Background: an optimization exercise with open tools, aiming at small area. Do not read the settings as production practice.
RTL that was checked went through simulation tests only; none was proved equivalent to the original.
Some runs may be left out. An edit can pass the tests and still lose a function that they never use.
For runs 2 to 15, only the layout was checked, not whether the RTL still works.

[flow/design.v]
`timescale 1ns / 1ps
module BCD_SEG(
    input wire [3:0] BCD, 
    output reg [7:0] s
);
    always @(*) begin
        case(BCD)
            0: s = 8'b0000_0011; 
            1: s = 8'b1001_1111;
            2: s = 8'b0010_0101;
            3: s = 8'b0000_1101;
            4: s = 8'b1001_1001;
            5: s = 8'b0100_1001;
            6: s = 8'b0100_0001;
            7: s = 8'b0001_1111;
            8: s = 8'b0000_0001;
            9: s = 8'b0000_1001;
            default s = 8'b0000_0000;
        endcase
end
endmodule
`timescale 1ns / 1ps
`default_nettype none
module Multi_Driver(
    input wire clk, 
    input wire reset, 
    input wire [15:0] sw,
    output reg [3:0] an,
    output reg [7:0] seg
    );
    wire [7:0] segValues [3:0]; 
    genvar i;
    generate 
        for(i = 0; i < 4; i = i + 1) begin
            BCD_SEG x(sw[3 + 4 * i:4 * i], segValues[i]); 
        end
    endgenerate
    parameter DELAY = 4095; 
    reg [11:0] count;  
    always @(posedge clk) begin
        if(count < (DELAY / 4)) begin
            an <= 4'b1110;
            seg <= segValues[0];
        end
        else if (count < (DELAY / 2)) begin
            an <= 4'b1101;
            seg <= segValues[1];
        end
        else if (count < ((3 * DELAY) / 4)) begin
            an <= 4'b1011;
            seg <= segValues[2];
        end
        else begin
            an <= 4'b0111;
            seg <= segValues[3];
        end
    end
    always @(posedge clk or posedge reset) begin
        if(reset) count <= 0;
        else count <= count + 1;
    end
endmodule
`timescale 1ns / 1ps
module COUNT_BCD(
    input wire clk,  
    input wire reset, 
    input wire en,  
    input wire [15:0] count, 
    output reg [19:0] BCD,
    output reg rdy
    );
    parameter IDLE = 0; 
    parameter SHIFT = 1;
    parameter ADD = 2;
    reg [15:0] count_p;  
    reg [4:0] shift_idx;  
    reg [1:0] state;  
    reg [19:0] BCD_temp;  
    always @(posedge clk or posedge reset) begin
        if(reset) begin
            BCD <= 0;
            rdy <= 0; 
            shift_idx <= 0; 
            count_p <= 0; 
            state <= IDLE;
        end
        else begin
            case(state)
                IDLE : begin  
                    if((count_p != count) && en) begin  
                        rdy <= 0;
                        BCD <= 0;  
                        count_p <= count;  
                        shift_idx <= 0;  
                        state <= SHIFT;  
                    end 
                    else state <= IDLE;  
                    rdy <= 0;  
                end
                SHIFT : begin  
                    BCD <= {BCD[18:0], count_p[15 - shift_idx]};  
                    shift_idx <= shift_idx + 1;  
                    state <= ADD;  
                    rdy <= 0;  
                end
                ADD : begin  
                    if(shift_idx == 16) begin
                        rdy <= 1;     
                        state <= IDLE;   
                    end
                    else begin  
                        BCD <= {(BCD[15:12] >= 5) ? BCD[15:12] + 4'd3 : BCD[15:12], 
                            (BCD[11:8] >= 5) ? BCD[11:8] + 4'd3 : BCD[11:8],
                            (BCD[7:4] >= 5) ? BCD[7:4] + 4'd3 : BCD[7:4],
                            (BCD[3:0] >= 5) ? BCD[3:0] + 4'd3 : BCD[3:0]}; 
                        state <= SHIFT;  
                        rdy <= 0;  
                    end
                end
            endcase             
        end
    end
endmodule
`timescale 1ns / 1ps
module Seq_Mult(
        input wire [7:0] A,
        input wire [7:0] B,
        input wire clk,
        input wire rst,
        input wire enable,
        output reg [15:0] res,
        output reg ready
    );
    parameter idle = 2'b00;
    parameter multiplying = 2'b01;
    parameter done = 2'b10;
    reg [1:0] state;
    reg [2:0] ns;
    reg [2:0] count;
    reg [15:0] temp_output;
    reg [15:0] Multiplier;
    reg [7:0] Multiplicand;
    always@(posedge clk) begin
        if(rst == 1) begin
            count <= 0;
            temp_output <= 0;
            res <= 0;
            ready <= 0;
            ns <= 0;
            Multiplier <= 0;
            Multiplicand <= 0;
        end
        else begin
        case(state)
            idle: begin
                count <= 0;
                temp_output <= 0;
                if(!enable)
                    ns <= idle;
                else 
                    ns <= multiplying;
                Multiplier[7:0] <= A;
                Multiplicand <= B;
                res <= res; 
                end
            multiplying: begin
                ready <= 0;
                if(Multiplicand[0])
                    temp_output = temp_output + Multiplier;
                Multiplier <= Multiplier << 1;
                Multiplicand <= {1'b0, Multiplicand[7:1]};
                if(count == 3'b111)
                    ns<=done;
                else begin
                    count <= count + 1;
                    ns <= multiplying;
                end
                end
            done: begin
                res <= temp_output;
                ready <= 1;
                count <= 0;
                temp_output <= 0;
                ns <= idle;
                Multiplier <= 0;
                Multiplicand <= 0;
                end
            default begin
                count <= 0;
                temp_output <= 0;
                res <= 0;
                ready <= 0;
                ns <= 0;
                Multiplier <= 0;
                Multiplicand <= 0;
            end
        endcase
        end
    end
    always@(negedge clk) begin
        if(rst) state <= 0; 
        else state <= ns;
    end
endmodule
`timescale 1ns / 1ps
module MultTop_seq(input wire clk, input wire reset, input wire m_enable, input wire [7:0] a, input wire [7:0] b, 
               output wire [3:0] an, output wire [7:0] seg);
    wire rdy;
    reg [15:0] latched_BCD;  
    wire [15:0] mult_out; 
    wire convert_en; 
    Seq_Mult SeqMultiplier(.A(a), .B(b), .rst(reset), .clk(clk), .enable(m_enable), .res(mult_out), .ready(convert_en));
    wire [19:0] BCD_out; 
    COUNT_BCD converter(.clk(clk), .en(convert_en), .reset(reset), .count(mult_out), .BCD(BCD_out), .rdy(rdy));
    always @(posedge clk or posedge reset) begin
        if(reset) begin
            latched_BCD <= 0;
        end
        else if(rdy) begin
            latched_BCD <= BCD_out[15:0]; 
        end
    end
    wire [3:0] md_an; wire [7:0] md_seg; 
    Multi_Driver MD(.clk(clk), .reset(reset), .sw(latched_BCD), .an(md_an), .seg(md_seg));
    assign an = md_an;
    assign seg = md_seg;
endmodule
[flow/run.sh]
#!/bin/bash
# synth_recipe.tcl (not shown) runs the flow's synth.tcl, then flattens the netlist and writes it again
# the make line also repeats each setting of config.mk as NAME=value (left out here)
make -C /OpenROAD-flow-scripts/flow DESIGN_CONFIG=/design/flow/config.mk WORK_HOME=/design/flow/orfs CLKGATE_MAP_FILE= SYNTH_SCRIPT=/design/flow/synth_recipe.tcl finish
[flow/config.mk]
export PLATFORM = sky130hd
export DESIGN_NAME = MultTop_seq
export DESIGN_NICKNAME = MultTop_seq
export VERILOG_FILES = /design/flow/design.v
export SDC_FILE = /design/flow/constraint.sdc
export NUM_CORES = 4
export LEC_CHECK = 0
export CAP_MARGIN = 20
export CORE_MARGIN = 2
export CORE_UTILIZATION = 40
export SLEW_MARGIN = 20
[flow/constraint.sdc]
create_clock -name core_clock -period 10.0 [get_ports {clk}]
set_input_delay 2.0000 -clock core_clock [delete_from_list [all_inputs] [get_ports {clk}]]
set_output_delay 2.0000 -clock core_clock [all_outputs]
set_load 0.01 [all_outputs]
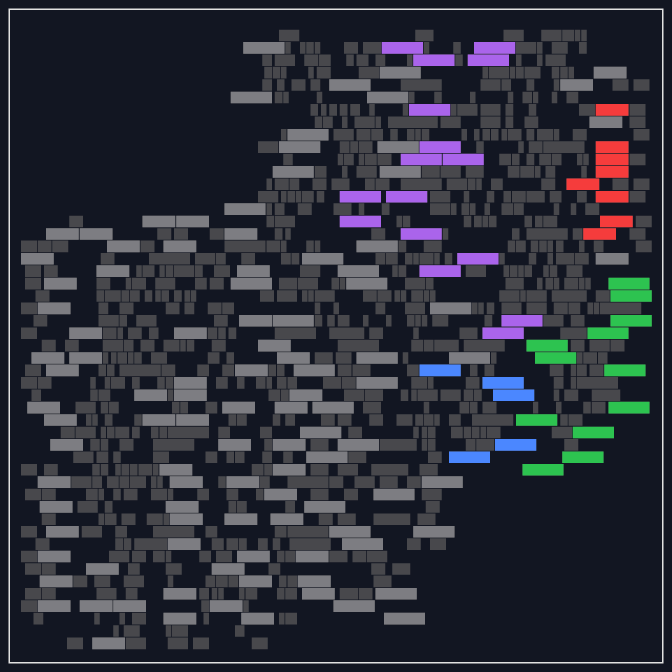
Fig. 1. Sequential cells grouped by signal name (run 1).
converter.shift_idx: in blue, flops 5, where middle right. MD.seg: in red, flops 8, where upper right. latched_BCD: in purple, flops 16. MD.count: in green, flops 12, where middle right.
Layout Utilization: 46.8%
FF+latch area: 3220 µm²

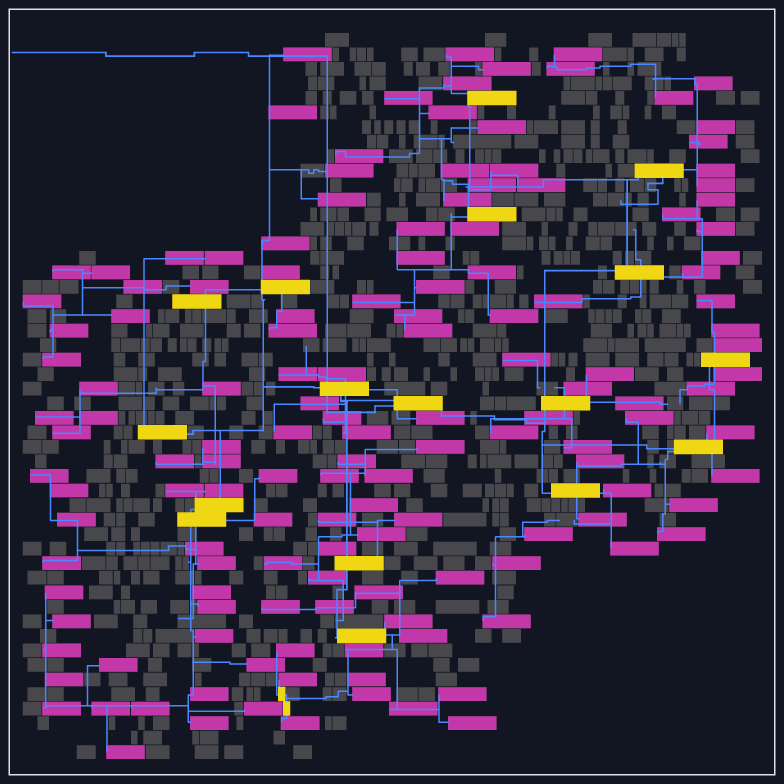
Fig. 2. Clock network drawn from the DEF (run 1).
flip-flops: in magenta, count 144. clock wires: in blue, length 1970 µm. clock-net drivers: in yellow, count 19.
There are 20 routed clock nets. Position of the flops: widely spread.
clock latency on the worst-skew pair: 0.45 ns
Setup Skew: 0.0297 ns

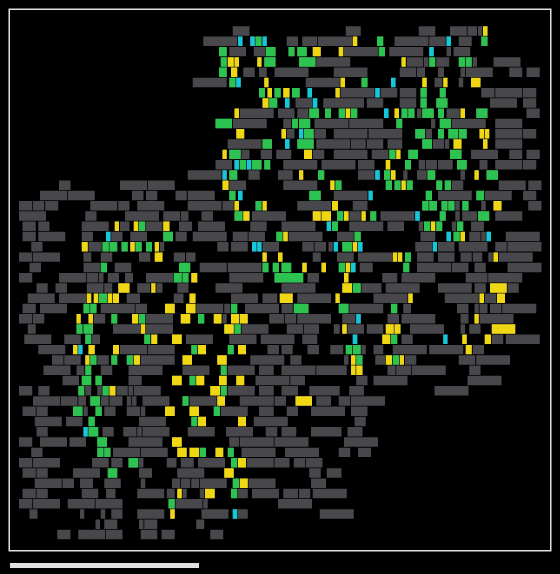
Fig. 3. Logic cells by family (run 1).
Bar = 50 µm.
nand cells: in yellow, cells 140, most used nand2_1. inv cells: in cyan, cells 37, most used inv_1. aoi and oai cells: in green, cells 161, most used o21ai_0, where widely spread.
non-filler instance count after layout: 1084
multi-input combinational area share: 47.5%
most common cell after layout, fill and taps aside: dfxtp_1

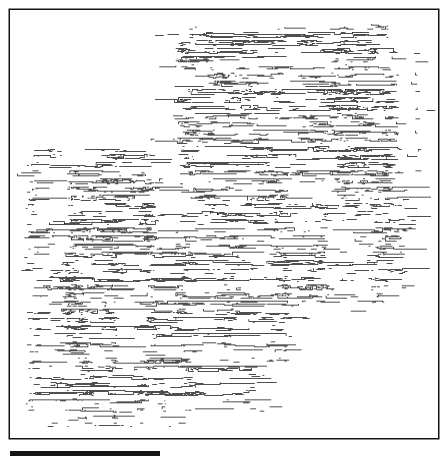
Fig. 4. Met1 routing (run 1).
Bar = 50 µm.
The longest straight run is 40.0 µm. 799 nets have wire on it. The layer holds 51% of the routed length. The wires run mostly horizontal.
vias after detailed routing: 5669
GR Util met1: 21.4%
WL final: 14900 µm

==> results.yml, run 1 <==
clocking:
  cts_tree: "built"
  cts_hold_buf: 0
  cts.sinks: 144
  clk_transition_reported_paths_ns: 0.07
  cts_buffer_depth: 2
  postCtsResizedCells: 0
  ctsHtreeMaxLevel: 4
  cts_buffers: 17
  cts_root_buffer: "clkbuf_16"
  post_cts_buffers: 0
layout:
  buffers_excl_clock: 33
  nMultiInputCombCells: 576
  diodes: 0
  inverters: 37
  drive_above_1_share_pct: 11.7
  multiInputGateArea_um2: 4190
  clk_share_pct: 7.04
  final_area_um2: 8820
  area_growth_syn_to_layout_pct: 14.2
  final_cell_mix: "dfxtp_1 (76), nand2_1 (69), dfrtp_1 (68)"
  largest_class: "multi-input combinational cells"
  sh_seq_area_pct: 36.5
  nClkBuffers: 20
  nonClkBufAreaFrac_pct: 3.66
  fin_nets: 883
  fill_cells: 1778
  seq_cells: 144
logic_synthesis:
  yosysTopAreaCell: "dfrtp_1"
  synth_edf_count: 0
  ys_ff_latch: 144
  synth-adder-area-share_pct: 8.69
  synth_top_area_share_pct: 22.0
  synth_simple_gate_area_share_pct: 16.2
  yosys_warnings: 5
  async_reset_ff_share_pct: 47.2
  synth_area_leaders: "dfrtp_1 (22%), dfxtp_1 (20%), ha_1 (8.4%)"
  ys_seq_area_share_pct: 41.7
  synth-compound-area-share_pct: 17.2
  synth_most_common_cell: "dfxtp_1"
  synth_top_family_by_area: "compound AO/OA/AOI/OAI gates"
  synthFlopType: "dfxtp_1"
  synth_fp_nets: 867
  syn_area_per_cell_um2: 9.71
  synth_common_cells: "dfxtp_1 (76), nand2_1 (69), dfrtp_1 (68)"
  synth_cells: 795
  yosysUniqueCellTypes: 71
  synthMuxAreaShare_pct: 7.19
  synth_xor_area_share_pct: 4.88
place:
  dp_slack_ns: 1.76
  io_buffer_count: 30
  placed_area_um2: 8200
  post-place-cells: 1051
  place.gp.congestion: 0.818
  hpwl_um: 10300
drt:
  met1_length_um: 7620
  drcViolationCount: 0
  detail_route.wl_per_cell_um: 13.7
  ant_nets: 0
  wl_met2_um: 6690
  first_pass_iters: 4
  drtIter0Drc: 260
  top_layer: "met4"
  met3_wirelength_um: 406
  viasPerCell: 5.23
flow_run:
  maxCapViolations: 0
critical_path:
  end_kind: "flop"
  worstPathMaxFanout: 22
  timing.rr.end: "SeqMultiplier.temp_output[15]$_SDFFE_PP0P_"
  crit_cells: 2
  crit_family: "buffers and inverters"
  cp-start-kind: "primary input"
  rrSetupSlack_ns: 2.70
  crit_required_ns: 5.31
  critPathArrivalTime_ns: 3.08
  critical-path-max-stage-delay_ns: 0.98
  crit_end: "SeqMultiplier.state[1]$_SDFF_NP0_"
  ff2ff_path_depth: 5
  critPathSlowestCell: "clkdlybuf4s50_1"
  cp.buffers_inverters: 1
  worstSetupStartpoint: "reset"
  reg2reg_from: "SeqMultiplier.state[1]$_SDFF_NP0_"
  crit_type: "primary input to flop"
die:
  taps: 260
  std_cell_rows: 50
  initial_core_util_pct: 41.0
  die-height_um: 143
  die_area_um2: 20400
  core_area_um2: 18800
  die_x_um: 143
global_routing:
  grt_pass1_wl_um: 25600
  first_global_vias: 5267
  grt_antenna_before_repair: 0
  met2_usage_pct: 24.0
  gr-usage-met3_pct: 3.72
  track_usage_pct: 15.6
  grt_max_degree: 69
  busiest_layer: "met2"
sta:
  slew_violations: 0
  slew_headroom_pct: 36.3
  timing.setup.tns_ns: 0
  worst_slack_ns: 2.23
  final_hold_viol_count: 0
  tightest_slew_ns: 0.955
  whs_ns: 0.449
  rsz0062_at_grt: "no"
status:
  run_status: "timing/DRC/antenna clean"
min_path:
  min-delay-start: "SeqMultiplier.Multiplicand[1]$_SDFF_PP0_"
  hold_path_class: "flop to flop"
  hold_depth: 1
  whs_endpoint: "SeqMultiplier.Multiplicand[0]$_SDFF_PP0_"
--- run 2 (diff from run 1) ---
==> flow/design.v (replaced) <==
`timescale 1ns / 1ps
module MultTop_seq(input wire clk, input wire reset, input wire m_enable,
                   input wire [7:0] a, input wire [7:0] b,
                   output wire [3:0] an, output wire [7:0] seg);
    reg  [3:0]  mc;
    reg         rv;       
    reg  [7:0]  ar;       
    reg  [15:0] p;        
    wire m_idle = (mc == 4'd0);
    wire m_done = (mc == 4'd9);
    wire m_first = (mc == 4'd1);
    wire [8:0] sum = {1'b0, p[15:8]} + (p[0] ? ar : 8'd0);
    reg  [5:0]  cnt;
    reg  [15:0] cp;       
    reg  [15:0] w;        
    reg         pl;       
    reg  [15:0] ld;       
    wire c_idle = (cnt == 6'd0) | (cnt == 6'd33);
    wire diff = (p != cp);
    wire cp_load = m_idle & rv & diff & (c_idle | (m_enable & (cnt == 6'd32)));
    wire start = c_idle & rv & (m_first | diff);
    wire step = (cnt[5:4] == 2'b01);
    wire first_step = step & (cnt[3:0] == 4'd0);
    wire sbit = cp[~cnt[3:0]];
    wire [15:0] wi = first_step ? 16'd0 : w;
    function [3:0] add3(input [3:0] d);
        add3 = (d >= 4'd5) ? d + 4'd3 : d;
    endfunction
    wire [15:0] wa = {add3(wi[15:12]), add3(wi[11:8]), add3(wi[7:4]), add3(wi[3:0])};
    always @(posedge clk) begin
        if (reset) mc <= 4'd0;
        else if (m_idle) mc <= {3'd0, m_enable};
        else if (m_done) mc <= 4'd0;
        else mc <= mc + 4'd1;
    end
    always @(posedge clk) begin
        if (reset) rv <= 1'b0;
        else if (m_done) rv <= 1'b1;
        else if (m_first) rv <= 1'b0;
        else if (m_idle & m_enable) rv <= rv & diff & (cnt == 6'd32);
    end
    always @(posedge clk) begin
        if (m_idle) begin
            ar <= a;
            if (m_enable) p <= {8'd0, b};
        end else if (!m_done) begin
            p <= {sum, p[7:1]};
        end
    end
    always @(posedge clk or posedge reset) begin
        if (reset) cnt <= 6'd0;
        else if (c_idle) cnt <= {5'd0, start};
        else cnt <= cnt + 6'd1;
    end
    always @(posedge clk or posedge reset) begin
        if (reset) cp <= 16'd0;
        else if (cp_load) cp <= p;
    end
    always @(posedge clk) begin
        if (step) w <= {wa[14:0], sbit};
    end
    always @(posedge clk) begin
        if (reset) pl <= 1'b0;
        else pl <= (cnt == 6'd33);
    end
    always @(posedge clk) begin
        if (reset) ld <= 16'd0;
        else if (pl) ld <= w;
    end
    reg [11:0] dc;        
    reg [1:0]  sel;       
    always @(posedge clk or posedge reset) begin
        if (reset) dc <= 12'd0;
        else dc <= dc + 12'd1;
    end
    wire wrap = &dc[9:0];
    always @(posedge clk) begin
        sel <= dc[11:10] + {1'b0, wrap & ~(&dc[11:10])};
    end
    reg [3:0] digit;
    always @(*) begin
        case (sel)
            2'd0: digit = ld[3:0];
            2'd1: digit = ld[7:4];
            2'd2: digit = ld[11:8];
            default: digit = ld[15:12];
        endcase
    end
    reg [7:0] s;
    always @(*) begin
        case (digit)
            4'd0: s = 8'b0000_0011;
            4'd1: s = 8'b1001_1111;
            4'd2: s = 8'b0010_0101;
            4'd3: s = 8'b0000_1101;
            4'd4: s = 8'b1001_1001;
            4'd5: s = 8'b0100_1001;
            4'd6: s = 8'b0100_0001;
            4'd7: s = 8'b0001_1111;
            4'd8: s = 8'b0000_0001;
            4'd9: s = 8'b0000_1001;
            default: s = 8'b0000_0000;
        endcase
    end
    assign seg = s;
    assign an = ~(4'd1 << sel);
endmodule
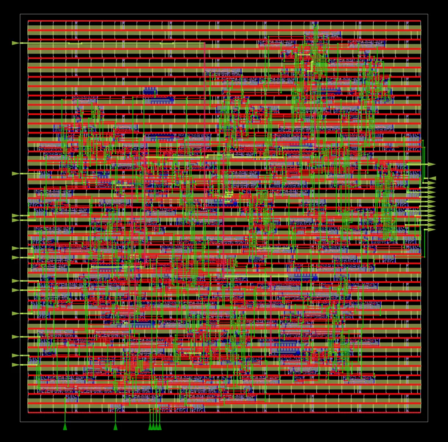
Fig. 5. Routing view (run 2).
vias after detailed routing: 3431
Tot GR Track Use: 14.1%
WL final: 9490 µm

==> results.yml, run 2 <==
status:
  run_status: "timing/DRC/antenna clean"
layout:
  area_growth_syn_to_layout_pct: 13.7
  multiInputGateArea_um2: 2580
  nClkBuffers: 11
  clk_share_pct: 4.91
  drive_above_1_share_pct: 13.2
  fin_nets: 538
  diodes: 0
  seq_area_um2: 2530
  postLayoutCoreUtil_pct: 45.9
  largest_class: "multi-input combinational cells"
  fin_cells: 675
  layout_commonest_cell: "nor2_1"
  buffers_excl_clock: 33
  nMultiInputCombCells: 337
  sh_seq_area_pct: 42.1
  fill_cells: 1197
  seq_cells: 98
  nonClkBufAreaFrac_pct: 5.37
  inverters: 15
  final_cell_mix: "nor2_1 (47), edfxtp_1 (40), nand2_1 (34), dfrtp_1 (34), clkdlybuf4s50_1 (30)"
  final_area_um2: 6010
logic_synthesis:
  yosys_warnings: 1
  synth_area_leaders: "edfxtp_1 (23%), dfrtp_1 (16%), dfxtp_1 (9.1%)"
  ys_seq_area_share_pct: 47.9
  synth_top_family_by_area: "simple AND/OR/NAND/NOR gates"
  synth_simple_gate_area_share_pct: 15.1
  synth_cells: 469
  synth_most_common_cell: "nor2_1"
  ys_ff_latch: 98
  yosysUniqueCellTypes: 51
  synth_top_area_share_pct: 22.7
  synth-adder-area-share_pct: 6.06
  synth-compound-area-share_pct: 8.00
  yosysTopAreaCell: "edfxtp_1"
  synthFlopType: "edfxtp_1"
  async_reset_ff_share_pct: 34.7
  synthMuxAreaShare_pct: 13.9
  synth_edf_count: 40
  synth_xor_area_share_pct: 5.80
  synth_fp_nets: 513
  syn_area_per_cell_um2: 11.3
  synth_common_cells: "nor2_1 (47), edfxtp_1 (40), dfrtp_1 (34), nand2_1 (34), a21oi_1 (28)"
drt:
  ant_nets: 0
  top_layer: "met4"
  drtIter0Drc: 213
  met1_length_um: 4750
  wl_met2_um: 4270
  first_pass_iters: 4
  detail_route.wl_per_cell_um: 14.1
  viasPerCell: 5.08
  met3_wirelength_um: 255
  drcViolationCount: 0
global_routing:
  grt_antenna_before_repair: 0
  grt_max_degree: 36
  grt_pass1_wl_um: 16000
  first_global_vias: 3298
  gr-usage-met3_pct: 3.16
  busiest_layer: "met2"
die:
  die_area_um2: 14200
  initial_core_util_pct: 40.4
  core_area_um2: 13100
  die_x_um: 119
  taps: 176
  std_cell_rows: 42
place:
  dp_slack_ns: 5.66
  placed_area_um2: 5720
  place.gp.congestion: 0.764
  hpwl_um: 6840
  io_buffer_count: 30
  post-place-cells: 659
sta:
  final_hold_viol_count: 0
  fmax_ghz: 0.214
  slew_headroom_pct: 37.4
  fin_crit_sh_pct: 46.8
  setup_viol: 0
  timing.setup.tns_ns: 0
  rsz0062_at_grt: "no"
  tightest_slew_ns: 0.938
  whs_ns: 0.470
  slew_violations: 0
  worst_slack_ns: 5.32
  clock_skew_ns: 0.00474
  fin_crit_ns: 4.68
clocking:
  post_cts_buffers: 0
  cts_buffer_depth: 2
  cts_buffers: 9
  cts_root_buffer: "clkbuf_16"
  cts.sinks: 98
  cts_tree: "built"
  clk_transition_reported_paths_ns: 0.07
  ctsHtreeMaxLevel: 3
  cts_hold_buf: 0
  postCtsResizedCells: 0
critical_path:
  end_kind: "output pin"
  critPathSlowestCell: "mux4_2"
  crit_end: "seg[4]"
  cp-start-kind: "flop"
  crit_required_ns: 8.00
  crit_type: "flop to output pin"
  crit_family: "multiplexers"
  critPathArrivalTime_ns: 2.68
  critical-path-max-stage-delay_ns: 0.62
  worstPathMaxFanout: 9
  rrSetupSlack_ns: 7.45
  ff2ff_path_depth: 9
  cp.buffers_inverters: 1
  reg2reg_from: "cnt[0]$_DFF_PP0_"
  timing.rr.end: "w[6]$_DFFE_PN_"
  worstSetupStartpoint: "sel[0]$_DFF_P_"
min_path:
  whs_endpoint: "dc[7]$_DFF_PP0_"
  min-delay-start: "dc[7]$_DFF_PP0_"
  hold_depth: 1
flow_run:
  maxCapViolations: 0
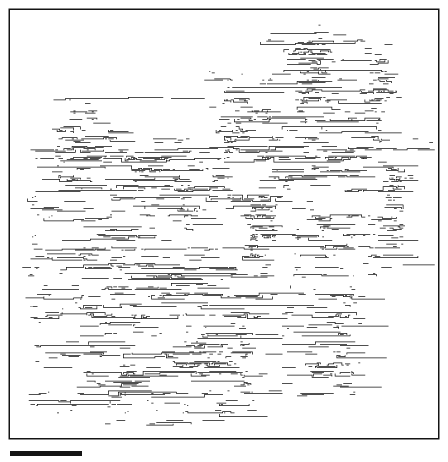
Fig. 6. Met1 routing (run 2).
Bar = 20 µm.
GR Util met1: 19.2%

--- run 3 (diff from run 2) ---
--- a/flow/config.mk
+++ b/flow/config.mk
@@ -6,4 +6,5 @@
 export NUM_CORES = 4
 export LEC_CHECK = 0
+export ABC_AREA = 1
 export CAP_MARGIN = 20
 export CORE_MARGIN = 2
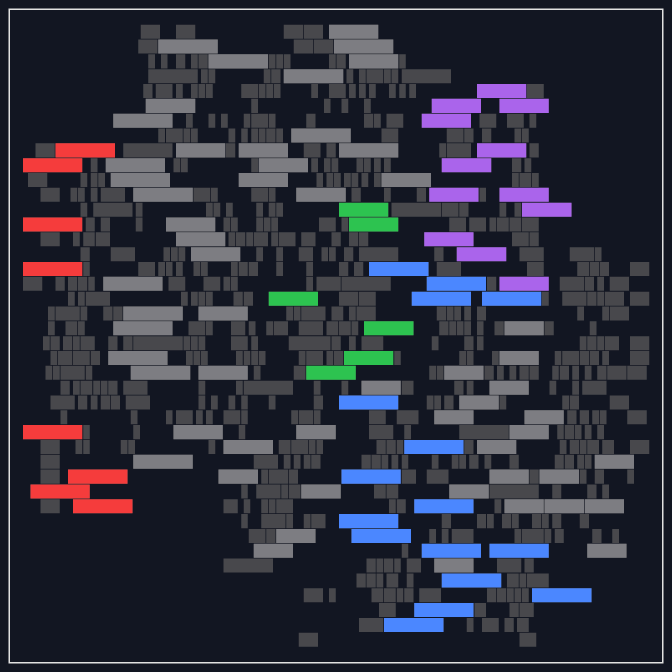
Fig. 7. Sequential cells grouped by signal name (run 3).
cnt: in green, flops 6, where centre. dc: in purple, flops 12, where upper right. w: in blue, flops 16. ar: in red, flops 8.
Layout Utilization: 45.9%

==> results.yml, run 3 <==
status:
  run_status: "timing/DRC/antenna clean"
logic_synthesis:
  synth-compound-area-share_pct: 14.1
  synth-adder-area-share_pct: 5.99
  syn_area_per_cell_um2: 8.58
  ys_ff_latch: 98
  synthFlopType: "edfxtp_1"
  synth_top_area_share_pct: 22.5
  async_reset_ff_share_pct: 34.7
  synth_edf_count: 40
  synth_most_common_cell: "nand2_1"
  ys_seq_area_share_pct: 47.4
  synthMuxAreaShare_pct: 0
drt:
  wl_met2_um: 4890
  ant_nets: 0
  met3_wirelength_um: 345
critical_path:
  cp.buffers_inverters: 3
  crit_end: "seg[3]"
  cp-start-kind: "flop"
  worstSetupStartpoint: "sel[1]$_DFF_P_"
  crit_family: "buffers and inverters"
  critPathArrivalTime_ns: 2.47
  crit_type: "flop to output pin"
  timing.rr.end: "w[14]$_DFFE_PN_"
  critPathSlowestCell: "clkdlybuf4s50_1"
  worstPathMaxFanout: 6
layout:
  final_cell_mix: "nand2_1 (137), inv_1 (92), nor2_1 (54)"
  fill_cells: 1285
  buffers_excl_clock: 31
  diodes: 0
  seq_area_um2: 2530
  nMultiInputCombCells: 413
  area_growth_syn_to_layout_pct: 12.9
  fin_cells: 830
  fin_nets: 693
  final_area_um2: 6030
  drive_above_1_share_pct: 8.87
sta:
  rsz0062_at_grt: "no"
  fin_crit_ns: 4.47
  fin_crit_sh_pct: 44.7
  clock_skew_ns: 0.00782
  final_hold_viol_count: 0
  fmax_ghz: 0.224
global_routing:
  gr-usage-met3_pct: 3.80
  grt_max_degree: 52
  track_usage_pct: 15.2
place:
  placed_area_um2: 5740
  hpwl_um: 7200
min_path:
  min-delay-start: "dc[0]$_DFF_PP0_"
  hold_depth: 1
clocking:
  post_cts_buffers: 0
  ctsHtreeMaxLevel: 3
  cts_buffers: 9
  cts_tree: "built"
  postCtsResizedCells: 0
  cts_buffer_depth: 2
die:
  die_area_um2: 14300
  core_area_um2: 13100
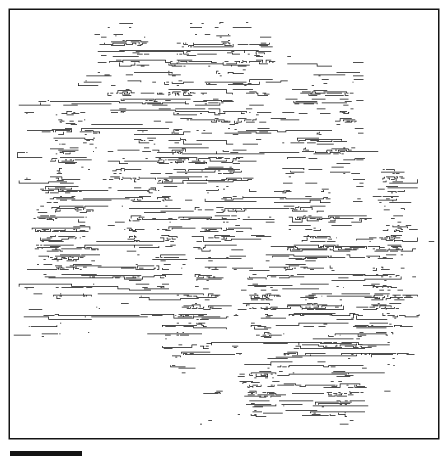
Fig. 8. Met1 routing (run 3).
Bar = 20 µm.
The wires run mostly horizontal. The layer holds 47% of the routed length. The longest straight run is 38.9 µm. 634 nets have wire on it.
WL final: 10100 µm
vias after detailed routing: 4043
GR Util met1: 18.6%

--- run 4 (diff from run 3) ---
--- a/flow/config.mk
+++ b/flow/config.mk
@@ -6,7 +6,7 @@
 export NUM_CORES = 4
 export LEC_CHECK = 0
-export ABC_AREA = 1
 export CAP_MARGIN = 20
 export CORE_MARGIN = 2
 export CORE_UTILIZATION = 40
+export CTS_BUF_LIST = sky130_fd_sc_hd__clkbuf_8
 export SLEW_MARGIN = 20
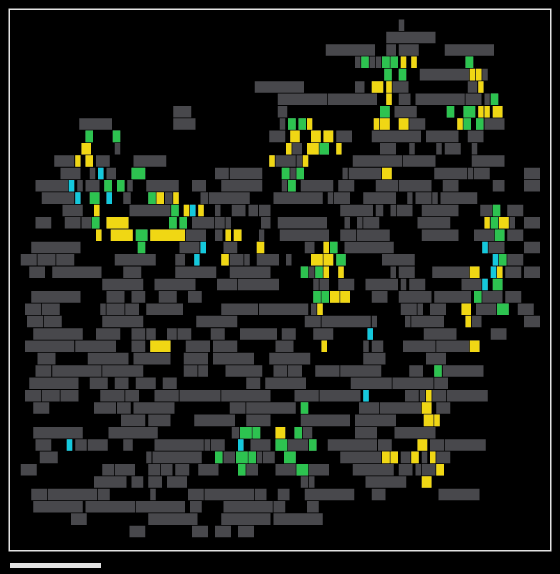
Fig. 9. Logic cells by family (run 4).
Bar = 20 µm.
aoi and oai cells: in green, cells 57, most used a21oi_1, where widely spread. nand cells: in yellow, cells 70, most used nand2_1. inv cells: in cyan, cells 15, most used inv_1.
multi-input combinational area share: 43.7%
most common cell after layout, fill and taps aside: nor2_1
non-filler instance count after layout: 675

==> results.yml, run 4 <==
critical_path:
  cp.buffers_inverters: 1
  worstPathMaxFanout: 9
  crit_type: "flop to output pin"
  worstSetupStartpoint: "sel[0]$_DFF_P_"
  crit_end: "seg[4]"
  crit_family: "multiplexers"
  critPathArrivalTime_ns: 2.71
  timing.rr.end: "w[6]$_DFFE_PN_"
  critPathSlowestCell: "mux4_2"
  path_cells: "mux4_2 > ha_1 > nand2b_1 > a21oi_1 > clkdlybuf4s50_1"
  reg2reg_from: "cnt[0]$_DFF_PP0_"
drt:
  wl_met2_um: 4320
  drtIter0Drc: 146
  routed-via-count: 3426
  drcViolationCount: 0
  ant_nets: 0
  wl_um: 9440
layout:
  drive_above_1_share_pct: 13.2
  nMultiInputCombCells: 337
  final_area_um2: 5910
  fill_cells: 1213
  fin_nets: 538
  buffers_excl_clock: 33
clocking:
  post_cts_buffers: 0
  ctsHtreeMaxLevel: 3
  cts_buffer_depth: 2
  clk_transition_reported_paths_ns: 0.10
  postCtsResizedCells: 0
  cts_tree: "built"
  cts_buffers: 9
logic_synthesis:
  syn_area_per_cell_um2: 11.3
  yosysTopAreaCell: "edfxtp_1"
  synth-compound-area-share_pct: 8.00
  async_reset_ff_share_pct: 34.7
  synthMuxAreaShare_pct: 13.9
  synth_most_common_cell: "nor2_1"
  synth_edf_count: 40
  ys_ff_latch: 98
  synthFlopType: "edfxtp_1"
  ys_seq_area_share_pct: 47.9
  synth-adder-area-share_pct: 6.06
  synth_top_area_share_pct: 22.7
sta:
  fin_crit_sh_pct: 47.1
  rsz0062_at_grt: "no"
  clock_skew_ns: 0.00844
  fin_crit_ns: 4.71
  final_hold_viol_count: 0
place:
  io_buffer_count: 30
  placed_area_um2: 5720
  hpwl_um: 6840
  place.gp.congestion: 0.764
status:
  run_status: "timing/DRC/antenna clean"
min_path:
  hold_depth: 1
global_routing:
  track_usage_pct: 14.0
  gr-usage-met3_pct: 2.44
  grt_max_degree: 36
  grt_use_met1_pct: 18.9
die:
  core_area_um2: 13100
  die-height_um: 119
  die_area_um2: 14200
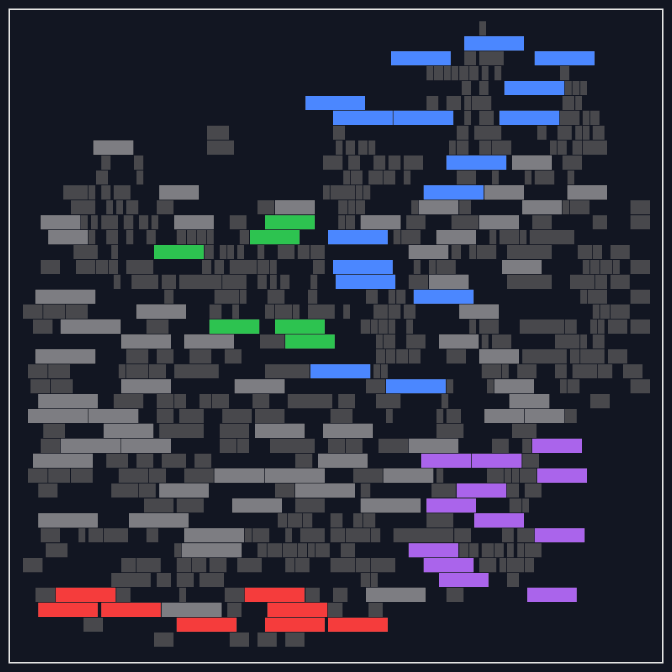
Fig. 10. Sequential cells grouped by signal name (run 4).
Layout Utilization: 45.2%
fraction of area in registers: 42.9%
FF+latch area: 2530 µm²

--- run 5 (diff from run 4) ---
--- a/flow/config.mk
+++ b/flow/config.mk
@@ -10,3 +10,5 @@
 export CORE_UTILIZATION = 40
 export CTS_BUF_LIST = sky130_fd_sc_hd__clkbuf_8
+export CTS_CLUSTER_DIAMETER = 200
+export CTS_CLUSTER_SIZE = 50
 export SLEW_MARGIN = 20
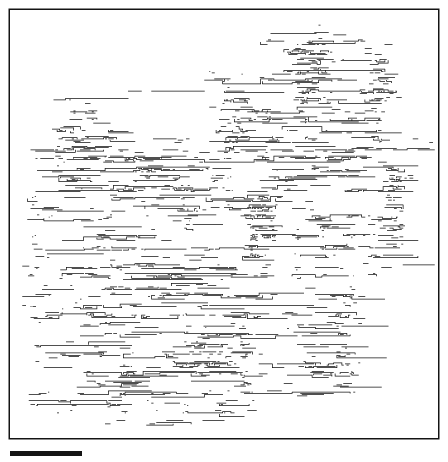
Fig. 11. Met1 routing (run 5).
Bar = 20 µm.
The layer carries 4700 µm of wire. 486 nets have wire on it. The longest straight run is 30.8 µm.
WL final: 9440 µm
GR Util met1: 18.9%
vias after detailed routing: 3426

==> results.yml, run 5 <==
clocking:
  clk_transition_reported_paths_ns: 0.10
  cts_tree: "built"
  cts_buffers: 9
  cts_root_buffer: "clkbuf_8"
  cts.sinks: 98
  ctsHtreeMaxLevel: 3
  post_cts_buffers: 0
  cts_buffer_depth: 2
  cts_hold_buf: 0
  postCtsResizedCells: 0
sta:
  rsz0062_at_grt: "no"
  slew_violations: 0
  final_hold_viol_count: 0
  slew_headroom_pct: 37.4
  fin_crit_ns: 4.71
  whs_ns: 0.472
  timing.setup.tns_ns: 0
  fmax_ghz: 0.212
  setup_viol: 0
  worst_slack_ns: 5.29
  tightest_slew_ns: 0.938
  fin_crit_sh_pct: 47.1
layout:
  final_area_um2: 5910
  inverters: 15
  nonClkBufAreaFrac_pct: 5.46
  multiInputGateArea_um2: 2580
  layout_commonest_cell: "nor2_1"
  final_cell_mix: "nor2_1 (47), edfxtp_1 (40), nand2_1 (34), dfrtp_1 (34), clkdlybuf4s50_1 (30)"
  diodes: 0
  postLayoutCoreUtil_pct: 45.2
  fin_cells: 675
  sh_seq_area_pct: 42.9
  fin_nets: 538
  fill_cells: 1213
  seq_cells: 98
  largest_class: "multi-input combinational cells"
  seq_area_um2: 2530
  area_growth_syn_to_layout_pct: 11.8
  drive_above_1_share_pct: 13.2
  buffers_excl_clock: 33
  multi_input_area_share_pct: 43.7
  clk_share_pct: 3.28
  nClkBuffers: 9
  nMultiInputCombCells: 337
global_routing:
  grt_max_degree: 36
  gr-usage-met3_pct: 2.44
  grt_antenna_before_repair: 0
  first_global_vias: 3279
  met2_usage_pct: 22.2
  busiest_layer: "met2"
  overflow: 0
  grt_pass1_wl_um: 15900
  track_usage_pct: 14.0
drt:
  wl_met2_um: 4320
  detail_route.wl_per_cell_um: 14.0
  met1_length_um: 4700
  first_pass_iters: 4
  drcViolationCount: 0
  top_layer: "met4"
  viasPerCell: 5.08
  drtIter0Drc: 146
  ant_nets: 0
  met3_wirelength_um: 279
critical_path:
  crit_required_ns: 8.00
  critical-path-max-stage-delay_ns: 0.62
  end_kind: "output pin"
  worstSetupStartpoint: "sel[0]$_DFF_P_"
  crit_cells: 5
  crit_family: "multiplexers"
  critPathArrivalTime_ns: 2.71
  cp-start-kind: "flop"
  path_cells: "mux4_2 > ha_1 > nand2b_1 > a21oi_1 > clkdlybuf4s50_1"
  crit_end: "seg[4]"
  cp.buffers_inverters: 1
  worstPathMaxFanout: 9
  rrSetupSlack_ns: 7.45
  ff2ff_path_depth: 9
  crit_type: "flop to output pin"
  reg2reg_from: "cnt[0]$_DFF_PP0_"
  critPathSlowestCell: "mux4_2"
  timing.rr.end: "w[6]$_DFFE_PN_"
logic_synthesis:
  yosysUniqueCellTypes: 51
  synth-adder-area-share_pct: 6.06
  ys_seq_area_share_pct: 47.9
  syn_area_per_cell_um2: 11.3
  netlist_area_um2: 5290
  synth_cells: 469
  synth_xor_area_share_pct: 5.80
  async_reset_ff_share_pct: 34.7
  synth_most_common_cell: "nor2_1"
  yosys_warnings: 1
  synth_top_area_share_pct: 22.7
  synth_top_family_by_area: "simple AND/OR/NAND/NOR gates"
  ys_ff_latch: 98
  yosysTopAreaCell: "edfxtp_1"
  synthMuxAreaShare_pct: 13.9
  synth_common_cells: "nor2_1 (47), edfxtp_1 (40), dfrtp_1 (34), nand2_1 (34), a21oi_1 (28)"
  synth_edf_count: 40
  synth_simple_gate_area_share_pct: 15.1
  synth-compound-area-share_pct: 8.00
  synthFlopType: "edfxtp_1"
  synth_area_leaders: "edfxtp_1 (23%), dfrtp_1 (16%), dfxtp_1 (9.1%)"
  synth_fp_nets: 513
min_path:
  whs_endpoint: "dc[7]$_DFF_PP0_"
  hold_path_class: "flop to flop"
  hold_depth: 1
  min-delay-start: "dc[7]$_DFF_PP0_"
status:
  run_status: "timing/DRC/antenna clean"
flow_run:
  maxCapViolations: 0
place:
  post-place-cells: 659
  place.gp.congestion: 0.764
  io_buffer_count: 30
  hpwl_um: 6840
  dp_slack_ns: 5.66
  placed_area_um2: 5720
die:
  std_cell_rows: 42
  die_x_um: 119
  core_area_um2: 13100
  die_area_um2: 14200
  taps: 176
  die-height_um: 119
  io_pins: 31
  initial_core_util_pct: 40.4
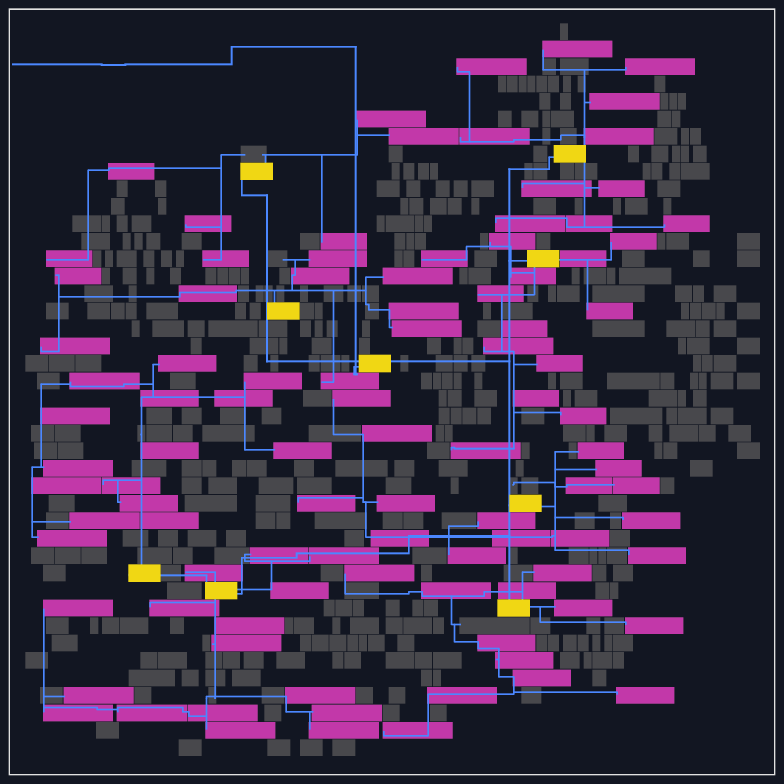
Fig. 12. Clock network drawn from the DEF (run 5).
clock latency on the worst-skew pair: 0.37 ns
Setup Skew: 0.00844 ns

--- run 6 (diff from run 5) ---
--- a/flow/config.mk
+++ b/flow/config.mk
@@ -9,6 +9,5 @@
 export CORE_MARGIN = 2
 export CORE_UTILIZATION = 40
-export CTS_BUF_LIST = sky130_fd_sc_hd__clkbuf_8
-export CTS_CLUSTER_DIAMETER = 200
-export CTS_CLUSTER_SIZE = 50
+export CTS_BUF_LIST = sky130_fd_sc_hd__clkbuf_4 sky130_fd_sc_hd__clkbuf_8
+export CTS_CLUSTER_SIZE = 10
 export SLEW_MARGIN = 20
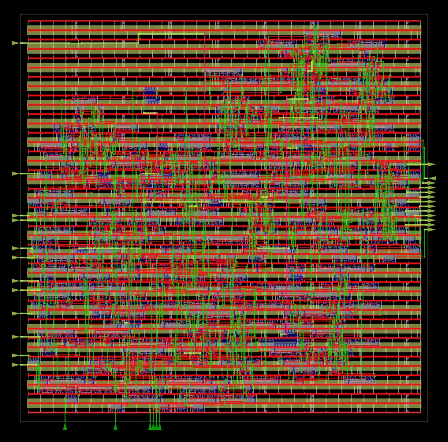
Fig. 13. Routing view (run 6).
highest routed layer: met4
WL per Instance: 14.0 µm
M1 wire length: 4680 µm

==> results.yml, run 6 <==
drt:
  met3_wirelength_um: 247
  wl_met2_um: 4320
  first_pass_iters: 4
  viasPerCell: 5.06
  drtIter0Drc: 143
  wl_um: 9430
  routed-via-count: 3418
  drcViolationCount: 0
  ant_nets: 0
flow_run:
  maxCapViolations: 0
sta:
  worst_slack_ns: 5.29
  slew_violations: 0
  timing.setup.tns_ns: 0
  rsz0062_at_grt: "no"
  final_hold_viol_count: 0
  fmax_ghz: 0.212
  fin_crit_ns: 4.71
  slew_headroom_pct: 37.4
  fin_crit_sh_pct: 47.1
  whs_ns: 0.473
  tightest_slew_ns: 0.937
  setup_viol: 0
global_routing:
  grt_use_met1_pct: 18.9
  grt_max_degree: 36
  gr-usage-met3_pct: 2.44
  overflow: 0
  grt_antenna_before_repair: 0
  track_usage_pct: 14.0
  first_global_vias: 3282
  grt_pass1_wl_um: 15900
  met2_usage_pct: 22.2
  busiest_layer: "met2"
logic_synthesis:
  ys_ff_latch: 98
  synth_area_leaders: "edfxtp_1 (23%), dfrtp_1 (16%), dfxtp_1 (9.1%)"
  yosysUniqueCellTypes: 51
  synth_edf_count: 40
  netlist_area_um2: 5290
  async_reset_ff_share_pct: 34.7
  synth_top_family_by_area: "simple AND/OR/NAND/NOR gates"
  yosys_warnings: 1
  synth_xor_area_share_pct: 5.80
  synthMuxAreaShare_pct: 13.9
  ys_seq_area_share_pct: 47.9
  synthFlopType: "edfxtp_1"
  yosysTopAreaCell: "edfxtp_1"
  synth-compound-area-share_pct: 8.00
  synth_common_cells: "nor2_1 (47), edfxtp_1 (40), dfrtp_1 (34), nand2_1 (34), a21oi_1 (28)"
  synth_simple_gate_area_share_pct: 15.1
  synth-adder-area-share_pct: 6.06
  synth_most_common_cell: "nor2_1"
  syn_area_per_cell_um2: 11.3
  synth_fp_nets: 513
  synth_top_area_share_pct: 22.7
  synth_cells: 469
layout:
  seq_area_um2: 2530
  final_area_um2: 5920
  fill_cells: 1208
  seq_cells: 98
  largest_class: "multi-input combinational cells"
  drive_above_1_share_pct: 13.6
  sh_seq_area_pct: 42.8
  nonClkBufAreaFrac_pct: 5.46
  multiInputGateArea_um2: 2580
  fin_nets: 538
  buffers_excl_clock: 33
  area_growth_syn_to_layout_pct: 11.9
  fin_cells: 675
  clk_share_pct: 3.40
  layout_commonest_cell: "nor2_1"
  postLayoutCoreUtil_pct: 45.2
  final_cell_mix: "nor2_1 (47), edfxtp_1 (40), nand2_1 (34), dfrtp_1 (34), clkdlybuf4s50_1 (30)"
  inverters: 15
  diodes: 0
  nClkBuffers: 11
  nMultiInputCombCells: 337
  multi_input_area_share_pct: 43.7
critical_path:
  critPathSlowestCell: "mux4_2"
  worstSetupStartpoint: "sel[0]$_DFF_P_"
  timing.rr.end: "w[6]$_DFFE_PN_"
  worstPathMaxFanout: 9
  rrSetupSlack_ns: 7.45
  cp-start-kind: "flop"
  critical-path-max-stage-delay_ns: 0.62
  reg2reg_from: "cnt[0]$_DFF_PP0_"
  end_kind: "output pin"
  crit_family: "multiplexers"
  crit_end: "seg[4]"
  path_cells: "mux4_2 > ha_1 > nand2b_1 > a21oi_1 > clkdlybuf4s50_1"
  crit_required_ns: 8.00
  crit_type: "flop to output pin"
  ff2ff_path_depth: 9
  critPathArrivalTime_ns: 2.71
  crit_cells: 5
  cp.buffers_inverters: 1
status:
  run_status: "timing/DRC/antenna clean"
clocking:
  cts_root_buffer: "clkbuf_8"
  clock_latency_ns: 0.37
  cts_buffer_depth: 2
  cts.sinks: 98
  cts_tree: "built"
  ctsHtreeMaxLevel: 3
  clk_transition_reported_paths_ns: 0.10
  post_cts_buffers: 0
  cts_hold_buf: 0
  postCtsResizedCells: 0
  cts_buffers: 9
min_path:
  hold_path_class: "flop to flop"
  hold_depth: 1
  min-delay-start: "dc[7]$_DFF_PP0_"
  whs_endpoint: "dc[7]$_DFF_PP0_"
die:
  die-height_um: 119
  initial_core_util_pct: 40.4
  die_area_um2: 14200
  die_x_um: 119
  std_cell_rows: 42
  core_area_um2: 13100
  io_pins: 31
  taps: 176
place:
  placed_area_um2: 5720
  post-place-cells: 659
  dp_slack_ns: 5.66
  io_buffer_count: 30
  place.gp.congestion: 0.764
  hpwl_um: 6840
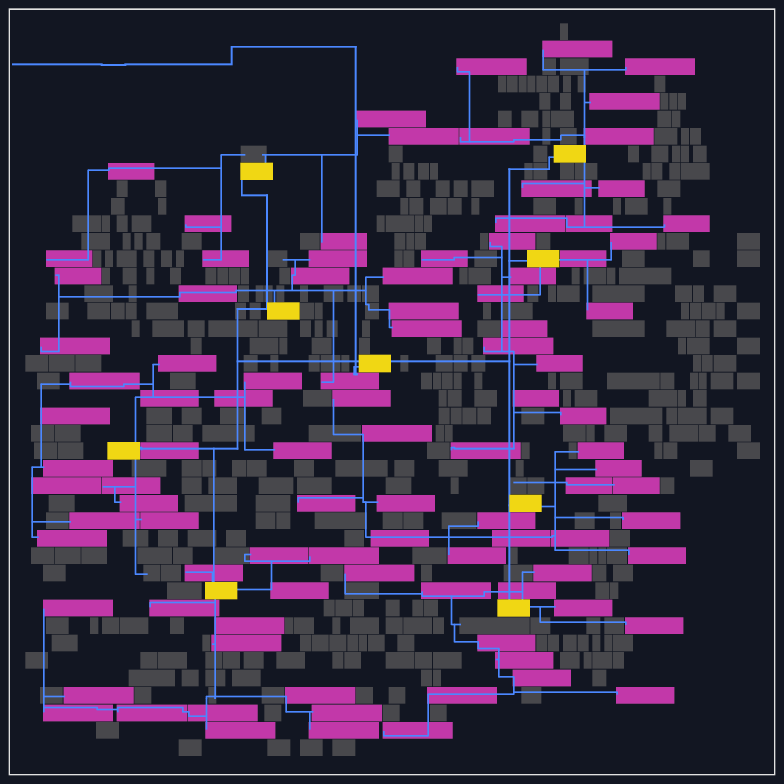
Fig. 14. Clock network drawn from the DEF (run 6).
Setup Skew: 0.00740 ns

--- run 7 (diff from run 6) ---
--- a/flow/config.mk
+++ b/flow/config.mk
@@ -9,5 +9,6 @@
 export CORE_MARGIN = 2
 export CORE_UTILIZATION = 40
-export CTS_BUF_LIST = sky130_fd_sc_hd__clkbuf_4 sky130_fd_sc_hd__clkbuf_8
-export CTS_CLUSTER_SIZE = 10
+export CTS_BUF_LIST = sky130_fd_sc_hd__clkbuf_16
+export CTS_CLUSTER_DIAMETER = 300
+export CTS_CLUSTER_SIZE = 100
 export SLEW_MARGIN = 20
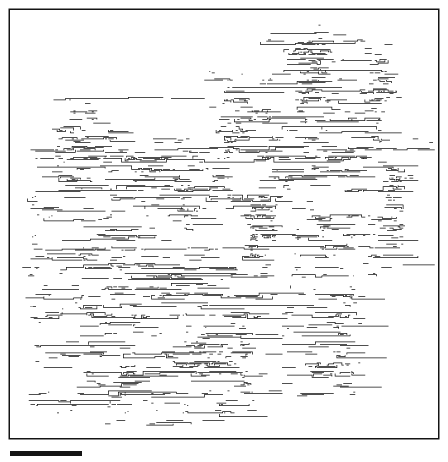
Fig. 15. Met1 routing (run 7).
Bar = 20 µm.
The layer carries 4720 µm of wire. The wires run mostly horizontal.
vias after detailed routing: 3429
GR Util met1: 19.2%
WL final: 9470 µm

==> results.yml, run 7 <==
layout:
  fin_cells: 675
  area_growth_syn_to_layout_pct: 13.7
  clk_share_pct: 4.91
  fill_cells: 1197
  layout_commonest_cell: "nor2_1"
  final_cell_mix: "nor2_1 (47), edfxtp_1 (40), nand2_1 (34), dfrtp_1 (34), clkdlybuf4s50_1 (30)"
  largest_class: "multi-input combinational cells"
  nMultiInputCombCells: 337
  fin_nets: 538
  nClkBuffers: 9
  buffers_excl_clock: 33
  final_area_um2: 6010
  seq_area_um2: 2530
  drive_above_1_share_pct: 13.2
  inverters: 15
  nonClkBufAreaFrac_pct: 5.37
  seq_cells: 98
  multi_input_area_share_pct: 43.0
  multiInputGateArea_um2: 2580
  diodes: 0
die:
  die-height_um: 119
  std_cell_rows: 42
  io_pins: 31
  initial_core_util_pct: 40.4
  die_area_um2: 14200
  die_x_um: 119
  taps: 176
  core_area_um2: 13100
place:
  dp_slack_ns: 5.66
  hpwl_um: 6840
  place.gp.congestion: 0.764
  placed_area_um2: 5720
  io_buffer_count: 30
  post-place-cells: 659
logic_synthesis:
  synthFlopType: "edfxtp_1"
  ys_ff_latch: 98
  synth_common_cells: "nor2_1 (47), edfxtp_1 (40), dfrtp_1 (34), nand2_1 (34), a21oi_1 (28)"
  synth_xor_area_share_pct: 5.80
  synth_top_family_by_area: "simple AND/OR/NAND/NOR gates"
  synthMuxAreaShare_pct: 13.9
  syn_area_per_cell_um2: 11.3
  synth_fp_nets: 513
  synth_most_common_cell: "nor2_1"
  synth_edf_count: 40
  async_reset_ff_share_pct: 34.7
  synth-adder-area-share_pct: 6.06
  synth-compound-area-share_pct: 8.00
  yosysUniqueCellTypes: 51
  synth_simple_gate_area_share_pct: 15.1
  synth_cells: 469
  ys_seq_area_share_pct: 47.9
  yosys_warnings: 1
  synth_top_area_share_pct: 22.7
  netlist_area_um2: 5290
  yosysTopAreaCell: "edfxtp_1"
  synth_area_leaders: "edfxtp_1 (23%), dfrtp_1 (16%), dfxtp_1 (9.1%)"
sta:
  slew_headroom_pct: 37.4
  fin_crit_sh_pct: 46.8
  whs_ns: 0.470
  tightest_slew_ns: 0.938
  fmax_ghz: 0.214
  rsz0062_at_grt: "no"
  final_hold_viol_count: 0
  slew_violations: 0
  timing.setup.tns_ns: 0
  clock_skew_ns: 0.00491
  worst_slack_ns: 5.32
  fin_crit_ns: 4.68
  setup_viol: 0
critical_path:
  cp-start-kind: "flop"
  crit_cells: 5
  critical-path-max-stage-delay_ns: 0.62
  critPathSlowestCell: "mux4_2"
  worstSetupStartpoint: "sel[0]$_DFF_P_"
  path_cells: "mux4_2 > ha_1 > nand2b_1 > a21oi_1 > clkdlybuf4s50_1"
  crit_type: "flop to output pin"
  reg2reg_from: "cnt[0]$_DFF_PP0_"
  ff2ff_path_depth: 9
  cp.buffers_inverters: 1
  crit_required_ns: 8.00
  worstPathMaxFanout: 9
  critPathArrivalTime_ns: 2.68
  crit_family: "multiplexers"
  end_kind: "output pin"
  rrSetupSlack_ns: 7.45
  timing.rr.end: "w[6]$_DFFE_PN_"
  crit_end: "seg[4]"
status:
  run_status: "timing/DRC/antenna clean"
global_routing:
  met2_usage_pct: 21.8
  gr-usage-met3_pct: 3.16
  first_global_vias: 3298
  grt_antenna_before_repair: 0
  overflow: 0
  track_usage_pct: 14.1
  busiest_layer: "met2"
  grt_max_degree: 36
  grt_pass1_wl_um: 16000
drt:
  drtIter0Drc: 221
  drcViolationCount: 0
  wl_met2_um: 4280
  top_layer: "met4"
  viasPerCell: 5.08
  ant_nets: 0
  first_pass_iters: 4
  met1_length_um: 4720
  met3_wirelength_um: 266
  detail_route.wl_per_cell_um: 14.0
min_path:
  hold_depth: 1
  hold_path_class: "flop to flop"
  whs_endpoint: "dc[7]$_DFF_PP0_"
  min-delay-start: "dc[7]$_DFF_PP0_"
clocking:
  cts_buffers: 9
  cts_hold_buf: 0
  ctsHtreeMaxLevel: 3
  post_cts_buffers: 0
  cts.sinks: 98
  postCtsResizedCells: 0
  clock_latency_ns: 0.35
  cts_buffer_depth: 2
  cts_root_buffer: "clkbuf_16"
  cts_tree: "built"
  clk_transition_reported_paths_ns: 0.07
flow_run:
  maxCapViolations: 0
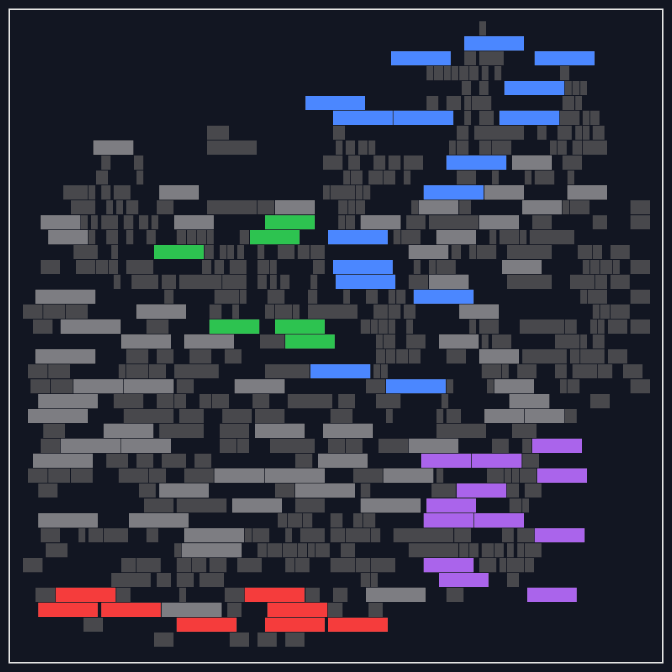
Fig. 16. Sequential cells grouped by signal name (run 7).
ar: in red, flops 8. cnt: in green, flops 6, where centre. w: in blue, flops 16. dc: in purple, flops 12, where lower right.
Layout Utilization: 45.9%
fraction of area in registers: 42.1%

--- run 8 (diff from run 7) ---
--- a/flow/design.v
+++ b/flow/design.v
@@ -13,7 +13,5 @@
     reg  [5:0]  cnt;
     reg  [15:0] cp;       
-    reg  [15:0] w;        
-    reg         pl;       
-    reg  [15:0] ld;       
+    reg  [15:0] l;        
     wire c_idle = (cnt == 6'd0) | (cnt == 6'd33);
     wire diff = (p != cp);
@@ -21,11 +19,11 @@
     wire start = c_idle & rv & (m_first | diff);
     wire step = (cnt[5:4] == 2'b01);
-    wire first_step = step & (cnt[3:0] == 4'd0);
-    wire sbit = cp[~cnt[3:0]];
-    wire [15:0] wi = first_step ? 16'd0 : w;
+    wire clr = reset | (step & (cnt[3:0] == 4'd0));
+    wire sbit = cp[~cnt[3:0]] & ~reset;
+    wire [15:0] li = clr ? 16'd0 : l;
     function [3:0] add3(input [3:0] d);
         add3 = (d >= 4'd5) ? d + 4'd3 : d;
     endfunction
-    wire [15:0] wa = {add3(wi[15:12]), add3(wi[11:8]), add3(wi[7:4]), add3(wi[3:0])};
+    wire [15:0] la = {add3(li[15:12]), add3(li[11:8]), add3(li[7:4]), add3(li[3:0])};
     always @(posedge clk) begin
         if (reset) mc <= 4'd0;
@@ -58,36 +56,45 @@
     end
     always @(posedge clk) begin
-        if (step) w <= {wa[14:0], sbit};
+        if (step | reset) l <= {la[14:0], sbit};
+    end
+    reg [9:0] lo;
+    reg [1:0] sel;
+    reg       q;
+    wire z9 = ~|lo[8:0];
+    wire lend = lo[9] & z9;
+    always @(posedge clk or posedge reset) begin
+        if (reset) lo <= 10'd0;
+        else lo <= {lo[8:0], lo[9] ^ lo[6] ^ z9};
+    end
+    wire sw = q | (lend & ~(&sel));
+    wire [1:0] sel_n = reset ? 2'd0 : sel + {1'b0, sw};
+    always @(posedge clk) begin
+        sel <= sel_n;
+        q <= lend & (&sel);
+    end
+    reg [3:0] d;
+    reg [3:0] sv;
+    wire capm = (cnt >= 6'd2) & (cnt <= 6'd15);
+    wire holdm = (cnt >= 6'd16);
+    wire [1:0] idx = sel + {1'b0, sw | capm};
+    reg [3:0] mx;
+    always @(*) begin
+        case (idx)
+            2'd0: mx = l[3:0];
+            2'd1: mx = l[7:4];
+            2'd2: mx = l[11:8];
+            default: mx = l[15:12];
+        endcase
     end
     always @(posedge clk) begin
-        if (reset) pl <= 1'b0;
-        else pl <= (cnt == 6'd33);
-    end
-    always @(posedge clk) begin
-        if (reset) ld <= 16'd0;
-        else if (pl) ld <= w;
-    end
-    reg [11:0] dc;        
-    reg [1:0]  sel;       
-    always @(posedge clk or posedge reset) begin
-        if (reset) dc <= 12'd0;
-        else dc <= dc + 12'd1;
-    end
-    wire wrap = &dc[9:0];
-    always @(posedge clk) begin
-        sel <= dc[11:10] + {1'b0, wrap & ~(&dc[11:10])};
-    end
-    reg [3:0] digit;
-    always @(*) begin
-        case (sel)
-            2'd0: digit = ld[3:0];
-            2'd1: digit = ld[7:4];
-            2'd2: digit = ld[11:8];
-            default: digit = ld[15:12];
-        endcase
+        if (capm) sv <= mx;
+        if (reset) d <= 4'd0;
+        else if (holdm) begin
+            if (sw) d <= sv;
+        end else if (sw | ~capm) d <= mx;
     end
     reg [7:0] s;
     always @(*) begin
-        case (digit)
+        case (d)
             4'd0: s = 8'b0000_0011;
             4'd1: s = 8'b1001_1111;
--- a/flow/config.mk
+++ b/flow/config.mk
@@ -9,6 +9,3 @@
 export CORE_MARGIN = 2
 export CORE_UTILIZATION = 40
-export CTS_BUF_LIST = sky130_fd_sc_hd__clkbuf_16
-export CTS_CLUSTER_DIAMETER = 300
-export CTS_CLUSTER_SIZE = 100
 export SLEW_MARGIN = 20
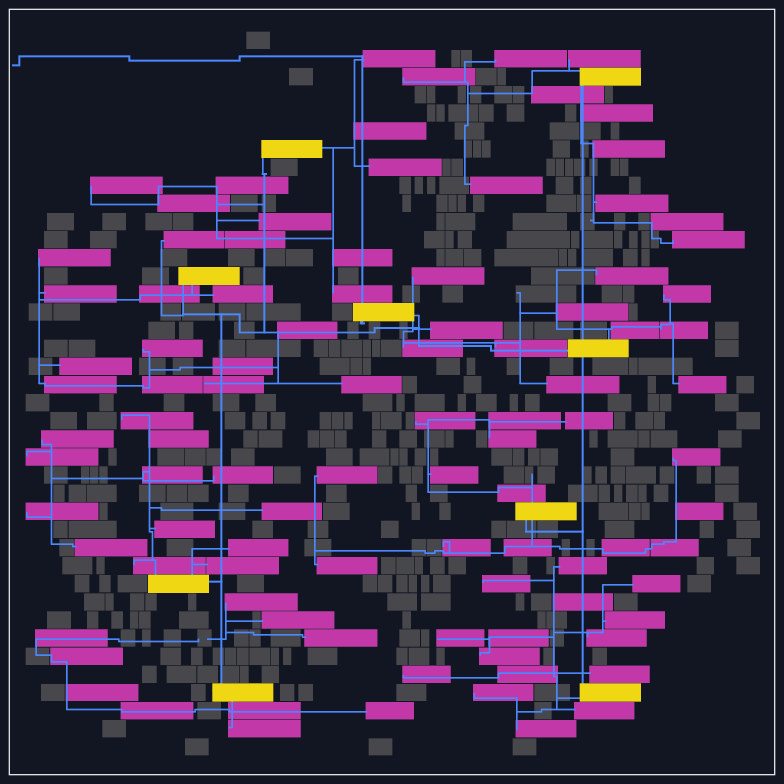
Fig. 17. Clock network drawn from the DEF (run 8).
clock-net drivers: in yellow, count 9. flip-flops: in magenta, count 96. clock wires: in blue, length 1390 µm.
Position of the flops: widely spread. There are 10 routed clock nets.
clock latency on the worst-skew pair: 0.36 ns
Setup Skew: 0.00866 ns

==> results.yml, run 8 <==
die:
  die-height_um: 115
  core_area_um2: 12000
  taps: 147
  die_area_um2: 13200
  initial_core_util_pct: 40.8
  io_pins: 31
logic_synthesis:
  synth_top_area_share_pct: 26.9
  yosys_warnings: 1
  ys_seq_area_share_pct: 51.4
  async_reset_ff_share_pct: 33.3
  synthFlopType: "edfxtp_1"
  synth-compound-area-share_pct: 7.83
  syn_area_per_cell_um2: 11.6
  synth-adder-area-share_pct: 8.06
  netlist_area_um2: 4900
  synth_fp_nets: 473
  yosysTopAreaCell: "edfxtp_1"
  synth_simple_gate_area_share_pct: 13.6
  ys_ff_latch: 96
  synth_top_family_by_area: "simple AND/OR/NAND/NOR gates"
  synth_most_common_cell: "edfxtp_1"
  synth_common_cells: "edfxtp_1 (44), nor2_1 (36), dfrtp_1 (32)"
  synth_area_leaders: "edfxtp_1 (27%), dfrtp_1 (16%), dfxtp_1 (8.2%)"
  synthMuxAreaShare_pct: 10.8
clocking:
  cts_tree: "built"
  cts_root_buffer: "clkbuf_16"
  clk_transition_reported_paths_ns: 0.07
  cts_buffer_depth: 2
  cts.sinks: 96
  cts_buffers: 9
  cts_hold_buf: 0
  post_cts_buffers: 0
  postCtsResizedCells: 0
  ctsHtreeMaxLevel: 3
drt:
  routed-via-count: 3196
  viasPerCell: 5.26
  wl_um: 9150
  drcViolationCount: 0
  top_layer: "met4"
  met3_wirelength_um: 313
  ant_nets: 0
  wl_met2_um: 4370
  met1_length_um: 4250
  detail_route.wl_per_cell_um: 15.1
  drtIter0Drc: 138
  first_pass_iters: 6
global_routing:
  met2_usage_pct: 23.9
  first_global_vias: 3100
  grt_max_degree: 26
  grt_pass1_wl_um: 15300
  overflow: 0
  gr-usage-met3_pct: 2.95
  grt_antenna_before_repair: 0
sta:
  timing.setup.tns_ns: 0
  fmax_ghz: 0.225
  final_hold_viol_count: 0
  setup_viol: 0
  slew_headroom_pct: 42.1
  tightest_slew_ns: 0.846
  slew_violations: 0
  fin_crit_ns: 4.45
  worst_slack_ns: 5.55
  whs_ns: 0.379
  fin_crit_sh_pct: 44.5
  rsz0062_at_grt: "no"
critical_path:
  worstPathMaxFanout: 11
  crit_type: "flop to flop"
  cp.buffers_inverters: 2
  worstSetupStartpoint: "cnt[0]$_DFF_PP0_"
  timing.rr.end: "seg[3]$_DFF_P_"
  critPathArrivalTime_ns: 4.75
  crit_end: "seg[3]$_DFF_P_"
  crit_cells: 14
  critPathSlowestCell: "a311oi_1"
  crit_required_ns: 10.30
  rrSetupSlack_ns: 5.55
  crit_family: "simple AND/OR/NAND/NOR gates"
  end_kind: "flop"
  ff2ff_path_depth: 14
layout:
  seq_cells: 96
  multiInputGateArea_um2: 2260
  buffers_excl_clock: 34
  diodes: 0
  fin_nets: 506
  final_area_um2: 5670
  postLayoutCoreUtil_pct: 47.2
  drive_above_1_share_pct: 12.8
  fill_cells: 1150
  sh_seq_area_pct: 44.5
  inverters: 19
  final_cell_mix: "edfxtp_1 (44), nor2_1 (35), dfrtp_1 (32)"
  area_growth_syn_to_layout_pct: 15.7
  seq_area_um2: 2520
  clk_share_pct: 5.29
flow_run:
  maxCapViolations: 0
place:
  hpwl_um: 6450
  dp_slack_ns: 5.43
  io_buffer_count: 30
  post-place-cells: 592
  placed_area_um2: 5370
min_path:
  hold_depth: 0
  whs_endpoint: "lo[8]$_DFF_PP0_"
  min-delay-start: "lo[7]$_DFF_PP0_"
status:
  run_status: "timing/DRC/antenna clean"
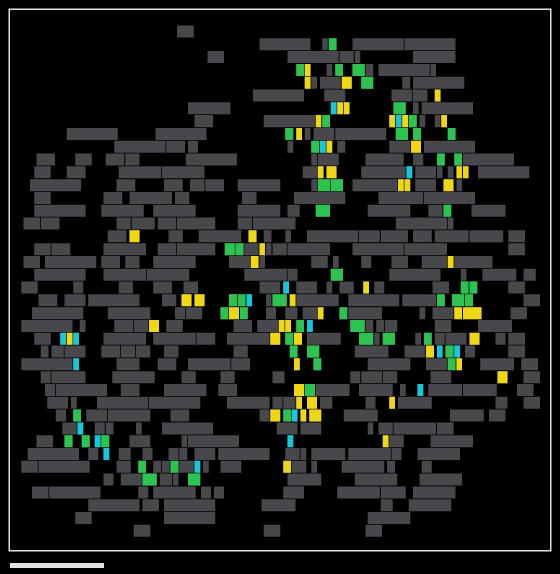
Fig. 18. Logic cells by family (run 8).
Bar = 20 µm.
aoi and oai cells: in green, cells 54, most used a21oi_1. inv cells: in cyan, cells 19, most used inv_1. nand cells: in yellow, cells 53, most used nand2_1.
non-filler instance count after layout: 608
multi-input combinational area share: 39.9%
most common cell after layout, fill and taps aside: edfxtp_1

--- run 9 (diff from run 8) ---
--- a/flow/design.v
+++ b/flow/design.v
@@ -94,20 +94,13 @@
         end else if (sw | ~capm) d <= mx;
     end
-    reg [7:0] s;
-    always @(*) begin
-        case (d)
-            4'd0: s = 8'b0000_0011;
-            4'd1: s = 8'b1001_1111;
-            4'd2: s = 8'b0010_0101;
-            4'd3: s = 8'b0000_1101;
-            4'd4: s = 8'b1001_1001;
-            4'd5: s = 8'b0100_1001;
-            4'd6: s = 8'b0100_0001;
-            4'd7: s = 8'b0001_1111;
-            4'd8: s = 8'b0000_0001;
-            4'd9: s = 8'b0000_1001;
-            default: s = 8'b0000_0000;
-        endcase
-    end
+    wire [3:0] d_ = d;
+    wire b7 = ~d_[1] & ~d_[3] & (d_[2] ^ d_[0]);
+    wire b6 = d_[2] & (d_[1] ^ d_[0]);
+    wire b5 = d_[1] & ~d_[2] & ~d_[0];
+    wire b4 = b7 | (d_[2] & d_[1] & d_[0]);
+    wire b3 = d_[0] | (d_[2] & ~d_[1]);
+    wire b2 = ~d_[3] & ((d_[1] & d_[0]) | (~d_[2] & (d_[1] | d_[0])));
+    wire b1 = ~d_[3] & (d_[2] ? (d_[1] & d_[0]) : ~d_[1]);
+    wire [7:0] s = {b7, b6, b5, b4, b3, b2, b1, 1'b1};
     assign seg = s;
     assign an = ~(4'd1 << sel);
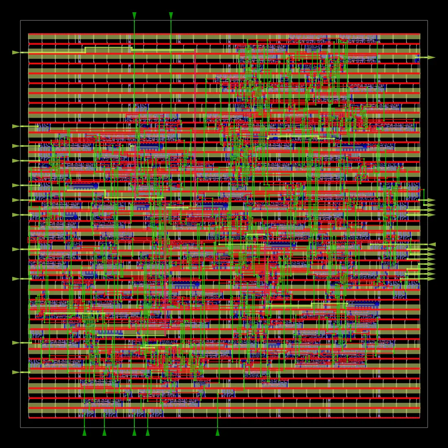
Fig. 19. Routing view (run 9).
WL per Instance: 14.0 µm
vias after detailed routing: 2952
Tot GR Track Use: 13.9%

==> results.yml, run 9 <==
logic_synthesis:
  synthFlopType: "edfxtp_1"
  synth_xor_area_share_pct: 6.31
  synth_fp_nets: 451
  synth_area_leaders: "edfxtp_1 (28%), dfrtp_1 (17%), ha_1 (7.2%)"
  synth_simple_gate_area_share_pct: 13.1
  synth-compound-area-share_pct: 7.43
  synth_top_family_by_area: "simple AND/OR/NAND/NOR gates"
  syn_area_per_cell_um2: 11.7
  async_reset_ff_share_pct: 36.4
  yosysTopAreaCell: "edfxtp_1"
  yosys_warnings: 1
  netlist_area_um2: 4720
  synthMuxAreaShare_pct: 11.1
  synth_cells: 404
  synth_edf_count: 44
  synth_top_area_share_pct: 28.0
  synth_most_common_cell: "edfxtp_1"
  ys_ff_latch: 88
  ys_seq_area_share_pct: 50.1
  yosysUniqueCellTypes: 54
  synth_common_cells: "edfxtp_1 (44), nor2_1 (40), dfrtp_1 (32)"
  synth-adder-area-share_pct: 7.59
layout:
  nonClkBufAreaFrac_pct: 5.70
  area_growth_syn_to_layout_pct: 13.6
  fill_cells: 1026
  drive_above_1_share_pct: 13.0
  diodes: 0
  buffers_excl_clock: 31
  multiInputGateArea_um2: 2150
  final_area_um2: 5360
  fin_cells: 575
  nClkBuffers: 16
  fin_nets: 474
  seq_cells: 88
  layout_commonest_cell: "edfxtp_1"
  largest_class: "registers"
  nMultiInputCombCells: 279
  clk_share_pct: 5.44
  inverters: 18
  final_cell_mix: "edfxtp_1 (44), nor2_1 (40), dfrtp_1 (32)"
  reg_top3: "cp x16, l x16, p x16"
  seq_area_um2: 2360
  multi_input_area_share_pct: 40.2
  postLayoutCoreUtil_pct: 46.7
  sh_seq_area_pct: 44.1
critical_path:
  critPathArrivalTime_ns: 4.32
  critPathSlowestCell: "a31oi_1"
  cp.buffers_inverters: 1
  worstSetupStartpoint: "reset"
  crit_cells: 9
  worstPathMaxFanout: 8
  crit_family: "compound AO/OA/AOI/OAI gates"
  end_kind: "flop"
  rrSetupSlack_ns: 6.55
  crit_end: "l[10]$_DFFE_PP_"
  timing.rr.end: "d[0]$_SDFFE_PP0P_"
  path_cells: "clkdlybuf4s50_1 > a31oi_1 > nand2_1 > ha_1 > nand2b_1 > a21oi_1 > nor2_1 > a21oi_1 > nor2_1"
  crit_type: "primary input to flop"
  critical-path-max-stage-delay_ns: 0.64
  cp-start-kind: "primary input"
  crit_required_ns: 10.08
  reg2reg_from: "cnt[0]$_DFF_PP0_"
  ff2ff_path_depth: 10
global_routing:
  first_global_vias: 2903
  grt_antenna_before_repair: 0
  busiest_layer: "met2"
  grt_pass1_wl_um: 14000
  grt_max_degree: 39
  met2_usage_pct: 22.9
  gr-usage-met3_pct: 4.10
  overflow: 0
drt:
  wl_met2_um: 3940
  ant_nets: 0
  top_layer: "met4"
  first_pass_iters: 4
  met1_length_um: 3730
  drcViolationCount: 0
  met3_wirelength_um: 292
  viasPerCell: 5.13
  drtIter0Drc: 142
die:
  io_pins: 31
  core_area_um2: 11500
  die-height_um: 113
  taps: 143
  std_cell_rows: 39
  die_x_um: 113
  die_area_um2: 12700
  initial_core_util_pct: 41.1
min_path:
  hold_path_class: "flop to flop"
  hold_depth: 0
  whs_endpoint: "lo[2]$_DFF_PP0_"
  min-delay-start: "lo[1]$_DFF_PP0_"
sta:
  setup_viol: 0
  final_hold_viol_count: 0
  clock_skew_ns: 0.00975
  worst_slack_ns: 5.76
  slew_headroom_pct: 45.2
  rsz0062_at_grt: "no"
  fin_crit_sh_pct: 42.4
  tightest_slew_ns: 0.822
  timing.setup.tns_ns: 0
  fin_crit_ns: 4.24
  fmax_ghz: 0.236
  slew_violations: 0
  whs_ns: 0.373
clocking:
  clk_transition_reported_paths_ns: 0.06
  cts_root_buffer: "clkbuf_16"
  cts.sinks: 88
  post_cts_buffers: 0
  cts_hold_buf: 0
  ctsHtreeMaxLevel: 3
  clock_latency_ns: 0.34
  postCtsResizedCells: 0
  cts_buffer_depth: 2
  cts_tree: "built"
  cts_buffers: 9
status:
  run_status: "timing/DRC/antenna clean"
place:
  post-place-cells: 559
  dp_slack_ns: 5.37
  io_buffer_count: 29
  place.gp.congestion: 0.754
  placed_area_um2: 5060
  hpwl_um: 5730
flow_run:
  maxCapViolations: 0
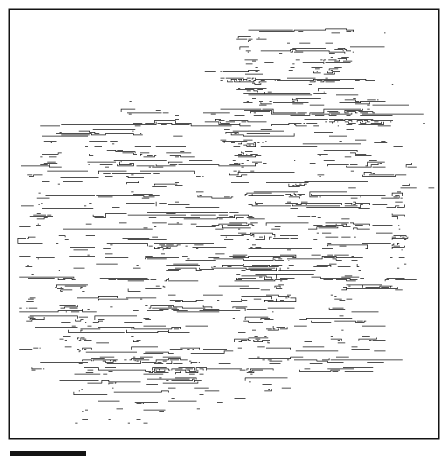
Fig. 20. Met1 routing (run 9).
Bar = 20 µm.
WL final: 8080 µm
GR Util met1: 17.4%

--- run 10 (diff from run 9) ---
==> flow/flow/run.sh (new file) <==
#!/bin/bash
export BUFFER_PORTS_ARGS="-buffer_cell sky130_fd_sc_hd__buf_1"
export CTS_ARGS="-sink_clustering_enable -repair_clock_nets -buf_list sky130_fd_sc_hd__clkbuf_8 -dont_use_dummy_load"
bash standard.sh > standard.log 2>&1
==> flow/standard.sh (new file) <==
#!/bin/bash
# synth_recipe.tcl (not shown) runs the flow's synth.tcl, then flattens the netlist and writes it again
# the make line also repeats each setting of config.mk as NAME=value (left out here)
make -C /OpenROAD-flow-scripts/flow DESIGN_CONFIG=/design/flow/config.mk WORK_HOME=/design/flow/orfs CLKGATE_MAP_FILE= SYNTH_SCRIPT=/design/flow/synth_recipe.tcl "${@:-finish}"
removed: flow/run.sh
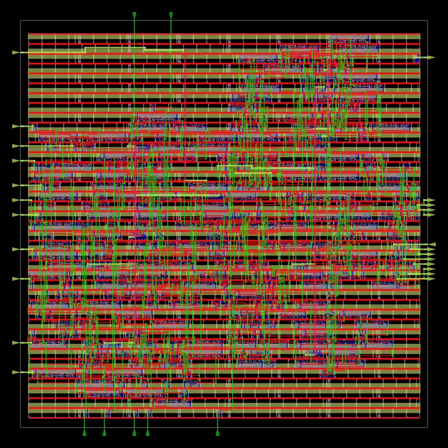
Fig. 21. Routing view (run 10).
vias after detailed routing: 2928
WL met3: 241 µm
WL per Instance: 14.2 µm

==> results.yml, run 10 <==
status:
  run_status: "timing/DRC/antenna clean"
logic_synthesis:
  synth-adder-area-share_pct: 7.59
  yosysTopAreaCell: "edfxtp_1"
  synth_common_cells: "edfxtp_1 (44), nor2_1 (40), dfrtp_1 (32)"
  yosysUniqueCellTypes: 54
  ys_seq_area_share_pct: 50.1
  synthFlopType: "edfxtp_1"
  synth_most_common_cell: "edfxtp_1"
  synth_xor_area_share_pct: 6.31
  synth_top_family_by_area: "simple AND/OR/NAND/NOR gates"
  synth_top_area_share_pct: 28.0
  async_reset_ff_share_pct: 36.4
  netlist_area_um2: 4720
  synth_edf_count: 44
  yosys_warnings: 1
  ys_ff_latch: 88
  syn_area_per_cell_um2: 11.7
  synthMuxAreaShare_pct: 11.1
  synth_simple_gate_area_share_pct: 13.1
  synth-compound-area-share_pct: 7.43
  synth_area_leaders: "edfxtp_1 (28%), dfrtp_1 (17%), ha_1 (7.2%)"
  synth_cells: 404
  synth_fp_nets: 451
min_path:
  hold_path_class: "flop to flop"
  min-delay-start: "lo[0]$_DFF_PP0_"
  hold_depth: 0
  whs_endpoint: "lo[1]$_DFF_PP0_"
clocking:
  post_cts_buffers: 0
  cts_hold_buf: 0
  clock_latency_ns: 0.37
  cts_root_buffer: "clkbuf_8"
  clk_transition_reported_paths_ns: 0.08
  cts_tree: "built"
  cts.sinks: 88
  postCtsResizedCells: 0
  ctsHtreeMaxLevel: 3
  cts_buffers: 9
  cts_buffer_depth: 2
place:
  dp_slack_ns: 5.83
  hpwl_um: 5760
  placed_area_um2: 4880
  post-place-cells: 559
  io_buffer_count: 29
  place.gp.congestion: 0.742
layout:
  clk_share_pct: 2.47
  nonClkBufAreaFrac_pct: 2.47
  largest_class: "registers"
  inverters: 18
  area_growth_syn_to_layout_pct: 6.18
  diodes: 0
  seq_cells: 88
  drive_above_1_share_pct: 12.2
  multiInputGateArea_um2: 2150
  fin_nets: 474
  nClkBuffers: 9
  layout_commonest_cell: "edfxtp_1"
  buffers_excl_clock: 31
  sh_seq_area_pct: 47.2
  nMultiInputCombCells: 279
  fill_cells: 1081
  final_cell_mix: "edfxtp_1 (44), nor2_1 (40), dfrtp_1 (32)"
  multi_input_area_share_pct: 43.0
  fin_cells: 568
  final_area_um2: 5010
  reg_top3: "cp x16, l x16, p x16"
sta:
  clock_skew_ns: 0.0210
  fmax_ghz: 0.264
  whs_ns: 0.374
  worst_slack_ns: 6.21
  timing.setup.tns_ns: 0
  fin_crit_sh_pct: 37.9
  slew_violations: 0
  setup_viol: 0
  fin_crit_ns: 3.79
  rsz0062_at_grt: "no"
  slew_headroom_pct: 45.5
  tightest_slew_ns: 0.810
  final_hold_viol_count: 0
drt:
  drtIter0Drc: 82
  drcViolationCount: 0
  first_pass_iters: 4
  met1_length_um: 3900
  ant_nets: 0
  top_layer: "met4"
  wl_met2_um: 3720
  viasPerCell: 5.15
  wl_um: 8040
flow_run:
  maxCapViolations: 0
global_routing:
  overflow: 0
  grt_use_met1_pct: 18.3
  track_usage_pct: 14.0
  grt_pass1_wl_um: 14100
  first_global_vias: 2979
  met2_usage_pct: 22.2
  grt_antenna_before_repair: 0
  gr-usage-met3_pct: 3.29
  grt_max_degree: 39
  busiest_layer: "met2"
die:
  die_area_um2: 12700
  std_cell_rows: 39
  taps: 143
  io_pins: 31
  die-height_um: 113
  die_x_um: 113
  initial_core_util_pct: 41.1
  core_area_um2: 11500
critical_path:
  critPathArrivalTime_ns: 3.90
  critical-path-max-stage-delay_ns: 0.57
  crit_end: "l[2]$_DFFE_PP_"
  ff2ff_path_depth: 10
  crit_required_ns: 10.10
  rrSetupSlack_ns: 6.53
  worstPathMaxFanout: 8
  path_cells: "buf_1 > a31oi_1 > nand2_1 > ha_1 > nand2b_1 > a21oi_1 > nor2_1 > a21oi_1 > nor2_1"
  cp-start-kind: "primary input"
  end_kind: "flop"
  crit_family: "compound AO/OA/AOI/OAI gates"
  cp.buffers_inverters: 1
  crit_cells: 9
  timing.rr.end: "d[0]$_SDFFE_PP0P_"
  worstSetupStartpoint: "reset"
  critPathSlowestCell: "a31oi_1"
  reg2reg_from: "cnt[0]$_DFF_PP0_"
  crit_type: "primary input to flop"
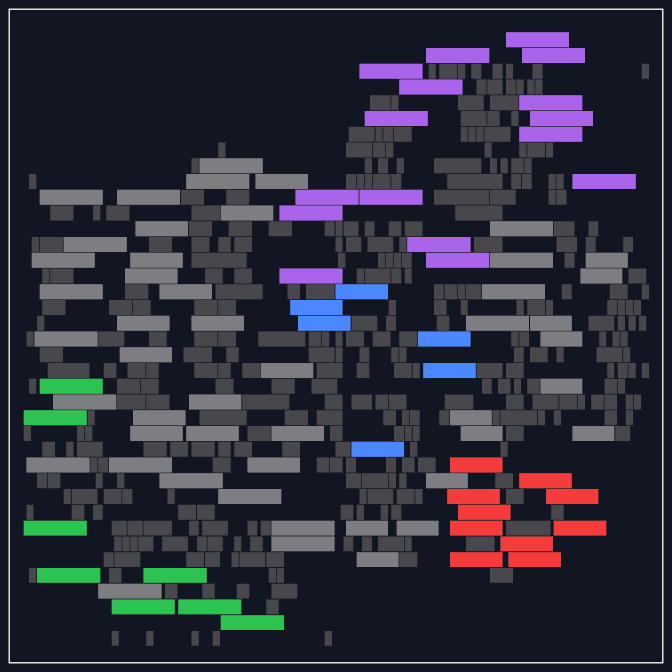
Fig. 22. Sequential cells grouped by signal name (run 10).
Layout Utilization: 43.7%
FF+latch area: 2360 µm²

--- run 11 (diff from run 10) ---
==> flow/flow/run.sh (replaced) <==
#!/bin/bash
export BUFFER_PORTS_ARGS="-buffer_cell sky130_fd_sc_hd__buf_1"
export CTS_ARGS="-sink_clustering_enable -repair_clock_nets -buf_list sky130_fd_sc_hd__clkbuf_16 -dont_use_dummy_load -sink_clustering_size 100 -sink_clustering_max_diameter 1000"
bash standard.sh > standard.log 2>&1
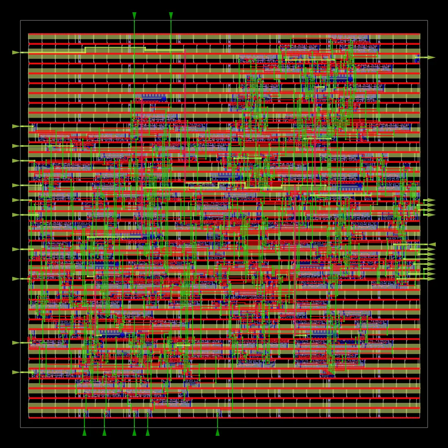
Fig. 23. Routing view (run 11).
vias after detailed routing: 2951
WL final: 8090 µm
Tot GR Track Use: 14.2%
WL per Instance: 14.2 µm
WL met3: 265 µm

==> results.yml, run 11 <==
logic_synthesis:
  synthFlopType: "edfxtp_1"
  syn_area_per_cell_um2: 11.7
  yosysTopAreaCell: "edfxtp_1"
  async_reset_ff_share_pct: 36.4
  netlist_area_um2: 4720
  synth_most_common_cell: "edfxtp_1"
  synth_top_area_share_pct: 28.0
  synth-adder-area-share_pct: 7.59
  synth_edf_count: 44
  yosys_warnings: 1
  synth_top_family_by_area: "simple AND/OR/NAND/NOR gates"
  synth_xor_area_share_pct: 6.31
  synth-compound-area-share_pct: 7.43
  synthMuxAreaShare_pct: 11.1
  synth_area_leaders: "edfxtp_1 (28%), dfrtp_1 (17%), ha_1 (7.2%)"
  synth_cells: 404
  ys_seq_area_share_pct: 50.1
  yosysUniqueCellTypes: 54
  synth_simple_gate_area_share_pct: 13.1
  ys_ff_latch: 88
  synth_fp_nets: 451
  synth_common_cells: "edfxtp_1 (44), nor2_1 (40), dfrtp_1 (32)"
drt:
  first_pass_iters: 4
  drcViolationCount: 0
  viasPerCell: 5.20
  met1_length_um: 3870
  drtIter0Drc: 87
  wl_met2_um: 3800
  ant_nets: 0
  top_layer: "met4"
sta:
  final_hold_viol_count: 0
  slew_violations: 0
  whs_ns: 0.368
  fin_crit_ns: 3.85
  tightest_slew_ns: 0.809
  worst_slack_ns: 6.15
  slew_headroom_pct: 45.5
  setup_viol: 0
  fmax_ghz: 0.260
  rsz0062_at_grt: "no"
  clock_skew_ns: 0.0116
  fin_crit_sh_pct: 38.5
  timing.setup.tns_ns: 0
layout:
  inverters: 18
  nClkBuffers: 9
  layout_commonest_cell: "edfxtp_1"
  seq_area_um2: 2360
  sh_seq_area_pct: 46.2
  final_area_um2: 5110
  fill_cells: 1071
  drive_above_1_share_pct: 12.2
  multiInputGateArea_um2: 2150
  final_cell_mix: "edfxtp_1 (44), nor2_1 (40), dfrtp_1 (32)"
  reg_top3: "cp x16, l x16, p x16"
  nMultiInputCombCells: 279
  postLayoutCoreUtil_pct: 44.5
  buffers_excl_clock: 31
  nonClkBufAreaFrac_pct: 2.42
  seq_cells: 88
  clk_share_pct: 4.41
  area_growth_syn_to_layout_pct: 8.33
  largest_class: "registers"
  diodes: 0
  fin_nets: 474
critical_path:
  timing.rr.end: "d[0]$_SDFFE_PP0P_"
  worstSetupStartpoint: "reset"
  path_cells: "buf_1 > a31oi_1 > nand2_1 > ha_1 > nand2b_1 > a21oi_1 > nor2_1 > a21oi_1 > nor2_1"
  crit_cells: 9
  critical-path-max-stage-delay_ns: 0.58
  reg2reg_from: "cnt[0]$_DFF_PP0_"
  crit_end: "l[2]$_DFFE_PP_"
  ff2ff_path_depth: 10
  critPathSlowestCell: "a31oi_1"
  crit_type: "primary input to flop"
  critPathArrivalTime_ns: 3.93
  crit_required_ns: 10.07
  worstPathMaxFanout: 8
  cp-start-kind: "primary input"
  crit_family: "compound AO/OA/AOI/OAI gates"
  end_kind: "flop"
  cp.buffers_inverters: 1
  rrSetupSlack_ns: 6.53
place:
  post-place-cells: 559
  placed_area_um2: 4880
  hpwl_um: 5760
  place.gp.congestion: 0.742
  io_buffer_count: 29
  dp_slack_ns: 5.83
die:
  io_pins: 31
  std_cell_rows: 39
  die_x_um: 113
  die-height_um: 113
  taps: 143
  initial_core_util_pct: 41.1
  core_area_um2: 11500
  die_area_um2: 12700
clocking:
  cts.sinks: 88
  cts_hold_buf: 0
  postCtsResizedCells: 0
  cts_root_buffer: "clkbuf_16"
  post_cts_buffers: 0
  cts_buffer_depth: 2
  cts_buffers: 9
  clk_transition_reported_paths_ns: 0.06
  clock_latency_ns: 0.34
  ctsHtreeMaxLevel: 3
  cts_tree: "built"
global_routing:
  grt_max_degree: 39
  grt_pass1_wl_um: 14300
  gr-usage-met3_pct: 3.24
  overflow: 0
  grt_antenna_before_repair: 0
  grt_use_met1_pct: 18.7
  met2_usage_pct: 22.6
  first_global_vias: 3009
  busiest_layer: "met2"
flow_run:
  maxCapViolations: 0
min_path:
  hold_path_class: "flop to flop"
  whs_endpoint: "lo[1]$_DFF_PP0_"
  min-delay-start: "lo[0]$_DFF_PP0_"
  hold_depth: 0
status:
  run_status: "timing/DRC/antenna clean"
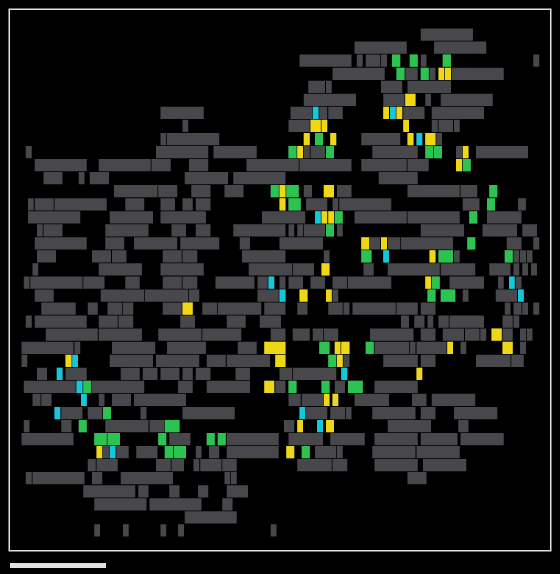
Fig. 24. Logic cells by family (run 11).
Bar = 20 µm.
aoi and oai cells: in green, cells 44, most used a21oi_1, where widely spread. inv cells: in cyan, cells 18, most used inv_1. nand cells: in yellow, cells 45, most used nand2_1.
multi-input combinational area share: 42.1%
non-filler instance count after layout: 568

--- run 12 (diff from run 11) ---
==> flow/flow/run.sh (replaced) <==
#!/bin/bash
export BUFFER_PORTS_ARGS="-buffer_cell sky130_fd_sc_hd__buf_1"
export CTS_ARGS="-repair_clock_nets -buf_list sky130_fd_sc_hd__clkbuf_16 -dont_use_dummy_load"
bash standard.sh > standard.log 2>&1
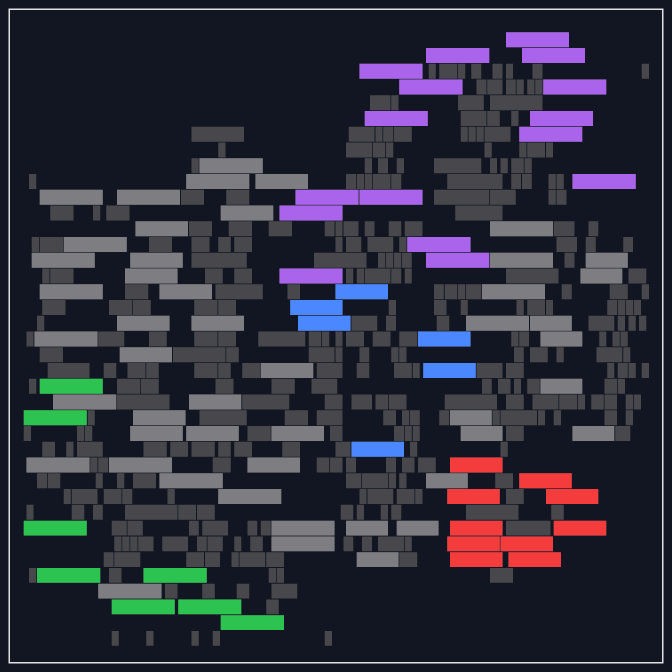
Fig. 25. Sequential cells grouped by signal name (run 12).
lo: in red, flops 10, where lower right. ar: in green, flops 8, where lower left. l: in purple, flops 16. cnt: in blue, flops 6, where centre.
fraction of area in registers: 46.2%
Layout Utilization: 44.5%

==> results.yml, run 12 <==
layout:
  layout_commonest_cell: "edfxtp_1"
  fin_nets: 474
  drive_above_1_share_pct: 12.2
  inverters: 18
  buffers_excl_clock: 31
  multi_input_area_share_pct: 42.1
  diodes: 0
  reg_top3: "cp x16, l x16, p x16"
  fin_cells: 568
  seq_area_um2: 2360
  nClkBuffers: 9
  seq_cells: 88
  multiInputGateArea_um2: 2150
critical_path:
  rrSetupSlack_ns: 6.53
  timing.rr.end: "d[0]$_SDFFE_PP0P_"
  critical-path-max-stage-delay_ns: 0.58
  crit_family: "compound AO/OA/AOI/OAI gates"
  worstSetupStartpoint: "reset"
  crit_required_ns: 10.07
  crit_type: "primary input to flop"
  reg2reg_from: "cnt[0]$_DFF_PP0_"
  crit_cells: 9
  critPathArrivalTime_ns: 3.93
  path_cells: "buf_1 > a31oi_1 > nand2_1 > ha_1 > nand2b_1 > a21oi_1 > nor2_1 > a21oi_1 > nor2_1"
  worstPathMaxFanout: 8
  end_kind: "flop"
  cp-start-kind: "primary input"
global_routing:
  busiest_layer: "met2"
  grt_max_degree: 39
  overflow: 0
  grt_pass1_wl_um: 14300
  track_usage_pct: 14.2
  gr-usage-met3_pct: 3.24
  first_global_vias: 3009
clocking:
  cts_tree: "built"
  clk_transition_reported_paths_ns: 0.06
  post_cts_buffers: 0
  cts_root_buffer: "clkbuf_16"
  ctsHtreeMaxLevel: 3
  cts_buffer_depth: 2
  postCtsResizedCells: 0
  clock_latency_ns: 0.34
  cts.sinks: 88
  cts_buffers: 9
logic_synthesis:
  synth_top_family_by_area: "simple AND/OR/NAND/NOR gates"
  yosys_warnings: 1
  synthMuxAreaShare_pct: 11.1
  synth_area_leaders: "edfxtp_1 (28%), dfrtp_1 (17%), ha_1 (7.2%)"
  yosysUniqueCellTypes: 54
  synth_edf_count: 44
  synth_cells: 404
  ys_seq_area_share_pct: 50.1
  synth_xor_area_share_pct: 6.31
  synth_top_area_share_pct: 28.0
  netlist_area_um2: 4720
  synth-adder-area-share_pct: 7.59
  syn_area_per_cell_um2: 11.7
  synth_simple_gate_area_share_pct: 13.1
  async_reset_ff_share_pct: 36.4
die:
  taps: 143
sta:
  final_hold_viol_count: 0
  slew_violations: 0
  clock_skew_ns: 0.0116
  slew_headroom_pct: 45.5
  timing.setup.tns_ns: 0
  fin_crit_sh_pct: 38.5
  fin_crit_ns: 3.85
  setup_viol: 0
  worst_slack_ns: 6.15
  rsz0062_at_grt: "no"
status:
  run_status: "timing/DRC/antenna clean"
place:
  post-place-cells: 559
  place.gp.congestion: 0.742
  hpwl_um: 5760
  dp_slack_ns: 5.83
  io_buffer_count: 29
drt:
  top_layer: "met4"
  drcViolationCount: 0
  drtIter0Drc: 87
  wl_um: 8090
  met1_length_um: 3870
min_path:
  min-delay-start: "lo[0]$_DFF_PP0_"
  hold_depth: 0
flow_run:
  maxCapViolations: 0
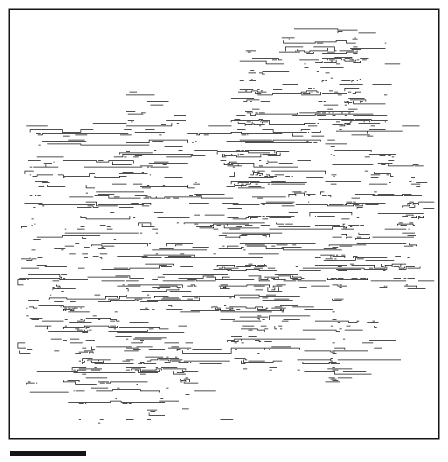
Fig. 26. Met1 routing (run 12).
Bar = 20 µm.
The layer holds 48% of the routed length. The wires run mostly horizontal. 419 nets have wire on it. The layer carries 3870 µm of wire. The longest straight run is 25.8 µm.
GR Util met1: 18.7%

--- run 13 (diff from run 12) ---
==> flow/flow/run.sh (replaced) <==
#!/bin/bash
export BUFFER_PORTS_ARGS="-buffer_cell sky130_fd_sc_hd__buf_1"
export CTS_ARGS="-sink_clustering_enable -repair_clock_nets -buf_list sky130_fd_sc_hd__clkbuf_8 -dont_use_dummy_load -sink_clustering_size 30 -sink_clustering_max_diameter 400"
bash standard.sh > standard.log 2>&1
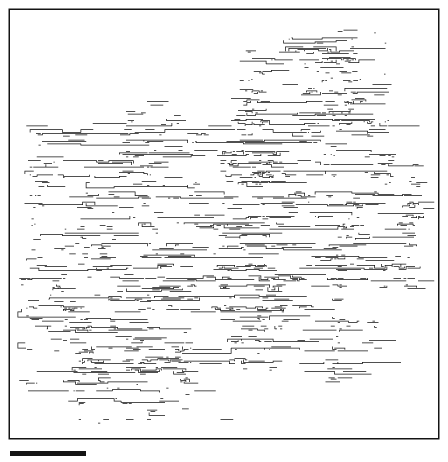
Fig. 27. Met1 routing (run 13).
Bar = 20 µm.
vias after detailed routing: 2928
GR Util met1: 18.3%
WL final: 8040 µm

==> results.yml, run 13 <==
status:
  run_status: "timing/DRC/antenna clean"
logic_synthesis:
  async_reset_ff_share_pct: 36.4
  synth_cells: 404
  synth_simple_gate_area_share_pct: 13.1
  syn_area_per_cell_um2: 11.7
  synth_area_leaders: "edfxtp_1 (28%), dfrtp_1 (17%), ha_1 (7.2%)"
  yosys_warnings: 1
  synth_top_family_by_area: "simple AND/OR/NAND/NOR gates"
  netlist_area_um2: 4720
  synth_edf_count: 44
  synth-adder-area-share_pct: 7.59
  synth_xor_area_share_pct: 6.31
  yosysUniqueCellTypes: 54
  synthMuxAreaShare_pct: 11.1
  synth_top_area_share_pct: 28.0
layout:
  layout_commonest_cell: "edfxtp_1"
  clk_share_pct: 2.47
  largest_class: "registers"
  fin_cells: 568
  diodes: 0
  inverters: 18
  postLayoutCoreUtil_pct: 43.7
  area_growth_syn_to_layout_pct: 6.18
  multiInputGateArea_um2: 2150
  seq_cells: 88
  reg_top3: "cp x16, l x16, p x16"
  nClkBuffers: 9
  drive_above_1_share_pct: 12.2
  seq_area_um2: 2360
  sh_seq_area_pct: 47.2
  buffers_excl_clock: 31
critical_path:
  critical-path-max-stage-delay_ns: 0.57
  rrSetupSlack_ns: 6.53
  timing.rr.end: "d[0]$_SDFFE_PP0P_"
  cp-start-kind: "primary input"
  path_cells: "buf_1 > a31oi_1 > nand2_1 > ha_1 > nand2b_1 > a21oi_1 > nor2_1 > a21oi_1 > nor2_1"
  worstSetupStartpoint: "reset"
  reg2reg_from: "cnt[0]$_DFF_PP0_"
  crit_family: "compound AO/OA/AOI/OAI gates"
  crit_type: "primary input to flop"
  crit_required_ns: 10.10
  end_kind: "flop"
  worstPathMaxFanout: 8
  critPathArrivalTime_ns: 3.90
  crit_cells: 9
clocking:
  clk_transition_reported_paths_ns: 0.08
  cts.sinks: 88
  ctsHtreeMaxLevel: 3
  post_cts_buffers: 0
  clock_latency_ns: 0.37
  cts_root_buffer: "clkbuf_8"
  postCtsResizedCells: 0
  cts_tree: "built"
  cts_buffer_depth: 2
  cts_buffers: 9
drt:
  drtIter0Drc: 82
  drcViolationCount: 0
  top_layer: "met4"
  met1_length_um: 3900
place:
  post-place-cells: 559
  place.gp.congestion: 0.742
  hpwl_um: 5760
  io_buffer_count: 29
  dp_slack_ns: 5.83
sta:
  slew_violations: 0
  timing.setup.tns_ns: 0
  setup_viol: 0
  clock_skew_ns: 0.0210
  rsz0062_at_grt: "no"
  final_hold_viol_count: 0
  slew_headroom_pct: 45.5
  worst_slack_ns: 6.21
  fin_crit_ns: 3.79
global_routing:
  overflow: 0
  grt_max_degree: 39
  gr-usage-met3_pct: 3.29
  track_usage_pct: 14.0
  grt_pass1_wl_um: 14100
  busiest_layer: "met2"
die:
  die_x_um: 113
min_path:
  min-delay-start: "lo[0]$_DFF_PP0_"
  hold_depth: 0
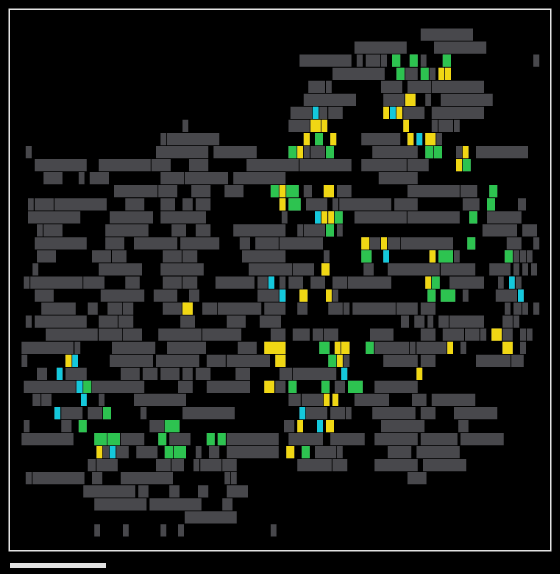
Fig. 28. Logic cells by family (run 13).
Bar = 20 µm.
nand cells: in yellow, cells 45, most used nand2_1. inv cells: in cyan, cells 18, most used inv_1. aoi and oai cells: in green, cells 44, most used a21oi_1, where widely spread.
multi-input combinational area share: 43.0%

--- run 14 (diff from run 13) ---
==> flow/flow/run.sh (replaced) <==
#!/bin/bash
export BUFFER_PORTS_ARGS="-buffer_cell sky130_fd_sc_hd__buf_1"
export CTS_ARGS="-sink_clustering_enable -sink_clustering_levels 1 -repair_clock_nets -buf_list sky130_fd_sc_hd__clkbuf_8 -dont_use_dummy_load -sink_clustering_size 30 -sink_clustering_max_diameter 400"
bash standard.sh > standard.log 2>&1
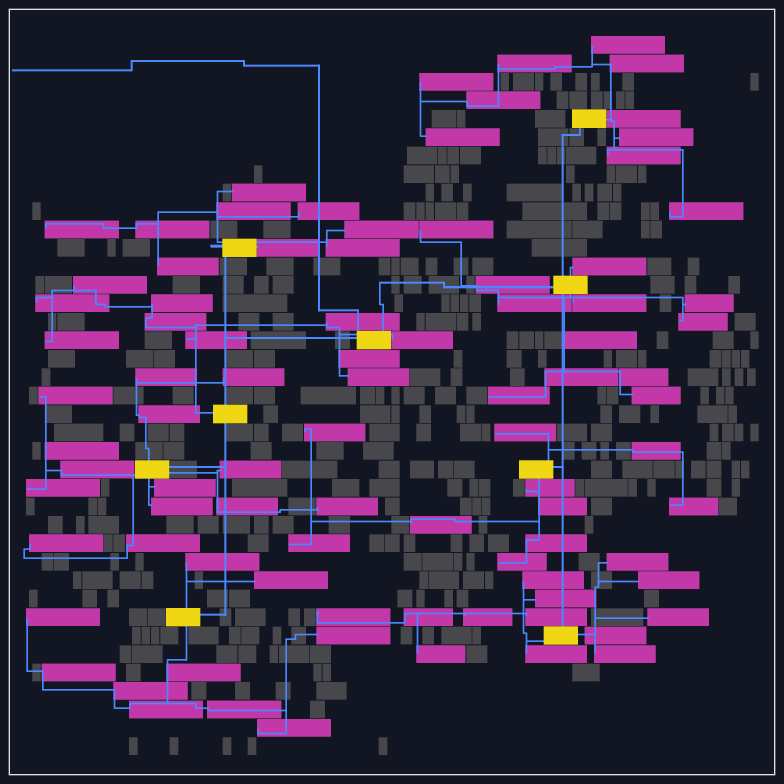
Fig. 29. Clock network drawn from the DEF (run 14).
clock-net drivers: in yellow, count 9. clock wires: in blue, length 1150 µm. flip-flops: in magenta, count 88.
Position of the flops: widely spread. There are 10 routed clock nets.
Setup Skew: 0.0210 ns
clock latency on the worst-skew pair: 0.37 ns

==> results.yml, run 14 <==
status:
  run_status: "timing/DRC/antenna clean"
drt:
  routed-via-count: 2928
  top_layer: "met4"
  detail_route.wl_per_cell_um: 14.2
  wl_um: 8040
  ant_nets: 0
  drcViolationCount: 0
  wl_met2_um: 3720
  met1_length_um: 3900
  first_pass_iters: 4
  drtIter0Drc: 82
  viasPerCell: 5.15
  met3_wirelength_um: 241
sta:
  worst_slack_ns: 6.21
  fin_crit_ns: 3.79
  tightest_slew_ns: 0.810
  fin_crit_sh_pct: 37.9
  final_hold_viol_count: 0
  fmax_ghz: 0.264
  slew_headroom_pct: 45.5
  whs_ns: 0.374
  timing.setup.tns_ns: 0
  setup_viol: 0
  rsz0062_at_grt: "no"
  slew_violations: 0
global_routing:
  grt_use_met1_pct: 18.3
  overflow: 0
  grt_max_degree: 39
  busiest_layer: "met2"
  grt_pass1_wl_um: 14100
  first_global_vias: 2979
  gr-usage-met3_pct: 3.29
  grt_antenna_before_repair: 0
  met2_usage_pct: 22.2
  track_usage_pct: 14.0
clocking:
  postCtsResizedCells: 0
  ctsHtreeMaxLevel: 3
  cts_buffers: 9
  cts.sinks: 88
  cts_root_buffer: "clkbuf_8"
  clk_transition_reported_paths_ns: 0.08
  cts_buffer_depth: 2
  post_cts_buffers: 0
  cts_hold_buf: 0
  cts_tree: "built"
layout:
  final_cell_mix: "edfxtp_1 (44), nor2_1 (40), dfrtp_1 (32)"
  area_growth_syn_to_layout_pct: 6.18
  postLayoutCoreUtil_pct: 43.7
  nonClkBufAreaFrac_pct: 2.47
  final_area_um2: 5010
  fin_cells: 568
  seq_area_um2: 2360
  nClkBuffers: 9
  drive_above_1_share_pct: 12.2
  largest_class: "registers"
  diodes: 0
  nMultiInputCombCells: 279
  inverters: 18
  fill_cells: 1081
  fin_nets: 474
  multiInputGateArea_um2: 2150
  buffers_excl_clock: 31
  sh_seq_area_pct: 47.2
  clk_share_pct: 2.47
  multi_input_area_share_pct: 43.0
  layout_commonest_cell: "edfxtp_1"
  reg_top3: "cp x16, l x16, p x16"
  seq_cells: 88
critical_path:
  critical-path-max-stage-delay_ns: 0.57
  crit_end: "l[2]$_DFFE_PP_"
  critPathSlowestCell: "a31oi_1"
  end_kind: "flop"
  timing.rr.end: "d[0]$_SDFFE_PP0P_"
  crit_cells: 9
  crit_type: "primary input to flop"
  reg2reg_from: "cnt[0]$_DFF_PP0_"
  rrSetupSlack_ns: 6.53
  cp.buffers_inverters: 1
  critPathArrivalTime_ns: 3.90
  crit_family: "compound AO/OA/AOI/OAI gates"
  crit_required_ns: 10.10
  cp-start-kind: "primary input"
  worstPathMaxFanout: 8
  path_cells: "buf_1 > a31oi_1 > nand2_1 > ha_1 > nand2b_1 > a21oi_1 > nor2_1 > a21oi_1 > nor2_1"
  worstSetupStartpoint: "reset"
  ff2ff_path_depth: 10
min_path:
  min-delay-start: "lo[0]$_DFF_PP0_"
  hold_depth: 0
  whs_endpoint: "lo[1]$_DFF_PP0_"
  hold_path_class: "flop to flop"
logic_synthesis:
  netlist_area_um2: 4720
  yosysTopAreaCell: "edfxtp_1"
  synth-compound-area-share_pct: 7.43
  yosys_warnings: 1
  ys_ff_latch: 88
  synth_area_leaders: "edfxtp_1 (28%), dfrtp_1 (17%), ha_1 (7.2%)"
  synthFlopType: "edfxtp_1"
  synth-adder-area-share_pct: 7.59
  async_reset_ff_share_pct: 36.4
  synth_xor_area_share_pct: 6.31
  yosysUniqueCellTypes: 54
  synth_cells: 404
  synth_top_area_share_pct: 28.0
  synth_edf_count: 44
  ys_seq_area_share_pct: 50.1
  synth_common_cells: "edfxtp_1 (44), nor2_1 (40), dfrtp_1 (32)"
  synth_most_common_cell: "edfxtp_1"
  synth_fp_nets: 451
  syn_area_per_cell_um2: 11.7
  synth_top_family_by_area: "simple AND/OR/NAND/NOR gates"
  synth_simple_gate_area_share_pct: 13.1
  synthMuxAreaShare_pct: 11.1
place:
  place.gp.congestion: 0.742
  io_buffer_count: 29
  placed_area_um2: 4880
  hpwl_um: 5760
  post-place-cells: 559
  dp_slack_ns: 5.83
flow_run:
  maxCapViolations: 0
die:
  io_pins: 31
  std_cell_rows: 39
  die_x_um: 113
  initial_core_util_pct: 41.1
  core_area_um2: 11500
  taps: 143
  die_area_um2: 12700
  die-height_um: 113
--- run 15 (diff from run 14) ---
--- a/flow/design.v
+++ b/flow/design.v
@@ -10,10 +10,20 @@
     wire m_done = (mc == 4'd9);
     wire m_first = (mc == 4'd1);
-    wire [8:0] sum = {1'b0, p[15:8]} + (p[0] ? ar : 8'd0);
+    wire [7:0] addend = ar & {8{p[0]}};
+    wire [8:0] cy;
+    wire [7:0] sm;
+    assign cy[0] = 1'b0;
+    genvar gi;
+    generate for (gi = 0; gi < 8; gi = gi + 1) begin : rca
+        assign sm[gi] = p[8+gi] ^ addend[gi] ^ cy[gi];
+        assign cy[gi+1] = (p[8+gi] & addend[gi]) | (cy[gi] & (p[8+gi] ^ addend[gi]));
+    end endgenerate
+    wire [8:0] sum = {cy[8], sm};
     reg  [5:0]  cnt;
     reg  [15:0] cp;       
     reg  [15:0] l;        
     wire c_idle = (cnt == 6'd0) | (cnt == 6'd33);
-    wire diff = (p != cp);
+    reg         cz;       
+    wire diff = cz ? (p != 16'd0) : (p != cp);
     wire cp_load = m_idle & rv & diff & (c_idle | (m_enable & (cnt == 6'd32)));
     wire start = c_idle & rv & (m_first | diff);
@@ -23,5 +33,8 @@
     wire [15:0] li = clr ? 16'd0 : l;
     function [3:0] add3(input [3:0] d);
-        add3 = (d >= 4'd5) ? d + 4'd3 : d;
+        add3 = {d[3] | (d[2] & (d[1] | d[0])),
+                (d[3] & d[0]) | (d[2] & ~d[1] & ~d[0]),
+                (d[3] & ~d[0]) | (~d[2] & d[1]) | (d[1] & d[0]),
+                (d[3] & ~d[0]) | (~d[3] & ~d[2] & d[0]) | (d[2] & d[1] & ~d[0])};
     endfunction
     wire [15:0] la = {add3(li[15:12]), add3(li[11:8]), add3(li[7:4]), add3(li[3:0])};
@@ -51,7 +64,8 @@
         else cnt <= cnt + 6'd1;
     end
-    always @(posedge clk or posedge reset) begin
-        if (reset) cp <= 16'd0;
-        else if (cp_load) cp <= p;
+    always @(posedge clk) begin
+        if (cp_load) cp <= p;
+        if (reset) cz <= 1'b1;
+        else if (cp_load) cz <= 1'b0;
     end
     always @(posedge clk) begin
==> flow/flow/run.sh (replaced) <==
#!/bin/bash
export BUFFER_PORTS_ARGS="-buffer_cell sky130_fd_sc_hd__buf_1"
export CTS_ARGS="-sink_clustering_enable -sink_clustering_size 44 -sink_clustering_max_diameter 400 -sink_buffer_max_cap_derate 1.0 -buf_list sky130_fd_sc_hd__clkbuf_8 -dont_use_dummy_load -repair_clock_nets"
bash standard.sh > standard.log 2>&1
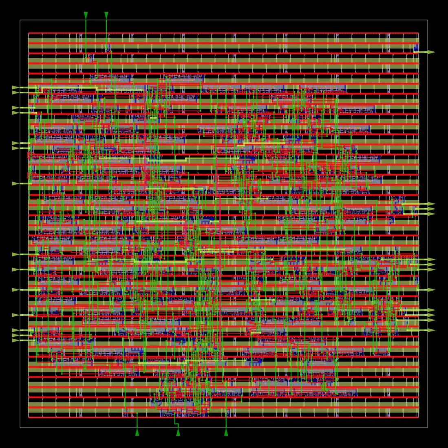
Fig. 30. Routing view (run 15).
vias after detailed routing: 2716
M1 wire length: 3400 µm
WL final: 7530 µm
met2 WL post-DR: 3670 µm

==> results.yml, run 15 <==
sta:
  worst_slack_ns: 6.39
  slew_violations: 0
  fmax_ghz: 0.277
  fin_crit_ns: 3.61
  tightest_slew_ns: 0.825
  rsz0062_at_grt: "no"
  setup_viol: 0
  fin_crit_sh_pct: 36.1
  timing.setup.tns_ns: 0
  clock_skew_ns: 0.0244
  final_hold_viol_count: 0
  slew_headroom_pct: 44.3
  whs_ns: 0.350
layout:
  clk_share_pct: 2.61
  final_area_um2: 4750
  nMultiInputCombCells: 239
  layout_commonest_cell: "edfxtp_1"
  postLayoutCoreUtil_pct: 43.8
  reg_top3: "cp x16, l x16, p x16"
  area_growth_syn_to_layout_pct: 6.37
  fin_nets: 431
  nClkBuffers: 9
  largest_class: "registers"
  inverters: 25
  sh_seq_area_pct: 51.9
  fill_cells: 1034
  seq_area_um2: 2460
  drive_above_1_share_pct: 8.70
  buffers_excl_clock: 29
  nonClkBufAreaFrac_pct: 2.29
  final_cell_mix: "edfxtp_1 (60), nor2_1 (37), buf_1 (29)"
  multiInputGateArea_um2: 1780
  diodes: 0
clocking:
  postCtsResizedCells: 0
  clk_transition_reported_paths_ns: 0.09
  cts_buffer_depth: 2
  cts_hold_buf: 0
  post_cts_buffers: 0
  cts_root_buffer: "clkbuf_8"
  cts.sinks: 89
  cts_tree: "built"
  cts_buffers: 9
  clock_latency_ns: 0.36
  ctsHtreeMaxLevel: 3
logic_synthesis:
  syn_area_per_cell_um2: 12.0
  synth_xor_area_share_pct: 5.30
  synth_area_leaders: "edfxtp_1 (40%), dfrtp_1 (9.0%), dfxtp_1 (5.8%)"
  synth_top_area_share_pct: 40.4
  synth_most_common_cell: "edfxtp_1"
  synth_cells: 373
  synth_fp_nets: 411
  synth_top_family_by_area: "simple AND/OR/NAND/NOR gates"
  synth_edf_count: 60
  netlist_area_um2: 4460
  synthFlopType: "edfxtp_1"
  synth-adder-area-share_pct: 6.51
  ys_seq_area_share_pct: 55.2
  synth-compound-area-share_pct: 8.38
  async_reset_ff_share_pct: 18.0
  synth_simple_gate_area_share_pct: 12.7
  synthMuxAreaShare_pct: 6.70
  yosys_warnings: 1
  yosysTopAreaCell: "edfxtp_1"
  yosysUniqueCellTypes: 51
  ys_ff_latch: 89
  synth_common_cells: "edfxtp_1 (60), nor2_1 (39), inv_1 (25)"
place:
  place.gp.congestion: 0.832
  hpwl_um: 5500
  io_buffer_count: 29
  placed_area_um2: 4620
  post-place-cells: 522
  dp_slack_ns: 6.26
min_path:
  whs_endpoint: "lo[4]$_DFF_PP0_"
  hold_path_class: "flop to flop"
  min-delay-start: "lo[3]$_DFF_PP0_"
  hold_depth: 0
drt:
  top_layer: "met4"
  drtIter0Drc: 114
  detail_route.wl_per_cell_um: 14.2
  first_pass_iters: 4
  drcViolationCount: 0
  viasPerCell: 5.11
  met3_wirelength_um: 372
global_routing:
  grt_max_degree: 26
  grt_antenna_before_repair: 0
  track_usage_pct: 13.9
  gr-usage-met3_pct: 4.62
  first_global_vias: 2677
  overflow: 0
  grt_use_met1_pct: 17.0
  met2_usage_pct: 23.4
  busiest_layer: "met2"
  grt_pass1_wl_um: 12800
critical_path:
  critPathArrivalTime_ns: 1.61
  crit_family: "flip-flops"
  critical-path-max-stage-delay_ns: 0.50
  timing.rr.end: "p[14]$_SDFFCE_PP0P_"
  path_cells: "inv_1 > or3_1 > mux2i_1 > buf_1"
  crit_cells: 4
  crit_end: "seg[4]"
  cp.buffers_inverters: 2
  end_kind: "output pin"
  crit_type: "flop to output pin"
  cp-start-kind: "flop"
  reg2reg_from: "p[0]$_DFFE_PP_"
  ff2ff_path_depth: 15
  worstPathMaxFanout: 8
  worstSetupStartpoint: "d[0]$_SDFFE_PP0P_"
  rrSetupSlack_ns: 6.49
  critPathSlowestCell: "dfxtp_1"
  crit_required_ns: 8.00
die:
  die_x_um: 110
  core_area_um2: 10800
  io_pins: 31
  taps: 140
  std_cell_rows: 38
  die-height_um: 110
  die_area_um2: 12000
  initial_core_util_pct: 41.2
flow_run:
  maxCapViolations: 0
status:
  run_status: "timing/DRC/antenna clean"
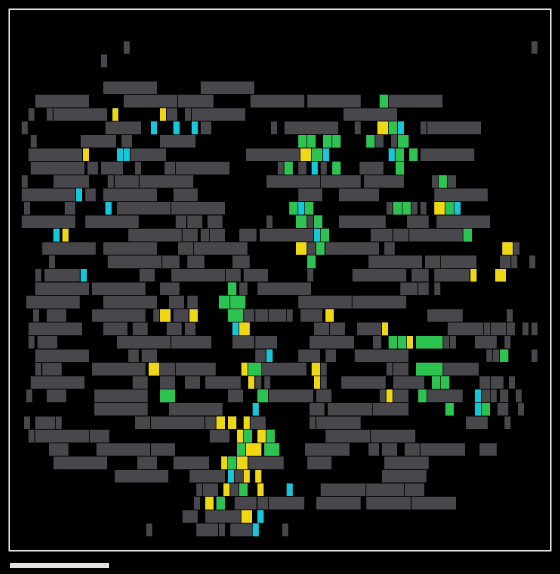
Fig. 31. Logic cells by family (run 15).
Bar = 20 µm.
non-filler instance count after layout: 531
multi-input combinational area share: 37.5%


==> notes/layouts.md <==
Pictures saved along the way, in no particular order.

Sequential cells grouped by signal name.
panel A
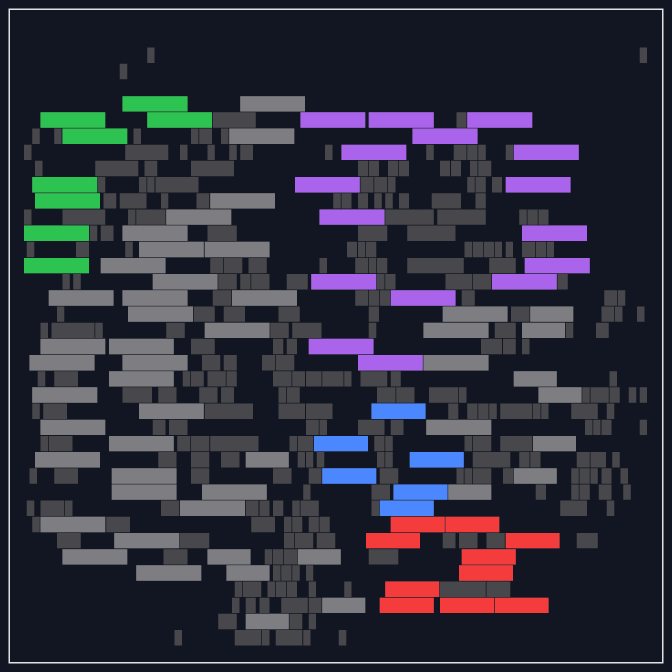
panel B
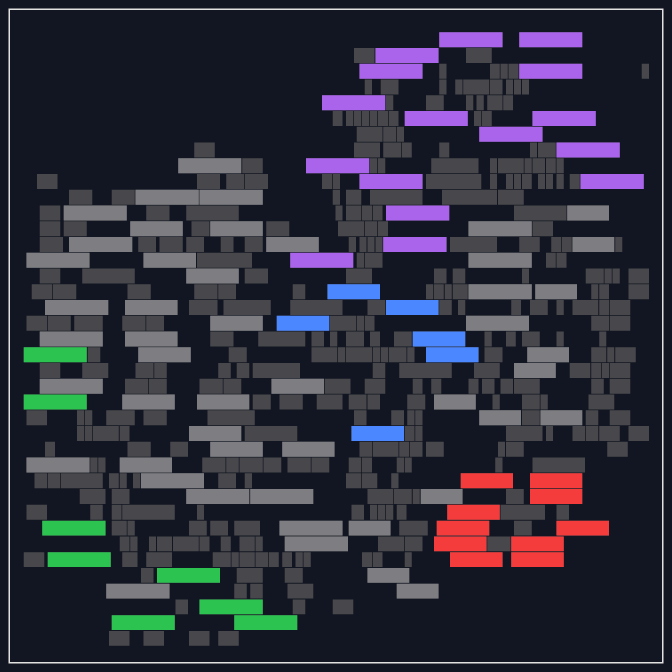
panel C
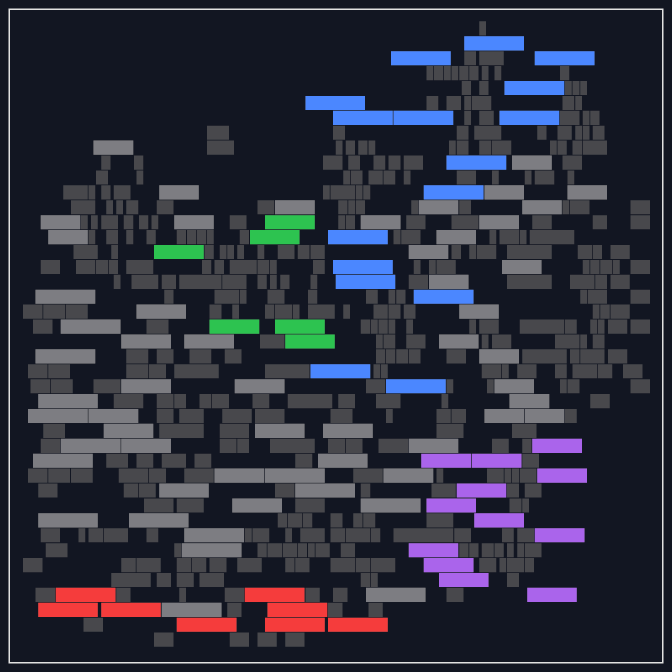
Of these, most cells: panel C
For run 6, see panel C.
For run 9, see panel B.
For run 15, see panel A.


## Gallery

Clock network drawn from the DEF.
image #1
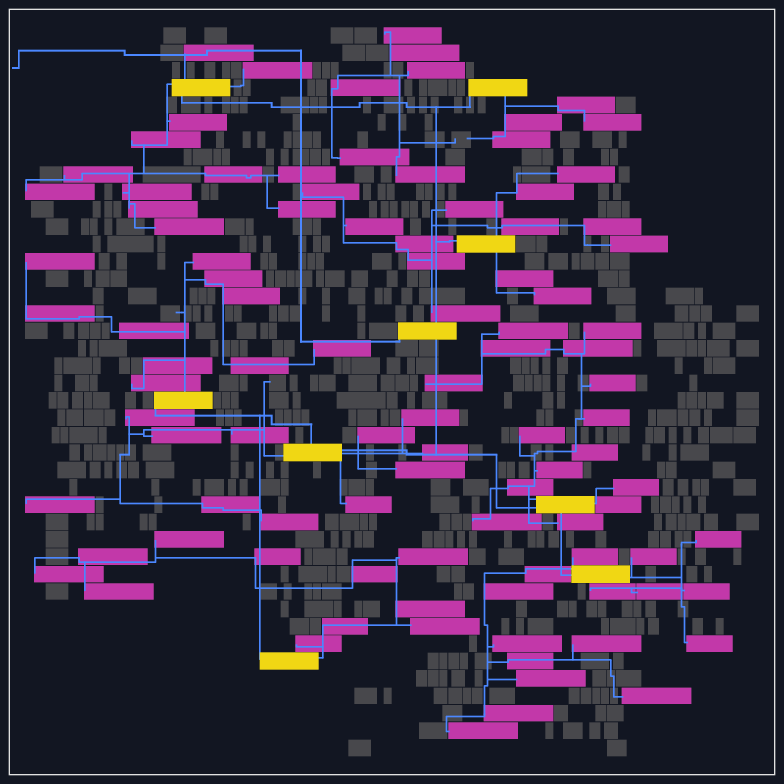
image #2
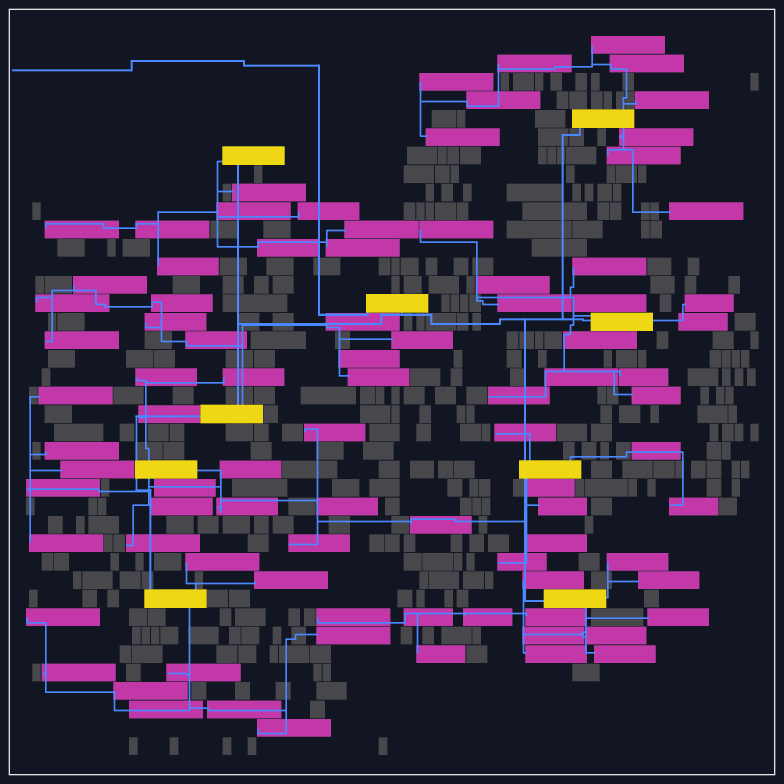
image #3
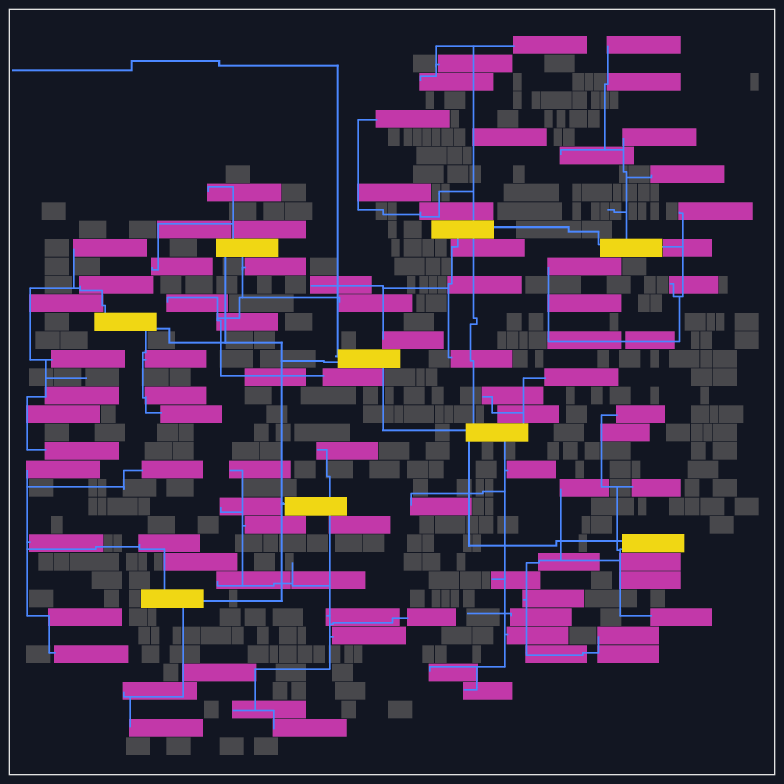
image #4
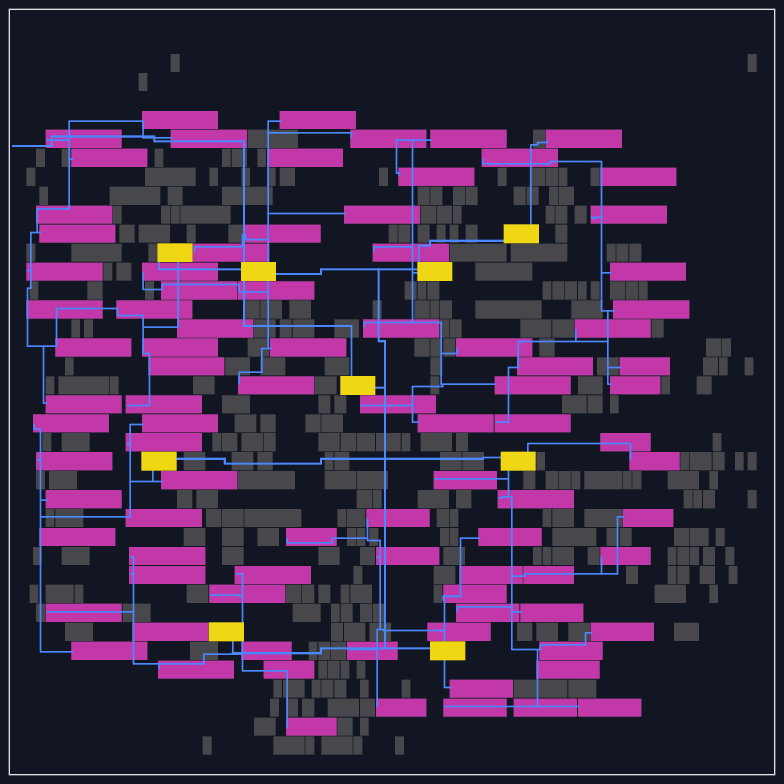
- image #1 = run 3
- image #2 = run 11
- image #3 = run 9
- image #4 = run 15

Key to image #4:
clock wires: in blue, length 1100 µm. clock-net drivers: in yellow, count 9. flip-flops: in magenta, count 89.
Position of the flops: widely spread.

[what the ideal ports hide]
How much do the figures lean on ideal ports? The routed layouts below were timed once more, with nothing changed but the port constraints. Step 1: set_driving_cell puts a clkbuf_16 on clk and a buf_2 on each other input, an assumption about the parent block. Step 2, shift: input delay + t, output delay - t, t = (earliest + latest rising clock arrival at the registers) / 2. This alone moves slack from input paths to output paths. a / b / c = no drivers / after step 1 / after step 2; a / b = the first two.
| run | shift t [ns] | slack for setup (ns) | worst register clock-pin slew, ns |
|---|---|---|---|
| run 2 | 0.381 | 5.322 / 5.287 / 5.667 | 0.07 / 0.07 |
| run 3 | 0.387 | 5.532 / 5.492 / 5.878 | 0.07 / 0.07 |
| run 4 | 0.402 | 5.285 / 5.253 / 5.655 | 0.10 / 0.10 |
| run 5 | 0.402 | 5.285 / 5.253 / 5.655 | 0.10 / 0.10 |
| run 6 | 0.403 | 5.285 / 5.253 / 5.655 | 0.10 / 0.10 |
| run 7 | 0.380 | 5.322 / 5.287 / 5.667 | 0.07 / 0.07 |
| run 8 | 0.389 | 5.552 / 5.552 / 5.390 | 0.07 / 0.07 |
| run 9 | 0.373 | 5.758 / 5.765 / 5.392 | 0.06 / 0.06 |
| run 10 | 0.391 | 6.205 / 6.212 / 5.822 | 0.09 / 0.09 |
| run 11 | 0.372 | 6.149 / 6.161 / 5.789 | 0.06 / 0.06 |
| run 12 | 0.372 | 6.149 / 6.161 / 5.789 | 0.06 / 0.06 |
| run 13 | 0.391 | 6.205 / 6.212 / 5.822 | 0.09 / 0.09 |
| run 14 | 0.391 | 6.205 / 6.212 / 5.822 | 0.09 / 0.09 |
| run 15 | 0.383 | 6.393 / 6.362 / 6.329 | 0.09 / 0.09 |
After both steps every run listed still meets setup and hold.
